This is an optimization exercise on Yosys and OpenROAD, whose aim is small area, a short achievable clock period and few clock cycles, not a production implementation.
The series may have gaps, and a smaller design here may also do less where the tests do not look.
No run shown here included a check of the RTL's function; only the layout flow was run.

<file path="flow/run.sh">
#!/bin/bash
# synth_recipe.tcl (not shown) runs the flow's synth.tcl, then flattens the netlist and writes it again
# the make line also repeats each setting of config.mk as NAME=value (left out here)
make -C /OpenROAD-flow-scripts/flow DESIGN_CONFIG=/design/flow/config.mk WORK_HOME=/design/flow/orfs CLKGATE_MAP_FILE= SYNTH_SCRIPT=/design/flow/synth_recipe.tcl finish
</file>
<file path="flow/config.mk">
export PLATFORM = sky130hd
export DESIGN_NAME = mat_mul
export DESIGN_NICKNAME = mat_mul
export VERILOG_FILES = /design/flow/design.v
export SDC_FILE = /design/flow/constraint.sdc
export NUM_CORES = 4
export LEC_CHECK = 0
export CAP_MARGIN = 20
export CORE_MARGIN = 2
export CORE_UTILIZATION = 45
export PLACE_DENSITY = 0.6
export SLEW_MARGIN = 20
</file>
<file path="flow/constraint.sdc">
create_clock -name core_clock -period 15.0 [get_ports {s00_axi_aclk}]
set_input_delay 3.0000 -clock core_clock [delete_from_list [all_inputs] [get_ports {s00_axi_aclk}]]
set_output_delay 3.0000 -clock core_clock [all_outputs]
set_load 0.01 [all_outputs]
</file>
<file path="flow/design.v">
`timescale 1ns / 1ps
module mat_mul #
    (
        parameter integer INPUT_SIZE = 49,  
        parameter integer RESULT_SIZE = 1,
        parameter integer WEIGHT_SIZE = INPUT_SIZE*RESULT_SIZE,
        parameter integer INPUT_ADDR_SIZE = 10,  
        parameter integer RESULT_ADDR_SIZE = 2,  
        parameter integer WEIGHT_ADDR_SIZE = 6,  
        parameter integer FIXED_POINT_AMOUNT = 12, 
        parameter integer DATA_WIDTH = 32
    )
    (
        input wire  s00_axi_aclk,
        input wire  s00_axi_aresetn,
        output wire  s00_axis_tready,
        input  wire  [DATA_WIDTH-1 : 0] s00_axis_tdata,
        input  wire  s00_axis_tlast,
        input  wire  s00_axis_tvalid,
        output wire  m00_axis_tvalid,
        (* mark_debug = "true", keep = "true" *) output wire  [DATA_WIDTH-1 : 0] m00_axis_tdata,
        output wire  [(DATA_WIDTH/8)-1 : 0] m00_axis_tstrb,
        output wire  m00_axis_tlast,
        input  wire  m00_axis_tready,
        input wire sel,
        input wire start,
        output wire [DATA_WIDTH-1 : 0] MAC_result,
        output wire valid_MAC_result
    ); 
    assign m00_axis_tstrb = 4'hf;    
    wire [DATA_WIDTH-1:0] data_out_mat_INPUT;
    wire [DATA_WIDTH-1:0] data_out_mat_WEIGHTS;
    (* mark_debug = "true", keep = "true" *) wire [DATA_WIDTH-1:0] data_in_mat_RESULT;
    wire en_INPUT, rw_INPUT;
    wire en_WEIGHTS, rw_WEIGHTS;
    wire en_RESULT, rw_RESULT;
    wire clear;
    (* mark_debug = "true", keep = "true" *) wire [INPUT_ADDR_SIZE-1 : 0] addr_INPUT;
    (* mark_debug = "true", keep = "true" *) wire [WEIGHT_ADDR_SIZE-1 : 0] addr_WEIGHTS;
    (* mark_debug = "true", keep = "true" *) wire [RESULT_ADDR_SIZE-1 : 0] addr_RESULT;
    reg en_R_pipe_1;
    reg rw_R_pipe_1;
    reg en_R_pipe_2;
    reg rw_R_pipe_2;
    reg [RESULT_ADDR_SIZE-1 : 0] addr_R_pipe_1;
    reg [RESULT_ADDR_SIZE-1 : 0] addr_R_pipe_2;
    (* mark_debug = "true", keep = "true" *) wire m00_axis_tready_from_agu;
    reg m00_axis_tready_pipe_1;
    reg m00_axis_tready_pipe_2;
    reg m00_axis_tready_pipe_3;
    (* mark_debug = "true", keep = "true" *) wire m00_axis_tlast_from_agu;
    reg m00_axis_tlast_pipe_1;
    reg m00_axis_tlast_pipe_2;
    reg m00_axis_tlast_pipe_3;
    assign m00_axis_tvalid = m00_axis_tready_pipe_3;
    assign m00_axis_tlast = m00_axis_tlast_pipe_3;
    assign MAC_result = data_in_mat_RESULT;
    assign valid_MAC_result = rw_R_pipe_2;
    assign clear = en_R_pipe_2 & rw_R_pipe_2;
    wire en_A, en_B, en_R, rw_A, rw_B, rw_R;    
    AGU # (INPUT_SIZE, RESULT_SIZE, WEIGHT_SIZE, INPUT_ADDR_SIZE, RESULT_ADDR_SIZE,  WEIGHT_ADDR_SIZE, DATA_WIDTH) agu(s00_axi_aclk,
                                                         s00_axi_aresetn,
                                                         s00_axis_tready,            
                                                         s00_axis_tlast,             
                                                         s00_axis_tvalid,            
                                                         m00_axis_tready_from_agu,   
                                                         m00_axis_tlast_from_agu,    
                                                         m00_axis_tready,            
                                                         sel,
                                                         start,
                                                         en_A,
                                                         en_B,
                                                         en_R,
                                                         rw_A,
                                                         rw_B,
                                                         rw_R,
                                                         addr_INPUT,
                                                         addr_WEIGHTS,
                                                         addr_RESULT
                                                         );
    weight_storage # (INPUT_SIZE, RESULT_SIZE, WEIGHT_SIZE, WEIGHT_ADDR_SIZE, DATA_WIDTH) weights (s00_axi_aclk, s00_axi_aresetn, en_A, rw_A, addr_WEIGHTS, s00_axis_tdata, data_out_mat_WEIGHTS);
    vector_storage # (INPUT_SIZE, INPUT_ADDR_SIZE , DATA_WIDTH) inputs (s00_axi_aclk, s00_axi_aresetn, en_B, rw_B, addr_INPUT, s00_axis_tdata, data_out_mat_INPUT);
    MAC # (INPUT_SIZE, RESULT_SIZE, WEIGHT_SIZE, INPUT_ADDR_SIZE, RESULT_ADDR_SIZE,  WEIGHT_ADDR_SIZE, DATA_WIDTH, FIXED_POINT_AMOUNT) alu (s00_axi_aclk, s00_axi_aresetn, clear, data_out_mat_WEIGHTS, data_out_mat_INPUT, data_in_mat_RESULT);
    vector_storage # (RESULT_SIZE, RESULT_ADDR_SIZE , DATA_WIDTH) results (s00_axi_aclk, s00_axi_aresetn, en_R_pipe_2, rw_R_pipe_2, addr_R_pipe_2, data_in_mat_RESULT, m00_axis_tdata);
    always @ (posedge s00_axi_aclk)
        if(!s00_axi_aresetn) begin
            en_R_pipe_1 <= 1'b0;
            en_R_pipe_2 <= 1'b0;
            rw_R_pipe_1 <= 1'b0;
            rw_R_pipe_2 <= 1'b0;
            addr_R_pipe_1 <= 'b0;
            addr_R_pipe_2 <= 'b0;
            m00_axis_tready_pipe_1 <= 1'b0;
            m00_axis_tready_pipe_2 <= 1'b0;
            m00_axis_tready_pipe_3 <= 1'b0;
            m00_axis_tlast_pipe_1 <= 1'b0;
            m00_axis_tlast_pipe_2 <= 1'b0;
            m00_axis_tlast_pipe_3 <= 1'b0;
        end else begin
            en_R_pipe_1 <= en_R;
            en_R_pipe_2 <= en_R_pipe_1;
            rw_R_pipe_1 <= rw_R;
            rw_R_pipe_2 <= rw_R_pipe_1;
            addr_R_pipe_1 <= addr_RESULT;
            addr_R_pipe_2 <= addr_R_pipe_1;
            m00_axis_tready_pipe_1 <= m00_axis_tready_from_agu;
            m00_axis_tready_pipe_2 <= m00_axis_tready_pipe_1;
            m00_axis_tready_pipe_3 <= m00_axis_tready_pipe_2;
            m00_axis_tlast_pipe_1 <= m00_axis_tlast_from_agu;
            m00_axis_tlast_pipe_2 <= m00_axis_tlast_pipe_1;
            m00_axis_tlast_pipe_3 <= m00_axis_tlast_pipe_2;
        end
endmodule
module weight_storage #
    (
        parameter integer INPUT_SIZE = 784,
        parameter integer RESULT_SIZE = 1,
        parameter integer WEIGHT_SIZE = INPUT_SIZE*RESULT_SIZE,
        parameter integer WEIGHT_ADDR_SIZE = 10,  
        parameter integer DATA_WIDTH = 32
    )
    (
        input wire s00_axi_aclk,
        input wire s00_axi_aresetn,  
        input wire en,
        input wire rw,
        input wire [WEIGHT_ADDR_SIZE-1 : 0] addr,
        input wire [DATA_WIDTH-1 : 0] data_in,
        output reg [DATA_WIDTH-1 : 0] data_out
    );
    reg [DATA_WIDTH-1 : 0] mem [0 : WEIGHT_SIZE-1];  
    always @ (posedge s00_axi_aclk)
        if(!s00_axi_aresetn) begin: bram_init
            integer row;
            integer column;
            data_out <= 'b0;
            for (row = 0; row < WEIGHT_SIZE; row = row + 1)
                mem[row] <= 'b0;
        end else if (en)
                if (rw)
                    mem[addr] <= data_in;
                else
                    data_out <= mem[addr];
        else
            data_out <= 'b0;
endmodule
module vector_storage #
    (
        parameter integer RESULT_SIZE = 1,
        parameter integer RESULT_ADDR_SIZE = 2,  
        parameter integer DATA_WIDTH = 32
    )
    (
        input wire s00_axi_aclk,
        input wire s00_axi_aresetn,  
        input wire en,
        input wire rw,
        input wire [RESULT_ADDR_SIZE-1 : 0] addr,
        input wire [DATA_WIDTH-1 : 0] data_in,
        output reg [DATA_WIDTH-1 : 0] data_out
    );
    (* mark_debug = "true", keep = "true" *) reg [DATA_WIDTH-1 : 0] mem [0 : RESULT_SIZE-1];  
    always @ (posedge s00_axi_aclk)
        if(!s00_axi_aresetn) begin: bram_init
            integer i;
            data_out <= 'b0;
            for (i = 0; i < RESULT_SIZE; i = i + 1)
                mem[i] <= 'b0;
        end else if (en)
            if (rw)
                mem[addr] <= data_in;
            else if (addr < RESULT_SIZE)
                data_out <= mem[addr];
            else
                data_out <= 'b0;
        else
            data_out <= 'b0;
endmodule
module MAC #
    (
        parameter integer INPUT_SIZE = 784,
        parameter integer RESULT_SIZE = 1,
        parameter integer WEIGHT_SIZE = INPUT_SIZE*RESULT_SIZE,
        parameter integer INPUT_ADDR_SIZE = 10,  
        parameter integer RESULT_ADDR_SIZE = 2,  
        parameter integer WEIGHT_ADDR_SIZE = 10,  
        parameter integer DATA_WIDTH = 32,
        parameter integer FIXED_POINT_AMOUNT = 12
    )
    (
        input wire s00_axi_aclk,
        input wire s00_axi_aresetn,
        input wire clear, 
        input wire [DATA_WIDTH-1 : 0] data_WEIGHTS,
        input wire [DATA_WIDTH-1 : 0] data_INPUT,
        output wire [DATA_WIDTH-1 : 0] data_RESULT
    );
    (* mark_debug = "true", keep = "true" *) reg [DATA_WIDTH*2-1 : 0] reg_INPUT, reg_WEIGHTS;
    (* mark_debug = "true", keep = "true" *) reg [DATA_WIDTH*2-1 : 0] cur_result;
    (* mark_debug = "true", keep = "true" *) reg [DATA_WIDTH-1 : 0] pre_result;
    assign data_RESULT = cur_result[DATA_WIDTH-1 : 0];
    always @ (posedge s00_axi_aclk) begin
        if (!s00_axi_aresetn) begin
            reg_INPUT <= 'b0;
            reg_WEIGHTS <= 'b0;
        end else begin
            reg_INPUT <= { {DATA_WIDTH{data_INPUT[DATA_WIDTH-1]}}, data_INPUT[DATA_WIDTH-1:0] };
            reg_WEIGHTS <= { {DATA_WIDTH{data_WEIGHTS[DATA_WIDTH-1]}}, data_WEIGHTS[DATA_WIDTH-1:0] };
        end
    end
    always @ (reg_INPUT, reg_WEIGHTS, pre_result) begin
        cur_result = ( (reg_INPUT * reg_WEIGHTS) >> FIXED_POINT_AMOUNT )+ pre_result;
    end
    always @ (posedge s00_axi_aclk) begin
        if (!s00_axi_aresetn || clear) begin
            pre_result <= 'b0;
        end else begin
            pre_result <= cur_result;
        end
    end
endmodule
module AGU #
    (
        parameter integer INPUT_SIZE = 784,
        parameter integer RESULT_SIZE = 1,
        parameter integer WEIGHT_SIZE = INPUT_SIZE*RESULT_SIZE,
        parameter integer INPUT_ADDR_SIZE = 10,  
        parameter integer RESULT_ADDR_SIZE = 2,  
        parameter integer WEIGHT_ADDR_SIZE = 10,  
        parameter integer DATA_WIDTH = 32
    )
    (
        input wire  s00_axi_aclk,
        input wire  s00_axi_aresetn,
        output reg  s00_axis_tready,
        input wire  s00_axis_tlast,
        input wire  s00_axis_tvalid,
        output reg  m00_axis_tvalid,
        output reg  m00_axis_tlast,
        input wire  m00_axis_tready,
        input wire sel,
        input wire start,
        output reg en_A,  
        output reg en_B,  
        output reg en_R,
        output reg rw_A,
        output reg rw_B,
        output reg rw_R,
        output reg [INPUT_ADDR_SIZE-1 : 0] addr_INPUT,
        output reg [WEIGHT_ADDR_SIZE-1 : 0] addr_WEIGHTS,
        output reg [RESULT_ADDR_SIZE-1 : 0] addr_RESULT
    );
    localparam
        S_IDLE =        5'b00001,  
        S_LOAD_A =      5'b00010,  
        S_LOAD_B =      5'b00100,  
        S_CALCULATE =   5'b01000,  
        S_OUTPUT =      5'b10000;  
    (* mark_debug = "true", keep = "true" *) reg [4:0] cur_state;
    reg [4:0] next_state;
    reg [INPUT_ADDR_SIZE-1 : 0] addr_INPUT_in;
    reg [WEIGHT_ADDR_SIZE-1 : 0] addr_WEIGHTS_in;  
    reg [RESULT_ADDR_SIZE-1 : 0] output_neuron_cnt;     
    reg [INPUT_ADDR_SIZE-1 : 0] input_cnt;     
    integer counter;
    always@(cur_state, 
            s00_axis_tvalid,
            s00_axis_tlast,
            sel,
            start,
            output_neuron_cnt,
            m00_axis_tready,
            counter
            ) begin
        next_state = cur_state;
        case(cur_state) 
            S_IDLE: begin
                if (s00_axis_tvalid)
                    if (!sel)
                        next_state = S_LOAD_A;
                    else
                        next_state = S_LOAD_B;
                if (start)
                    next_state = S_CALCULATE;
                if (m00_axis_tready)  
                    next_state = S_OUTPUT;
            end
            S_LOAD_A: begin
                if (s00_axis_tlast)
                    next_state = S_IDLE;
            end
            S_LOAD_B: begin
                if (s00_axis_tlast)
                    next_state = S_IDLE;
            end
            S_CALCULATE: begin
                if (counter == INPUT_SIZE - 1 )
                    next_state = S_IDLE;
            end
            S_OUTPUT: begin
                if (output_neuron_cnt == RESULT_SIZE - 1 + 3)
                    next_state = S_IDLE;
            end
        endcase
    end
    always@(posedge s00_axi_aclk) begin
        if (!s00_axi_aresetn) begin
            cur_state <= S_IDLE;
        end else begin
            cur_state <= next_state;
        end
    end
    always@(posedge s00_axi_aclk) begin  
        if (!s00_axi_aresetn) begin
            addr_INPUT_in <= 'b0;
            addr_WEIGHTS_in <= 'b0;  
            output_neuron_cnt <= 'b0;
            input_cnt <= 'b0;
            counter <= 0;
        end else begin
            case(cur_state)
                S_IDLE: begin
                    addr_INPUT_in <= 'b0;
                    addr_WEIGHTS_in <= 'b0;  
                    output_neuron_cnt <= 'b0;
                    input_cnt <= 'b0;
                    counter <= 0;
                end
                S_LOAD_A: begin 
                    addr_WEIGHTS_in <= addr_WEIGHTS_in + 1;
                end
                S_LOAD_B: begin
                    addr_INPUT_in <= addr_INPUT_in + 1;
                end
                S_CALCULATE: begin
                    counter <= counter + 1;
                    input_cnt <= input_cnt+1;
                    if (input_cnt == INPUT_SIZE-1) begin
                        output_neuron_cnt <= output_neuron_cnt + 1;
                        input_cnt <= 0;
                    end
                end
                S_OUTPUT: begin
                    output_neuron_cnt <= output_neuron_cnt + 1;
                end
            endcase
        end
    end
    always@(posedge s00_axi_aclk) begin  
        if (!s00_axi_aresetn) begin
            {en_A, en_B, en_R} <= {1'b0, 1'b0, 1'b0};
            {rw_A, rw_B, rw_R} <= {1'b0, 1'b0, 1'b0};
            addr_INPUT <= 'b0;
            addr_WEIGHTS <= 'b0;
            addr_RESULT <= 'b0;
            {s00_axis_tready, m00_axis_tvalid, m00_axis_tlast} <= {1'b0, 1'b0, 1'b0};
        end else begin
            case(cur_state)
                S_IDLE: begin
                    {en_A, en_B, en_R} <= {1'b0, 1'b0, 1'b0};  
                    {rw_A, rw_B, rw_R} <= {1'b0, 1'b0, 1'b0};  
                    addr_INPUT <= 'b0;
                    addr_WEIGHTS <= 'b0;
                    addr_RESULT <= 'b0;
                    {s00_axis_tready, m00_axis_tvalid, m00_axis_tlast} <= {1'b0, 1'b0, 1'b0};
                end
                S_LOAD_A: begin 
                    {en_A, en_B, en_R} <= {1'b1, 1'b0, 1'b0};
                    {rw_A, rw_B, rw_R} <= {1'b1, 1'b0, 1'b0};
                    addr_WEIGHTS <= addr_WEIGHTS_in;
                    addr_INPUT <= 'b0;
                    addr_RESULT <= 'b0;
                    {s00_axis_tready, m00_axis_tvalid, m00_axis_tlast} <= {1'b1, 1'b0, 1'b0};
                end
                S_LOAD_B: begin
                    {en_A, en_B, en_R} <= {1'b0, 1'b1, 1'b0};
                    {rw_A, rw_B, rw_R} <= {1'b0, 1'b1, 1'b0};
                    addr_WEIGHTS <= 'b0;
                    addr_INPUT <= addr_INPUT_in;
                    addr_RESULT <= 'b0;
                    {s00_axis_tready, m00_axis_tvalid, m00_axis_tlast} <= {1'b1, 1'b0, 1'b0};
                end
                S_CALCULATE: begin
                    {en_A, en_B} <= {1'b1, 1'b1};
                    {rw_A, rw_B} <= {1'b0, 1'b0};
                    addr_WEIGHTS <= input_cnt;
                    addr_INPUT <= input_cnt;
                    if(input_cnt == INPUT_SIZE-1) begin
                        {en_R, rw_R} <= {1'b1, 1'b1};
                        addr_RESULT <= output_neuron_cnt;
                    end else begin
                        {en_R, rw_R} <= {1'b0, 1'b0};
                        addr_RESULT <= 'b0;
                    end
                    {s00_axis_tready, m00_axis_tvalid, m00_axis_tlast} <= {1'b0, 1'b0, 1'b0};
                end
                S_OUTPUT: begin
                    {en_A, en_B, en_R} <= {1'b0, 1'b0, 1'b1};
                    {rw_A, rw_B, rw_R} <= {1'b0, 1'b0, 1'b0};
                    addr_WEIGHTS <= 'b0;
                    addr_INPUT <= 'b0;
                    addr_RESULT <= output_neuron_cnt;
                    {s00_axis_tready, m00_axis_tvalid} <= {1'b0, 1'b1};
                    if(output_neuron_cnt == RESULT_SIZE-1) begin
                        m00_axis_tlast <= 1'b1;
                    end else begin
                        m00_axis_tlast <= 1'b0;
                    end                
                end
            endcase
        end
    end
endmodule
</file>
Fig. 1: run 1, clock network drawn from the DEF
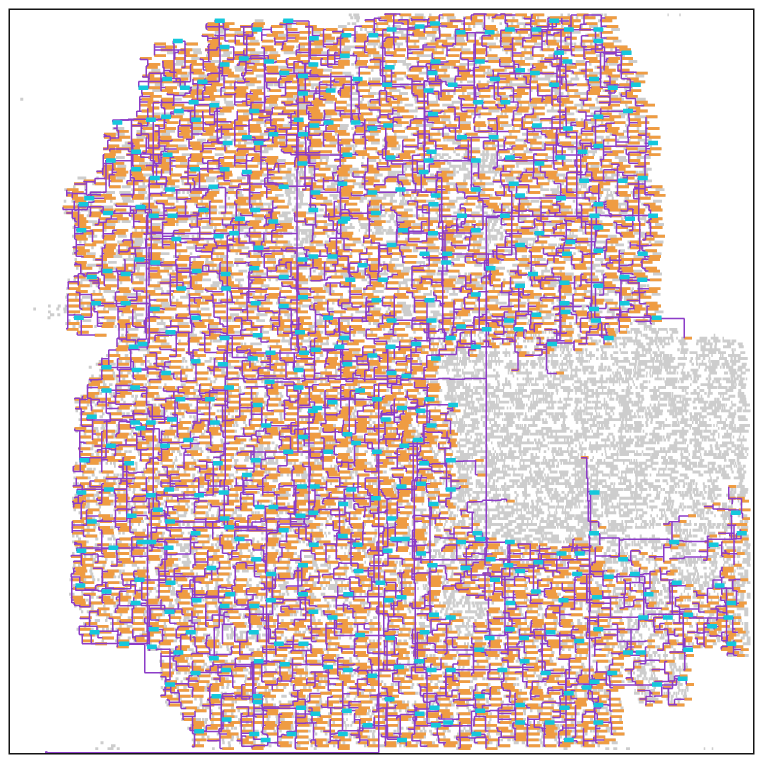
[cyan] clock-net drivers | count: 452
[purple] clock wires | length: 53.6 mm
[orange] flip-flops | count: 4,432
routed clock nets: 453
Skew-Pair Late Insertion Delay: 1.08 ns
Clock Skews: 0.0982 ns

Fig. 2: run 1, I/O nets highlighted
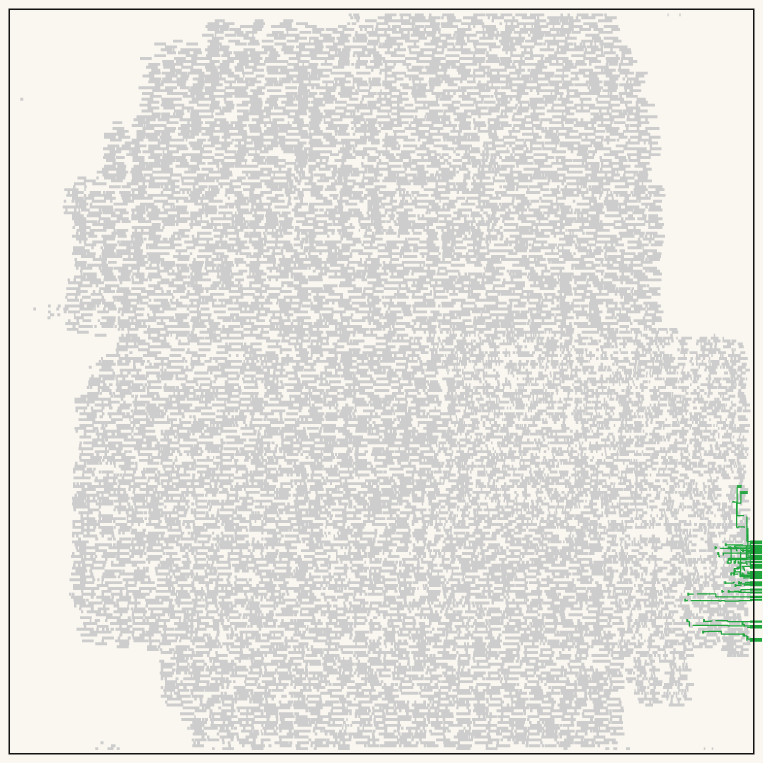
[green] `MAC_result` | bits: 32 | direction: output | edge: east | end cells: 32 | buffers: 32 | wire: 915 µm
IO Pins: 111
PortBufs: 106

==> results by group, run 1 <==
Worst setup path
  – Critical path class: flip-flop to output port
  – Reg2Reg Depth: 34
  – Critical Path End Type: output port
  – Cell family with most CP delay: adder cells
  – WP data required: 12.00 ns
  – RR Endpoint: results.mem[0][30]
  – Crit path launch type: flip-flop
  – Levels on crit path: 35
  – Reg2Reg Setup Slack: 5.03 ns
  – Worst-path maximum fanout: 20
  – Cell mode on critical path: fa_1
  – Slowest stage cell on the critical path: dfxtp_1
  – Critical Path Sink: MAC_result[30]
  – CP startpoint: alu.reg_WEIGHTS[2]
  – Critical Path Max Stage Delay: roughly 0.9 ns
  – Critical path data arrival time: 11.28 ns
  – Bufs and invs on worst path: 8
  – Worst R2R Start: alu.reg_WEIGHTS[2]

Synth
  – Mean Syn Cell Area: 14.1 µm²
  – Mapped cell area: approximately 210,000 µm²
  – Gate Count Post-Synth: 15,200
  – Synthesis Warnings: 6

Finish
  – FILL cells: around 40,000
  – Share of post-route cells with drive strength above 1: 0.135
  – Most common cell after layout, fill and taps aside: edfxtp_1
  – Most frequent cells in the layout: 4,128 x edfxtp_1, 3,750 x and2_1, 782 x inv_1
  – Fin nets: 15,800
  – Layout area overhead: 10.8%
  – Filler-free cell count of the finished design: 21,400

Hold path
  – Hold/Removal Path Class: flip-flop to flip-flop
  – HP Start: weights.data_out[7]
  – Hold depth: 2
  – Worst Hold Path EP: alu.reg_WEIGHTS[7]

Detailed routing
  – Avg WL per Cell: 30.8 µm
  – WL final: ~660,000 µm
  – DRC: 0
  – M1 wire length: 267,000 µm
  – Top sig layer: met5
  – Vias per cell: 5.95
  – Antenna-violating nets left: 0
  – DR WL met3: 64,900 µm
  – Routed via count: 127,000
  – Detailed router's first-iteration violation count: 16,700
  – Routed wl met2: a little over 300,000 µm
  – DR pass1 iterations: 9

Placement
  – Post-DP HPWL: 386,000 µm
  – DP Worst Slack: roughly 1.8 ns
  – Placer Congestion: 0.858
  – Placed inst area: 223,000 µm²
  – Placed cells: approximately 21,000

Die
  – Die height: about 700 µm
  – Initial Util: 0.452
  – Die Wd: 694 µm
  – Area of the die: between 400,000 and 500,000 µm²

GRT
  – Largest net degree at the start of global routing: 108
  – Met1 usage: 0.380
  – GR Overflow Total: 0
  – Met3 Use GR: 0.0546
  – Antenna violations before repair: 50
  – GR Util All Layers: 0.270
  – Vias in the first global route: between 100k and 150k
  – Busiest grt layer: met2
  – Met2 Use GR: 0.423
  – First-pass GRT wire length: 939,000 µm

Timing
  – Worst-Margin Slew: 1.32 ns
  – Slew headroom: 0.110
  – Fmax: 70.1 MHz
  – Final setup viols: 0
  – Tcrit/Tclk final: 0.952
  – Hold Slack: approximately 0.42 ns
  – Worst Slack Setup Final: 0.725 ns
  – RSZ-0062 raised after global routing: false
  – Setup tns final: 0 ns
  – Final min period: 14.28 ns
  – Pins Over Slew Limit: 0
  – Final Hold Viols: 0

Clock network
  – CTS resizes: 0
  – Post-CTS Setup Bufs: 0
  – Hold_buf cts: 0
  – CTS tree: yes
  – CTS max path bufs: 4
  – Clock Pin Slew Worst Setup and Hold Paths: 0.07 ns

Flow run
  – Max Cap Viol: 0

Status
  – Status: complete, no violations
Fig. 3: run 1, clock tree branches
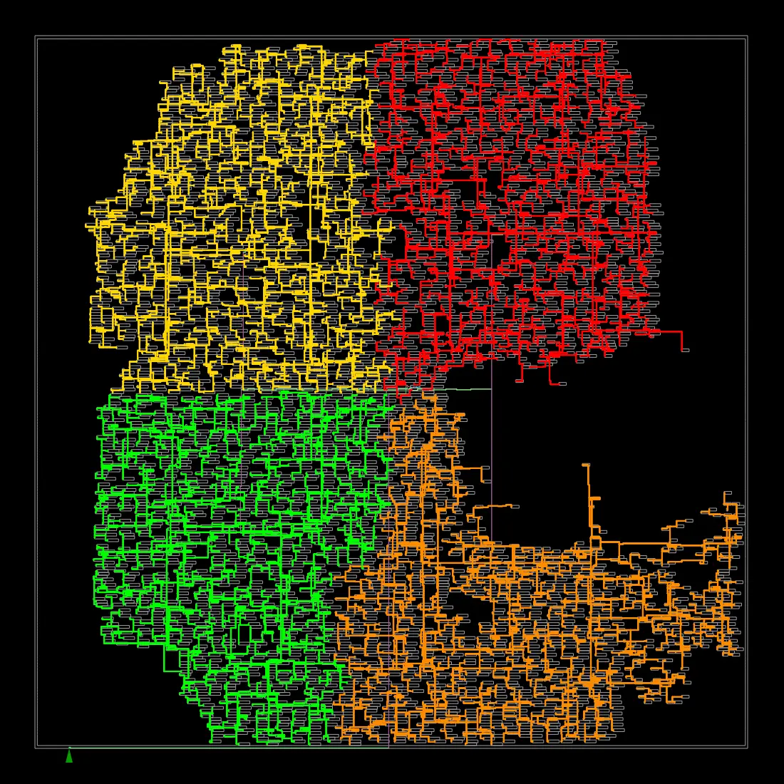
Num Clock Sinks: 4,432
Clock Root Buffer: clkbuf_16
sequential cells: 4,432
CTS Buf Count: 452
htree depth: 5

Fig. 4: run 1, cells coloured by class
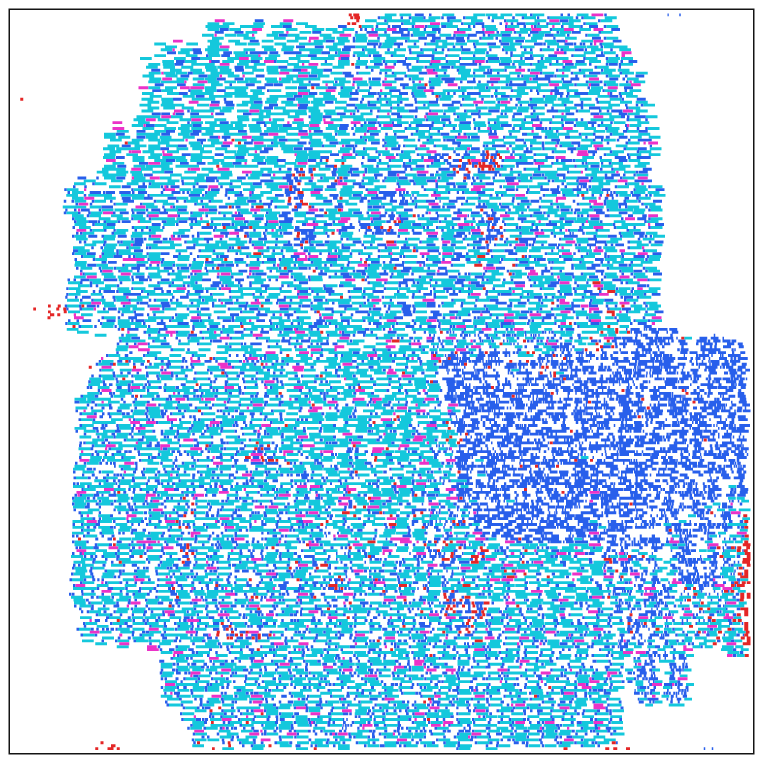
[red] remaining buffers and delay cells | cells: 525 | share of their area: 1.9%
[cyan] registers | cells: 4,432 | share of their area: 57%
[magenta] clock drivers and dummy loads | cells: 834 | share of their area: 6.2%
[blue] remaining logic cells | cells: 9,354 | share of their area: 35%
Rows: 253
final core occ: 0.500
Seq area share: 0.548
core box area: 475,000 µm²
cell area after layout: 237,000 µm²

==> run 1: flip-flops by register name, indices dropped and copies added, names as in the netlist, 5 cells and up, named ones only <==
register / cells
weights.data_out: 32
alu.reg_WEIGHTS: 32
results.data_out: 32
alu.pre_result: 32
weights.mem: 2048
agu.cur_state: 5
agu.addr_WEIGHTS: 6
inputs.mem: 2048
alu.reg_INPUT: 32
inputs.data_out: 32
agu.input_cnt: 10
agu.addr_INPUT: 10
agu.addr_WEIGHTS_in: 6
agu.addr_INPUT_in: 10
results.mem: 32
agu.counter: 32
==> run 1: area by class of cell <==
| type | instances | area [µm²] | share of cell area |
|---|---|---|---|
| Inverter | 783 | 2940 | 0.0124 |
| Clock inverter | 255 | 2140 | 0.00902 |
| Antenna cell | 22 | 55.1 | 0.000232 |
| Clock buffer | 579 | 12100 | 0.0510 |
| Timing Repair Buffer | 525 | 4440 | 0.0187 |
| Multi-Input combinational cell | 8571 | 77900 | 0.328 |
| Tap cell | 6247 | 7820 | 0.0329 |
| Sequential cell | 4432 | 130000 | 0.548 |
## Run 2: large edit since run 1, in outline
flow/design.v: 413 -> 1316 lines; modules unchanged: 0
  mat_mul: edited, 112 -> 191 lines
  booth8_enc: new, 15 lines
  booth8_mul44: new, 963 lines
  bk_add32: new, 119 lines
  cy12: new, 27 lines
  removed: weight_storage, vector_storage, MAC, AGU
==> module mat_mul as of run 2 <==
module mat_mul #
    (
        parameter integer INPUT_SIZE = 49,
        parameter integer RESULT_SIZE = 1,
        parameter integer WEIGHT_SIZE = INPUT_SIZE*RESULT_SIZE,
        parameter integer INPUT_ADDR_SIZE = 10,
        parameter integer RESULT_ADDR_SIZE = 2,
        parameter integer WEIGHT_ADDR_SIZE = 6,
        parameter integer FIXED_POINT_AMOUNT = 12,
        parameter integer DATA_WIDTH = 32
    )
    (
        input wire  s00_axi_aclk,
        input wire  s00_axi_aresetn,
        output wire  s00_axis_tready,
        input  wire  [DATA_WIDTH-1 : 0] s00_axis_tdata,
        input  wire  s00_axis_tlast,
        input  wire  s00_axis_tvalid,
        output wire  m00_axis_tvalid,
        output wire  [DATA_WIDTH-1 : 0] m00_axis_tdata,
        output wire  [(DATA_WIDTH/8)-1 : 0] m00_axis_tstrb,
        output wire  m00_axis_tlast,
        input  wire  m00_axis_tready,
        input wire sel,
        input wire start,
        output wire [DATA_WIDTH-1 : 0] MAC_result,
        output wire valid_MAC_result
    );
    localparam integer N = 49;
    localparam integer NT = 6;    
    wire clk = s00_axi_aclk;
    wire rst = !s00_axi_aresetn;
    function automatic in_taps(input [5:0] c);
        in_taps = (c[2:0] == 3'd1);
    endfunction
    function automatic [NT-1:0] tap_onehot(input [5:0] c);
        tap_onehot = (c[2:0] == 3'd1) ? (6'd1 << c[5:3]) : 6'd0;
    endfunction
    function automatic [5:0] inc49(input [5:0] c);
        inc49 = (c == 6'd48) ? 6'd0 : c + 6'd1;
    endfunction
    reg        rdy;            
    reg        busy;           
    reg        ldx;            
    reg        w_ok, x_ok;     
    reg        dirty;          
    reg  [5:0] cw, cx;         
    reg  [NT-1:0] tsel;        
    wire xfer  = s00_axis_tvalid & rdy;
    wire first = xfer & ~busy;
    wire ins_w = xfer & ~sel;
    wire ins_x = xfer & sel;
    localparam [2:0] SP_IDLE = 3'd0, SP_SYNC = 3'd1, SP_SHIFT = 3'd2,
                     SP_RUN = 3'd3, SP_D1 = 3'd4, SP_D2 = 3'd5;
    reg  [2:0] sp;
    reg        sh1;            
    wire rl = (sp == SP_SHIFT);
    reg        m1v, m1f;       
    reg        m2v, m2f;       
    reg        vq;             
    reg        vr;             
    reg  [31:0] acc;           
    reg  [31:0] res;           
    reg  [31:0] od;            
    reg        s0, s1, s2, tv;
    reg [31:0] w [0:N-1];
    reg [31:0] x [0:N-1];
    reg [33:0] x3;             
    wire [31:0] x0_n = ins_x ? s00_axis_tdata : (rl ? acc : x[N-1]);
    integer k;
    always @(posedge clk) begin
        for (k = 1; k < N; k = k + 1) begin
            w[k] <= w[k-1];
            x[k] <= x[k-1];
        end
        w[0] <= ins_w ? s00_axis_tdata : w[N-1];
        x[0] <= x0_n;
        x3   <= {{2{x0_n[31]}}, x0_n} + {x0_n[31], x0_n, 1'b0};
    end
    wire [31:0] wtap = ({32{tsel[0]}} & w[0])  | ({32{tsel[1]}} & w[8])  |
                       ({32{tsel[2]}} & w[16]) | ({32{tsel[3]}} & w[24]) |
                       ({32{tsel[4]}} & w[32]) | ({32{tsel[5]}} & w[40]);
    wire [54:0] wenc;
    booth8_enc benc (.y(wtap), .e(wenc));
    reg  [54:0] wb;
    always @(posedge clk) wb <= wenc;
    wire [43:0] ms, mc;
    booth8_mul44 mul (.e(wb), .m(x[0]), .m3(x3), .s(ms), .c(mc));
    wire        lo_cy;
    cy12 lcy (.a(ms[11:0]), .b(mc[11:0]), .co(lo_cy));
    reg  [31:0] ps, pc;
    reg         pcy;
    always @(posedge clk) begin
        ps  <= ms[43:12];
        pc  <= mc[43:12];
        pcy <= lo_cy;
    end
    wire [31:0] acc_in = m2f ? 32'd0 : acc;
    wire [31:0] t3 = acc_in ^ ps ^ pc;
    wire [31:0] u3 = (acc_in & ps) | (acc_in & pc) | (ps & pc);
    wire [31:0] acc_sum;
    bk_add32 aadd (.a(t3), .b({u3[30:0], pcy}), .s(acc_sum));
    always @(posedge clk) begin
        if (rst)
            acc <= 32'd0;
        else if (rl)
            acc <= x[N-1];
        else if (m2v)
            acc <= acc_sum;
    end
    wire [5:0] cw_n = (first & ~sel) ? 6'd1 : inc49(cw);
    always @(posedge clk) begin
        if (rst) begin
            rdy <= 1'b0; busy <= 1'b0; ldx <= 1'b0;
            w_ok <= 1'b0; x_ok <= 1'b0; dirty <= 1'b0;
            cw <= 6'd0; cx <= 6'd0; tsel <= {NT{1'b0}};
            sp <= SP_IDLE; sh1 <= 1'b0;
            m1v <= 1'b0; m1f <= 1'b0; m2v <= 1'b0; m2f <= 1'b0;
            vq <= 1'b0; res <= 32'd0;
            s0 <= 1'b0; s1 <= 1'b0; s2 <= 1'b0; tv <= 1'b0;
        end else begin
            if (xfer & s00_axis_tlast)
                busy <= 1'b0;
            else if (first)
                busy <= 1'b1;
            if (first)
                ldx <= sel;
            if (xfer & s00_axis_tlast)
                rdy <= 1'b0;
            else if (busy | first)
                rdy <= 1'b1;
            else if (s00_axis_tvalid & ~sel)
                rdy <= 1'b1;
            else
                rdy <= in_taps(cw_n);
            cw <= cw_n;
            if (first & sel)
                cx <= 6'd1;
            else if (!(rl && sh1))
                cx <= inc49(cx);
            if (first & sel) begin
                x_ok <= 1'b1; dirty <= 1'b0;
            end else if (first & ~sel) begin
                w_ok <= 1'b1; dirty <= 1'b1;
            end
            if (!((first & sel) | (busy & ldx) | (sp == SP_RUN) | (sp == SP_D1) | (sp == SP_D2) |
                  (((sp == SP_SYNC) | (rl & ~sh1)) & (cx == 6'd0) & in_taps(cw))))
                tsel <= tap_onehot(cw_n) &
                        {NT{((sp != SP_IDLE) | (start & dirty)) ? x_ok : w_ok}};
            m1v <= ins_x;
            m1f <= first & sel;
            sh1 <= 1'b0;
            case (sp)
                SP_IDLE: if (start & dirty) sp <= SP_SYNC;
                SP_SYNC, SP_SHIFT: if (cx == 6'd0 && !(rl && sh1)) begin
                    if (in_taps(cw)) begin
                        sp <= SP_RUN;
                        m1v <= 1'b1; m1f <= 1'b1;
                    end else begin
                        sp <= SP_SHIFT; sh1 <= 1'b1;
                    end
                end
                SP_RUN: begin
                    m1v <= 1'b1; m1f <= 1'b0;
                    if (cx == 6'd48) sp <= SP_D1;
                end
                SP_D1: sp <= SP_D2;
                SP_D2: begin sp <= SP_IDLE; dirty <= 1'b0; end
                default: sp <= SP_IDLE;
            endcase
            m2v <= m1v; m2f <= m1f;
            vq <= (start & ~dirty) | (sp == SP_D2);
            if (vr) res <= acc;
            s0 <= m00_axis_tready;
            s1 <= s0;
            s2 <= s1;
            tv <= m00_axis_tready | s0 | s1 | s2;
        end
    end
    always @(posedge clk) begin
        vr <= (start & ~dirty) | (sp == SP_D2);
        od <= m00_axis_tready ? res : 32'd0;
    end
    assign s00_axis_tready  = rdy;
    assign valid_MAC_result = vq;
    assign MAC_result       = acc;
    assign m00_axis_tvalid  = tv;
    assign m00_axis_tlast   = s0;
    assign m00_axis_tdata   = od;
    assign m00_axis_tstrb   = 4'hf;
endmodule
==> module cy12 as of run 2 <==
module cy12 (input wire [11:0] a, input wire [11:0] b, output wire co);
    wire [11:0] p = a ^ b;
    wire [11:0] g = a & b;
    wire G1 = g[11] | (p[11] & g[10]);
    wire P1 = p[11] & p[10];
    wire G2 = G1 | (P1 & g[9]);
    wire P2 = P1 & p[9];
    wire G3 = g[8] | (p[8] & g[7]);
    wire P3 = p[8] & p[7];
    wire G4 = G3 | (P3 & g[6]);
    wire P4 = P3 & p[6];
    wire G5 = G2 | (P2 & G4);
    wire P5 = P2 & P4;
    wire G6 = g[5] | (p[5] & g[4]);
    wire P6 = p[5] & p[4];
    wire G7 = G6 | (P6 & g[3]);
    wire P7 = P6 & p[3];
    wire G8 = g[2] | (p[2] & g[1]);
    wire P8 = p[2] & p[1];
    wire G9 = G8 | (P8 & g[0]);
    wire P9 = P8 & p[0];
    wire G10 = G7 | (P7 & G9);
    wire P10 = P7 & P9;
    wire G11 = G5 | (P5 & G10);
    wire P11 = P5 & P10;
    assign co = G11;
endmodule
==> module booth8_enc as of run 2 <==
module booth8_enc (input wire [31:0] y, output wire [54:0] e);
    wire [33:0] ye = {y[31], y[31], y};
    genvar i;
    generate for (i = 0; i < 11; i = i + 1) begin : g
        wire b3 = ye[3*i+2];
        wire c2 = ye[3*i+1] ^ b3;
        wire c1 = ye[3*i] ^ b3;
        wire c0 = ((i == 0) ? 1'b0 : ye[3*i-1]) ^ b3;
        assign e[5*i]   = ~c2 & (c1 ^ c0);
        assign e[5*i+1] = (~c2 & c1 & c0) | (c2 & ~c1 & ~c0);
        assign e[5*i+2] = c2 & (c1 ^ c0);
        assign e[5*i+3] = c2 & c1 & c0;
        assign e[5*i+4] = b3;
    end endgenerate
endmodule
==> module bk_add32 as of run 2 <==
module bk_add32 (input wire [31:0] a, input wire [31:0] b, output wire [31:0] s);
    wire [31:0] p = a ^ b;
    wire [31:0] g = a & b;
    wire G1 = g[1] | (p[1] & g[0]);
    wire G2 = g[3] | (p[3] & g[2]);
    wire P2 = p[3] & p[2];
    wire G3 = g[5] | (p[5] & g[4]);
    wire P3 = p[5] & p[4];
    wire G4 = g[7] | (p[7] & g[6]);
    wire P4 = p[7] & p[6];
    wire G5 = g[9] | (p[9] & g[8]);
    wire P5 = p[9] & p[8];
    wire G6 = g[11] | (p[11] & g[10]);
    wire P6 = p[11] & p[10];
    wire G7 = g[13] | (p[13] & g[12]);
    wire P7 = p[13] & p[12];
    wire G8 = g[15] | (p[15] & g[14]);
    wire P8 = p[15] & p[14];
    wire G9 = g[17] | (p[17] & g[16]);
    wire P9 = p[17] & p[16];
    wire G10 = g[19] | (p[19] & g[18]);
    wire P10 = p[19] & p[18];
    wire G11 = g[21] | (p[21] & g[20]);
    wire P11 = p[21] & p[20];
    wire G12 = g[23] | (p[23] & g[22]);
    wire P12 = p[23] & p[22];
    wire G13 = g[25] | (p[25] & g[24]);
    wire P13 = p[25] & p[24];
    wire G14 = g[27] | (p[27] & g[26]);
    wire P14 = p[27] & p[26];
    wire G15 = g[29] | (p[29] & g[28]);
    wire P15 = p[29] & p[28];
    wire G16 = g[31] | (p[31] & g[30]);
    wire P16 = p[31] & p[30];
    wire G17 = G2 | (P2 & G1);
    wire G18 = G4 | (P4 & G3);
    wire P18 = P4 & P3;
    wire G19 = G6 | (P6 & G5);
    wire P19 = P6 & P5;
    wire G20 = G8 | (P8 & G7);
    wire P20 = P8 & P7;
    wire G21 = G10 | (P10 & G9);
    wire P21 = P10 & P9;
    wire G22 = G12 | (P12 & G11);
    wire P22 = P12 & P11;
    wire G23 = G14 | (P14 & G13);
    wire P23 = P14 & P13;
    wire G24 = G16 | (P16 & G15);
    wire P24 = P16 & P15;
    wire G25 = G18 | (P18 & G17);
    wire G26 = G20 | (P20 & G19);
    wire P26 = P20 & P19;
    wire G27 = G22 | (P22 & G21);
    wire P27 = P22 & P21;
    wire G28 = G24 | (P24 & G23);
    wire P28 = P24 & P23;
    wire G29 = G26 | (P26 & G25);
    wire G30 = G28 | (P28 & G27);
    wire P30 = P28 & P27;
    wire G31 = G30 | (P30 & G29);
    wire G32 = G27 | (P27 & G29);
    wire G33 = G19 | (P19 & G25);
    wire G34 = G21 | (P21 & G29);
    wire G35 = G23 | (P23 & G32);
    wire G36 = G3 | (P3 & G17);
    wire G37 = G5 | (P5 & G25);
    wire G38 = G7 | (P7 & G33);
    wire G39 = G9 | (P9 & G29);
    wire G40 = G11 | (P11 & G34);
    wire G41 = G13 | (P13 & G32);
    wire G42 = G15 | (P15 & G35);
    wire G43 = g[2] | (p[2] & G1);
    wire G44 = g[4] | (p[4] & G17);
    wire G45 = g[6] | (p[6] & G36);
    wire G46 = g[8] | (p[8] & G25);
    wire G47 = g[10] | (p[10] & G37);
    wire G48 = g[12] | (p[12] & G33);
    wire G49 = g[14] | (p[14] & G38);
    wire G50 = g[16] | (p[16] & G29);
    wire G51 = g[18] | (p[18] & G39);
    wire G52 = g[20] | (p[20] & G34);
    wire G53 = g[22] | (p[22] & G40);
    wire G54 = g[24] | (p[24] & G32);
    wire G55 = g[26] | (p[26] & G41);
    wire G56 = g[28] | (p[28] & G35);
    wire G57 = g[30] | (p[30] & G42);
    assign s[0] = p[0];
    assign s[1] = p[1] ^ g[0];
    assign s[2] = p[2] ^ G1;
    assign s[3] = p[3] ^ G43;
    assign s[4] = p[4] ^ G17;
    assign s[5] = p[5] ^ G44;
    assign s[6] = p[6] ^ G36;
    assign s[7] = p[7] ^ G45;
    assign s[8] = p[8] ^ G25;
    assign s[9] = p[9] ^ G46;
    assign s[10] = p[10] ^ G37;
    assign s[11] = p[11] ^ G47;
    assign s[12] = p[12] ^ G33;
    assign s[13] = p[13] ^ G48;
    assign s[14] = p[14] ^ G38;
    assign s[15] = p[15] ^ G49;
    assign s[16] = p[16] ^ G29;
    assign s[17] = p[17] ^ G50;
    assign s[18] = p[18] ^ G39;
    assign s[19] = p[19] ^ G51;
    assign s[20] = p[20] ^ G34;
    assign s[21] = p[21] ^ G52;
    assign s[22] = p[22] ^ G40;
    assign s[23] = p[23] ^ G53;
    assign s[24] = p[24] ^ G32;
    assign s[25] = p[25] ^ G54;
    assign s[26] = p[26] ^ G41;
    assign s[27] = p[27] ^ G55;
    assign s[28] = p[28] ^ G35;
    assign s[29] = p[29] ^ G56;
    assign s[30] = p[30] ^ G42;
    assign s[31] = p[31] ^ G57;
endmodule
==> flow/flow/run.sh (new file) <==
#!/bin/bash
set -euo pipefail
bash standard.sh SETUP_SLACK_MARGIN=10.8 \
    "BUFFER_PORTS_ARGS=-buffer_cell sky130_fd_sc_hd__buf_4" \
    "CTS_ARGS=-sink_clustering_enable -repair_clock_nets -sink_clustering_size 25 -sink_clustering_max_diameter 100 -buf_list sky130_fd_sc_hd__clkbuf_16 -dont_use_dummy_load" \
    finish > flow_make.log 2>&1
==> flow/standard.sh (new file) <==
#!/bin/bash
# synth_recipe.tcl (not shown) runs the flow's synth.tcl, then flattens the netlist and writes it again
# the make line also repeats each setting of config.mk as NAME=value (left out here)
make -C /OpenROAD-flow-scripts/flow DESIGN_CONFIG=/design/flow/config.mk WORK_HOME=/design/flow/orfs CLKGATE_MAP_FILE= SYNTH_SCRIPT=/design/flow/synth_recipe.tcl "${@:-finish}"
--- a/flow/config.mk
+++ b/flow/config.mk
@@ -6,7 +6,11 @@
 export NUM_CORES = 4
 export LEC_CHECK = 0
+export ABC_AREA = 1
 export CAP_MARGIN = 20
 export CORE_MARGIN = 2
-export CORE_UTILIZATION = 45
-export PLACE_DENSITY = 0.6
+export CORE_UTILIZATION = 55
+export CTS_BUF_LIST = sky130_fd_sc_hd__clkbuf_16
+export CTS_CLUSTER_DIAMETER = 100
+export CTS_CLUSTER_SIZE = 25
+export PLACE_DENSITY = 0.65
 export SLEW_MARGIN = 20
removed: flow/run.sh
Fig. 5: run 2, clock tree branches
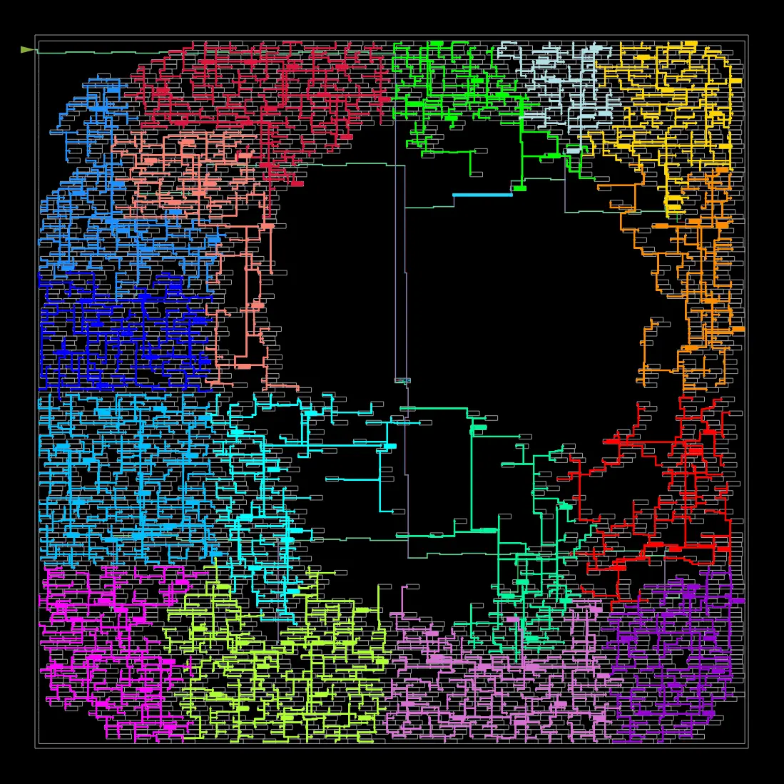
htree depth: 4
Num Clock Sinks: 3,420
sequential cells: 3,420
CTS Buf Count: 157

Fig. 6: run 2, cells coloured by class
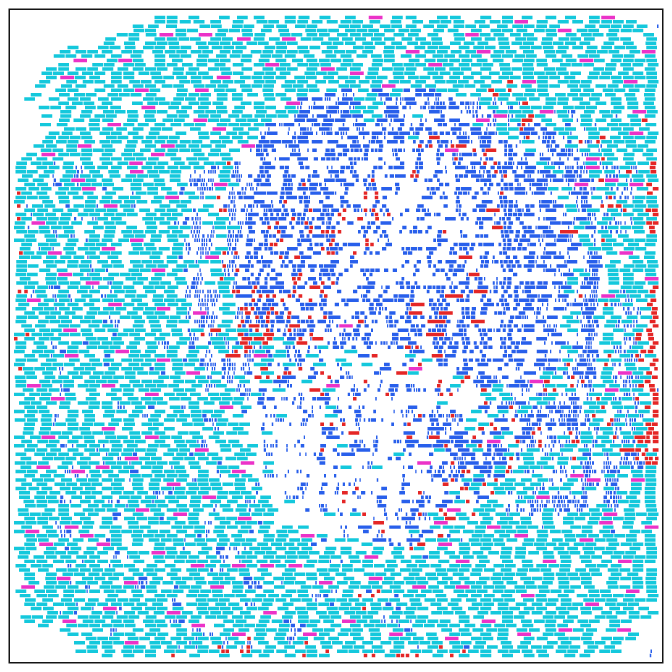
core box area: 167,000 µm²
Rows: 150
cell area after layout: 104,000 µm²

==> results by group, run 2 <==
Status
  – Status: complete, no violations

Clock network
  – Skew-Pair Late Insertion Delay: 0.85 ns (-0.23 ns)
  – Clock Root Buffer: clkbuf_16
  – Clock Pin Slew Worst Setup and Hold Paths: 0.09 ns (+0.02 ns)
  – CTS max path bufs: 3 (-1)
  – Post-CTS Setup Bufs: 94 (+94)
  – CTS resizes: 388 (+388)
  – Hold_buf cts: 0 (unchanged)
  – CTS tree: yes

Synth
  – Top FF cell, synth: dfxtp_1
  – Yosys top cell area share: 0.740
  – Top-count cell post-synth: dfxtp_1
  – Adder-cell share of the synthesized area: 0.0703
  – FF+latch count, synth: around 3,400
  – Main combinational cell family by area after synthesis: adder cells
  – Synthesis Warnings: 5 (-1)
  – Number of flops mapped to enable cells by yosys: 0
  – Async SR Flop Fraction: 0
  – Dominant cells by area after synthesis: dfxtp_1 74%, fa_1 5.5%, nand2_1 3.1%
  – Register area share after synthesis: 0.740
  – Cell taking the most area after synthesis: dfxtp_1
  – Post-synth top cells: 3,420 x dfxtp_1, 766 x nand2_1, 600 x inv_1
  – Synth Area in Simple Gates: 0.0518
  – Mapped cell area: 92,500 µm² (-57%)
  – Post-Synth XOR/XNOR Area: 0.0325
  – Mean Syn Cell Area: 13.0 µm² (-7.8%)
  – Netlist cell types: 53
  – Complex-gate fraction of the synthesized area: 0.0642
  – Fraction of synthesized area in multiplexers: 0.00239
  – Gate Count Post-Synth: 7,109 (-53%)

GRT
  – First-pass GRT wire length: 314,000 µm (-67%)
  – Largest net degree at the start of global routing: 52 (-52%)
  – Busiest grt layer: met2
  – GR Util All Layers: 0.247 (-0.0229)
  – Vias in the first global route: 48,300 (-62%)
  – Met3 Use GR: 0.0744 (+0.0198)
  – Antenna violations before repair: 25 (-50%)
  – GR Overflow Total: 0 (unchanged)
  – Met2 Use GR: 0.362 (-0.0603)
  – Met1 usage: 0.342 (-0.0380)

Worst setup path
  – Crit path launch type: input port
  – Worst-path maximum fanout: 7 (-65%)
  – Critical path data arrival time: 5.35 ns (-5.93 ns)
  – Cell Chain, Critical Path: buf_6, clkinvlp_4, nor2_4, buf_12, clkinv_16, o21ai_4, ha_4, inv_2, fa_2, o21ai_4, nand2_1, nand2_2, nand2_1, nand2_2, nand3_2, nand4_1, nand2_1
  – Cell family with most CP delay: simple AND/OR/NAND/NOR gates
  – Critical Path End Type: flip-flop
  – Slowest stage cell on the critical path: fa_2
  – Critical path class: input port to flip-flop
  – Critical Path Max Stage Delay: 0.36 ns (-0.55 ns)
  – Cell mode on critical path: nand2_1
  – Bufs and invs on worst path: 5 (-3)
  – WP data required: 15.66 ns (+3.66 ns)

Finish
  – Multi-input gate area: 22,200 µm² (-72%)
  – Most frequent cells in the layout: 3,317 x dfxtp_1, 733 x nand2_1, 554 x inv_1
  – Sequential Area: 68,700 µm² (-47%)
  – Top flop regs: w x1568, x x1567, wb x53
  – Layout area overhead: 12.5%
  – Most common cell after layout, fill and taps aside: dfxtp_1
  – Final core occ: 0.623 (+0.122)
  – Top reg by flops: w
  – Fin nets: 7,776 (-51%)
  – Filler-free cell count of the finished design: 9,576 (-55%)
  – FILL cells: 12,800 (-68%)
  – Share of post-route cells with drive strength above 1: 0.141 (+0.00636)
  – Max FFs per register: 1,568

Timing
  – Tcrit/Tclk final: 0.312 (-0.639)
  – Worst Slack Setup Final: 10.32 ns (+9.59 ns)
  – Final setup viols: 0 (unchanged)
  – Worst-Margin Slew: 1.01 ns (-0.313 ns)
  – RSZ-0062 raised after global routing: true
  – Hold Slack: 0.267 ns (-0.154 ns)
  – Final Hold Viols: 0 (unchanged)
  – Setup tns final: 0 ns (unchanged)
  – Clock Skews: 0.114 ns (+0.0162 ns)
  – Final min period: 4.68 ns (-9.59 ns)
  – Fmax: 213 MHz (+200%)
  – Pins Over Slew Limit: 0 (unchanged)
  – Slew headroom: 0.324 (+0.215)

Placement
  – Placed cells: 9,221 (-55%)
  – Placed inst area: 95,800 µm² (-57%)
  – DP Worst Slack: 8.19 ns (+6.39 ns)
  – Placer Congestion: 0.981 (+14%)
  – Post-DP HPWL: 144,000 µm (-63%)
  – PortBufs: 106 (unchanged)

Detailed routing
  – Top sig layer: met5
  – Avg WL per Cell: 22.6 µm (-27%)
  – DR WL met3: 20,200 µm (-69%)
  – Antenna-violating nets left: 0 (unchanged)
  – Vias per cell: 5.18 (-13%)
  – Routed via count: 49,600 (-61%)
  – DRC: 0 (unchanged)
  – Routed wl met2: 89,900 µm (-70%)
  – Detailed router's first-iteration violation count: 4,410 (-74%)
  – WL final: 216,000 µm (-67%)
  – M1 wire length: 95,700 µm (-64%)
  – DR pass1 iterations: 9 (unchanged)

Die
  – Initial Util: 0.553 (+0.102)
  – IO Pins: 111 (unchanged)
  – Die height: 414 µm (-40%)
  – Area of the die: 172,000 µm² (-64%)
  – Die Wd: 414 µm (-40%)

Flow run
  – Max Cap Viol: 0 (unchanged)

Hold path
  – Hold/Removal Path Class: flip-flop to flip-flop
[run 2: cell types whose count changed in the layout (fill, tap and decap cells not counted), moves of 263 or more]
cell	delta
mux4_2	-660
and2_1	-3750
nand2_1	+263
a22oi_1	-728
dfxtp_1	+3028
edfxtp_1	-4128
fa_1	-532
clkbuf_16	-297
xor2_1	+290
[run 2: logic make-up (layout without fill, tap and decap cells)]
family          after synthesis  count (layout)
compound gates              858             858
xor+xnor                    343             343
fa+ha+maj                   369             369
buf+inv                     926            1180
flops                      3420            3420
mux                          20              20
other cells                   1              10
simple gates               1172            1172
[run 2: path summary, 6_finish.rpt]
check             startpoint   endpoint  slack [ns]  cells after the start
hold / removal     w[13][20]  w[14][20]        0.27                      0
hold reg to reg    w[13][20]  w[14][20]        0.27                      0
setup / recovery         sel     x3[27]       10.32                     17
setup reg to reg     x[0][9]     ps[21]       10.82                     13
[run 2: area by class of cell]
type / instances / share of cell area
antenna: 6 / 0.000144
clock buffer: 157 / 0.0377
inverter: 636 / 0.0257
multi-input combinational: 2766 / 0.213
sequential: 3420 / 0.660
tap: 2204 / 0.0265
timing repair buffer: 371 / 0.0355
timing repair inverter: 16 / 0.00157
==> run 3: changes to the inputs <==
--- a/flow/design.v
+++ b/flow/design.v
@@ -69,4 +69,6 @@
     reg [33:0] x3;             
     wire [31:0] x0_n = ins_x ? s00_axis_tdata : (rl ? acc : x[N-1]);
+    wire [33:0] x3_n;
+    bk_add34 x3add (.a({{2{x0_n[31]}}, x0_n}), .b({x0_n[31], x0_n, 1'b0}), .s(x3_n));
     integer k;
     always @(posedge clk) begin
@@ -77,5 +79,5 @@
         w[0] <= ins_w ? s00_axis_tdata : w[N-1];
         x[0] <= x0_n;
-        x3   <= {{2{x0_n[31]}}, x0_n} + {x0_n[31], x0_n, 1'b0};
+        x3   <= x3_n;
     end
     wire [31:0] wtap = ({32{tsel[0]}} & w[0])  | ({32{tsel[1]}} & w[8])  |
@@ -1288,4 +1290,129 @@
     assign s[31] = p[31] ^ G57;
 endmodule
+module bk_add34 (input wire [33:0] a, input wire [33:0] b, output wire [33:0] s);
+    wire [33:0] p = a ^ b;
+    wire [33:0] g = a & b;
+    wire G1 = g[1] | (p[1] & g[0]);
+    wire G2 = g[3] | (p[3] & g[2]);
+    wire P2 = p[3] & p[2];
+    wire G3 = g[5] | (p[5] & g[4]);
+    wire P3 = p[5] & p[4];
+    wire G4 = g[7] | (p[7] & g[6]);
+    wire P4 = p[7] & p[6];
+    wire G5 = g[9] | (p[9] & g[8]);
+    wire P5 = p[9] & p[8];
+    wire G6 = g[11] | (p[11] & g[10]);
+    wire P6 = p[11] & p[10];
+    wire G7 = g[13] | (p[13] & g[12]);
+    wire P7 = p[13] & p[12];
+    wire G8 = g[15] | (p[15] & g[14]);
+    wire P8 = p[15] & p[14];
+    wire G9 = g[17] | (p[17] & g[16]);
+    wire P9 = p[17] & p[16];
+    wire G10 = g[19] | (p[19] & g[18]);
+    wire P10 = p[19] & p[18];
+    wire G11 = g[21] | (p[21] & g[20]);
+    wire P11 = p[21] & p[20];
+    wire G12 = g[23] | (p[23] & g[22]);
+    wire P12 = p[23] & p[22];
+    wire G13 = g[25] | (p[25] & g[24]);
+    wire P13 = p[25] & p[24];
+    wire G14 = g[27] | (p[27] & g[26]);
+    wire P14 = p[27] & p[26];
+    wire G15 = g[29] | (p[29] & g[28]);
+    wire P15 = p[29] & p[28];
+    wire G16 = g[31] | (p[31] & g[30]);
+    wire P16 = p[31] & p[30];
+    wire G17 = g[33] | (p[33] & g[32]);
+    wire P17 = p[33] & p[32];
+    wire G18 = G2 | (P2 & G1);
+    wire G19 = G4 | (P4 & G3);
+    wire P19 = P4 & P3;
+    wire G20 = G6 | (P6 & G5);
+    wire P20 = P6 & P5;
+    wire G21 = G8 | (P8 & G7);
+    wire P21 = P8 & P7;
+    wire G22 = G10 | (P10 & G9);
+    wire P22 = P10 & P9;
+    wire G23 = G12 | (P12 & G11);
+    wire P23 = P12 & P11;
+    wire G24 = G14 | (P14 & G13);
+    wire P24 = P14 & P13;
+    wire G25 = G16 | (P16 & G15);
+    wire P25 = P16 & P15;
+    wire G26 = G19 | (P19 & G18);
+    wire G27 = G21 | (P21 & G20);
+    wire P27 = P21 & P20;
+    wire G28 = G23 | (P23 & G22);
+    wire P28 = P23 & P22;
+    wire G29 = G25 | (P25 & G24);
+    wire P29 = P25 & P24;
+    wire G30 = G27 | (P27 & G26);
+    wire G31 = G29 | (P29 & G28);
+    wire P31 = P29 & P28;
+    wire G32 = G31 | (P31 & G30);
+    wire G33 = G28 | (P28 & G30);
+    wire G34 = G20 | (P20 & G26);
+    wire G35 = G22 | (P22 & G30);
+    wire G36 = G24 | (P24 & G33);
+    wire G37 = G3 | (P3 & G18);
+    wire G38 = G5 | (P5 & G26);
+    wire G39 = G7 | (P7 & G34);
+    wire G40 = G9 | (P9 & G30);
+    wire G41 = G11 | (P11 & G35);
+    wire G42 = G13 | (P13 & G33);
+    wire G43 = G15 | (P15 & G36);
+    wire G44 = G17 | (P17 & G32);
+    wire G45 = g[2] | (p[2] & G1);
+    wire G46 = g[4] | (p[4] & G18);
+    wire G47 = g[6] | (p[6] & G37);
+    wire G48 = g[8] | (p[8] & G26);
+    wire G49 = g[10] | (p[10] & G38);
+    wire G50 = g[12] | (p[12] & G34);
+    wire G51 = g[14] | (p[14] & G39);
+    wire G52 = g[16] | (p[16] & G30);
+    wire G53 = g[18] | (p[18] & G40);
+    wire G54 = g[20] | (p[20] & G35);
+    wire G55 = g[22] | (p[22] & G41);
+    wire G56 = g[24] | (p[24] & G33);
+    wire G57 = g[26] | (p[26] & G42);
+    wire G58 = g[28] | (p[28] & G36);
+    wire G59 = g[30] | (p[30] & G43);
+    wire G60 = g[32] | (p[32] & G32);
+    assign s[0] = p[0];
+    assign s[1] = p[1] ^ g[0];
+    assign s[2] = p[2] ^ G1;
+    assign s[3] = p[3] ^ G45;
+    assign s[4] = p[4] ^ G18;
+    assign s[5] = p[5] ^ G46;
+    assign s[6] = p[6] ^ G37;
+    assign s[7] = p[7] ^ G47;
+    assign s[8] = p[8] ^ G26;
+    assign s[9] = p[9] ^ G48;
+    assign s[10] = p[10] ^ G38;
+    assign s[11] = p[11] ^ G49;
+    assign s[12] = p[12] ^ G34;
+    assign s[13] = p[13] ^ G50;
+    assign s[14] = p[14] ^ G39;
+    assign s[15] = p[15] ^ G51;
+    assign s[16] = p[16] ^ G30;
+    assign s[17] = p[17] ^ G52;
+    assign s[18] = p[18] ^ G40;
+    assign s[19] = p[19] ^ G53;
+    assign s[20] = p[20] ^ G35;
+    assign s[21] = p[21] ^ G54;
+    assign s[22] = p[22] ^ G41;
+    assign s[23] = p[23] ^ G55;
+    assign s[24] = p[24] ^ G33;
+    assign s[25] = p[25] ^ G56;
+    assign s[26] = p[26] ^ G42;
+    assign s[27] = p[27] ^ G57;
+    assign s[28] = p[28] ^ G36;
+    assign s[29] = p[29] ^ G58;
+    assign s[30] = p[30] ^ G43;
+    assign s[31] = p[31] ^ G59;
+    assign s[32] = p[32] ^ G32;
+    assign s[33] = p[33] ^ G60;
+endmodule
 module cy12 (input wire [11:0] a, input wire [11:0] b, output wire co);
     wire [11:0] p = a ^ b;
Fig. 7: run 3, clock network drawn from the DEF
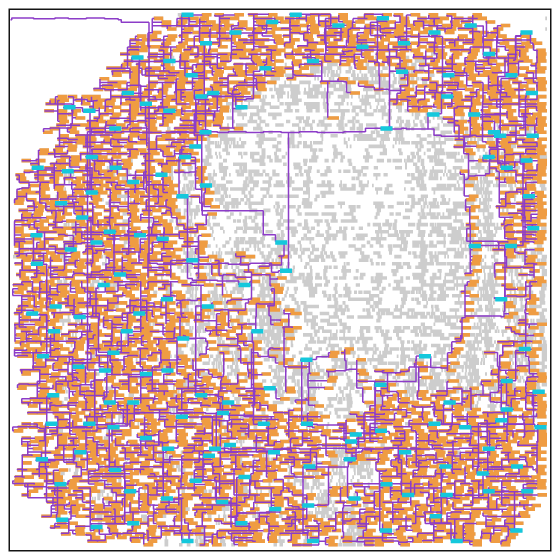
Clock Skews: 0.102 ns
Skew-Pair Late Insertion Delay: 0.82 ns

Fig. 8: run 3, clock tree branches
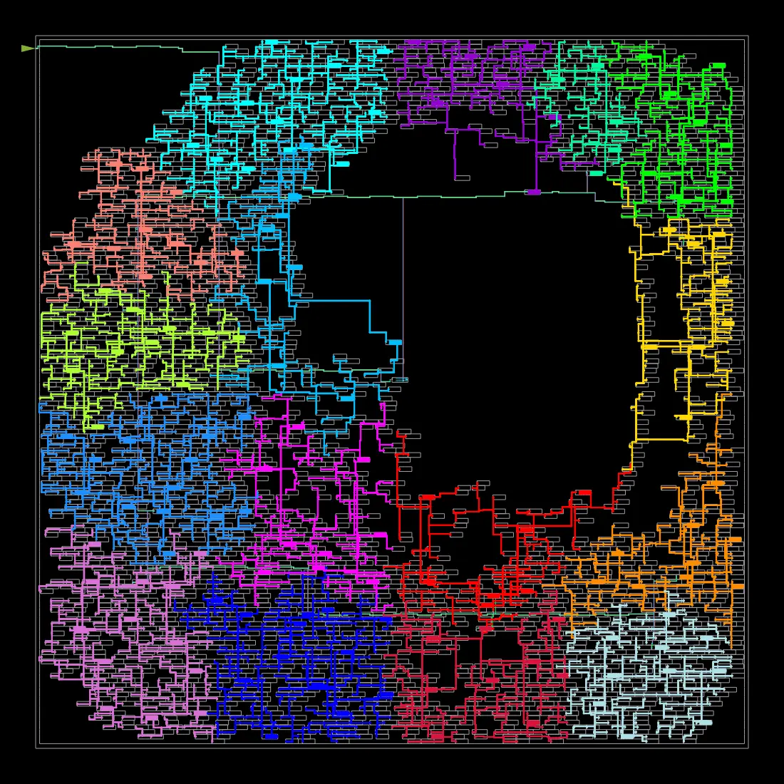

==> results by group, run 3 <==
Status
  – Status: complete, no violations

GRT
  – Met1 usage: 0.337 (-0.00480)
  – GR Util All Layers: 0.249 (+0.00135)
  – Vias in the first global route: 47,900 (-0.75%)
  – GR Overflow Total: 0 (unchanged)
  – Met3 Use GR: 0.0728 (-0.00163)
  – Antenna violations before repair: 21 (-16%)
  – Busiest grt layer: met2
  – First-pass GRT wire length: 310,000 µm (-1.1%)
  – Largest net degree at the start of global routing: 62 (+19%)

Timing
  – Tcrit/Tclk final: 0.330 (+0.0173)
  – Worst-Margin Slew: 1.17 ns (+0.162 ns)
  – Setup tns final: 0 ns (unchanged)
  – Final setup viols: 0 (unchanged)
  – RSZ-0062 raised after global routing: true
  – Slew headroom: 0.219 (-0.106)
  – Worst Slack Setup Final: 10.06 ns (-0.259 ns)
  – Pins Over Slew Limit: 0 (unchanged)
  – Final Hold Viols: 0 (unchanged)

Clock network
  – Hold_buf cts: 0 (unchanged)
  – CTS Buf Count: 157 (unchanged)
  – Clock Root Buffer: clkbuf_16
  – Htree depth: 4 (unchanged)
  – Post-CTS Setup Bufs: 112 (+19%)
  – Clock Pin Slew Worst Setup and Hold Paths: 0.10 ns (about the same)
  – Num Clock Sinks: 3,420 (unchanged)

Placement
  – DP Worst Slack: 8.36 ns (+0.168 ns)
  – PortBufs: 106 (unchanged)
  – Placer Congestion: 0.994 (+1.4%)
  – Placed cells: 9,116 (-1.1%)

Finish
  – Top cell category: flip-flops and latches
  – NonClk Buf Share: 0.0305 (-0.00499)
  – Layout area overhead: 10.6%
  – Plain + repair buffers: 341 (-8.1%)
  – Top reg by flops: w
  – Cell area after layout: 102,000 µm² (-2.3%)
  – Max FFs per register: 1,568 (unchanged)
  – Non-Clock Inverter Count: 654 (+0.31%)
  – Sequential Area: 68,700 µm² (about the same)
  – Comb_multi_in: 2,652 (-4.1%)
  – Diode count: 9 (+3)
  – Share of post-route cells with drive strength above 1: 0.114 (-0.0274)
  – Most frequent cells in the layout: 3,328 x dfxtp_1, 757 x nand2_1, 569 x inv_1
  – Top flop regs: w x1568, x x1567, wb x53
  – Sequential cells: 3,420 (unchanged)
  – Clk cell area share: 0.0386 (+0.000872)
  – Multi-input gate share of total cell area: 0.202 (-0.0104)
  – Multi-input gate area: 20,600 µm² (-7.1%)

Synth
  – FF+latch count, synth: 3,420 (unchanged)
  – Gate Count Post-Synth: 7,007 (-1.4%)
  – Yosys top cell area share: 0.744 (+0.00408)
  – Top FF cell, synth: dfxtp_1
  – Post-synth top cells: 3,420 x dfxtp_1, 782 x nand2_1, 610 x inv_1
  – Top-count cell post-synth: dfxtp_1
  – Number of flops mapped to enable cells by yosys: 0 (unchanged)
  – Mapped cell area: 92,000 µm² (-0.55%)
  – Dominant cells by area after synthesis: dfxtp_1 74%, fa_1 5.8%, nand2_1 3.2%
  – Async SR Flop Fraction: 0 (unchanged)
  – Synthesis Warnings: 5 (unchanged)
  – Cell taking the most area after synthesis: dfxtp_1

Die
  – Initial Util: 0.552 (-0.00118)
  – Tap Cells: 2,204 (unchanged)
  – IO Pins: 111 (unchanged)
  – Core box area: 167,000 µm² (-0.34%)
  – Rows: 150 (unchanged)
  – Die height: 413 µm (-0.27%)
  – Die Wd: 413 µm (-0.27%)

Worst setup path
  – Critical Path Sink: x3[31]
  – CP startpoint: s00_axis_tvalid
  – Critical path data arrival time: 5.66 ns (+0.31 ns)
  – Critical path class: input port to flip-flop
  – Critical Path Max Stage Delay: 0.36 ns (about the same)
  – Reg2Reg Depth: 13 (unchanged)
  – Reg2Reg Setup Slack: 10.54 ns (-0.28 ns)
  – Cell Chain, Critical Path: buf_8, nand2_8, nor2_4, buf_12, inv_16, o211ai_1, o21ai_2, ha_1, nand2_1, nand2_1, nand2_1, nand2_1, a21oi_2, nand2_4, nand2_4, nand2_4, nand2_2, nand2_2, nand2_2, nand2_2, fa_2, xor2_1
  – RR Endpoint: ps[21]
  – Critical Path End Type: flip-flop
  – Worst R2R Start: x[0][27]
  – Crit path launch type: input port
  – Worst-path maximum fanout: 14 (+7)

Hold path
  – HP Start: x[21][11]
  – Hold depth: 0 (unchanged)
  – Hold/Removal Path Class: flip-flop to flip-flop

Detailed routing
  – WL final: 213,000 µm (-1.3%)
  – Avg WL per Cell: 22.6 µm (+0.11%)
  – Antenna-violating nets left: 0 (unchanged)
  – Routed via count: 49,300 (-0.72%)
  – DRC: 0 (unchanged)
  – Vias per cell: 5.22 (+0.74%)
==> run 3: cell types whose count changed after synthesis, sizes merged, moves of 5 or more <==
cell    before  now
nand3      101   91
nor2       228  195
fa         252  266
a22o        32   39
inv        622  628
mux2        17    0
xnor2       19   24
clkbuf     196  205
nand2      778  785
a21oi      103   72
xor2       324  306
a31oi       40   31
==> run 3: cell families after synthesis <==
group           share of synthesized area
other cells                     0.0000408
simple gates                       0.0497
buf+inv                            0.0397
fa+ha+maj                          0.0738
mux                              0.000109
compound gates                     0.0613
flops                               0.744
xor+xnor                           0.0314
==> run 3: layer usage <==
layer | wire [µm] | vias up
met4 | 11600 | 14
met3 | 20400 | 674
met2 | 89200 | 2212
met1 | 92300 | 23800
met5 | 94 | -
li1 | - | 22600
==> run 3: through the flow <==
stage	utilization
6_report	0.611
5_1_grt	0.611
4_1_cts	0.607
3_3_place_gp	0.572
3_5_place_dp	0.572
2_1_floorplan	-
==> run 3: worst max-delay path: cells and delay by family <==
family,cells,cell delay [ns]
buffers and inverters,3,0.38
AOI/OAI and AO/OA,3,0.44
and+or+nand+nor,13,0.96
xor gates and xnor gates,1,0.15
adders and majority gates,2,0.69

re-timing with driven ports:
The results above use ideal ports. As a check the final layouts listed here were re-extracted and re-timed, cells and wires unchanged.
Step 1 sets driving cells, clkbuf_16 on the clock port and buf_2 on the other inputs (assumed; they add their load-dependent delay and slew).
Step 2 times the ports against the registers' clock, not the clock port: input delays grow and output delays shrink by t, the midpoint of the rising clock arrivals with the driver on.
Slacks: no drivers / after step 1 / after step 2; pairs: no drivers / after step 1.
| run | t, ns | slack for setup (ns) | worst hold slack (ns) | latest minus earliest clock arrival (ns) | worst data-port slew with drivers (ns) |
|---|---|---|---|---|---|
| run 1 | 1.146 | 0.725 / 0.600 / 1.746 | 0.421 / 0.421 / 0.421 | 0.107 / 0.108 | 0.09 |
| run 2 | 0.882 | 10.316 / 10.360 / 9.477 | 0.267 / 0.267 / 0.267 | 0.135 / 0.135 | 0.06 |
| run 3 | 0.862 | 10.057 / 10.087 / 9.225 | 0.274 / 0.274 / 0.274 | 0.134 / 0.134 | 0.21 |
After both steps every run listed still meets setup and hold. For run 2, which loses most, drivers alone change the setup slack by +0.044 ns; drivers and shift together by -0.839 ns.
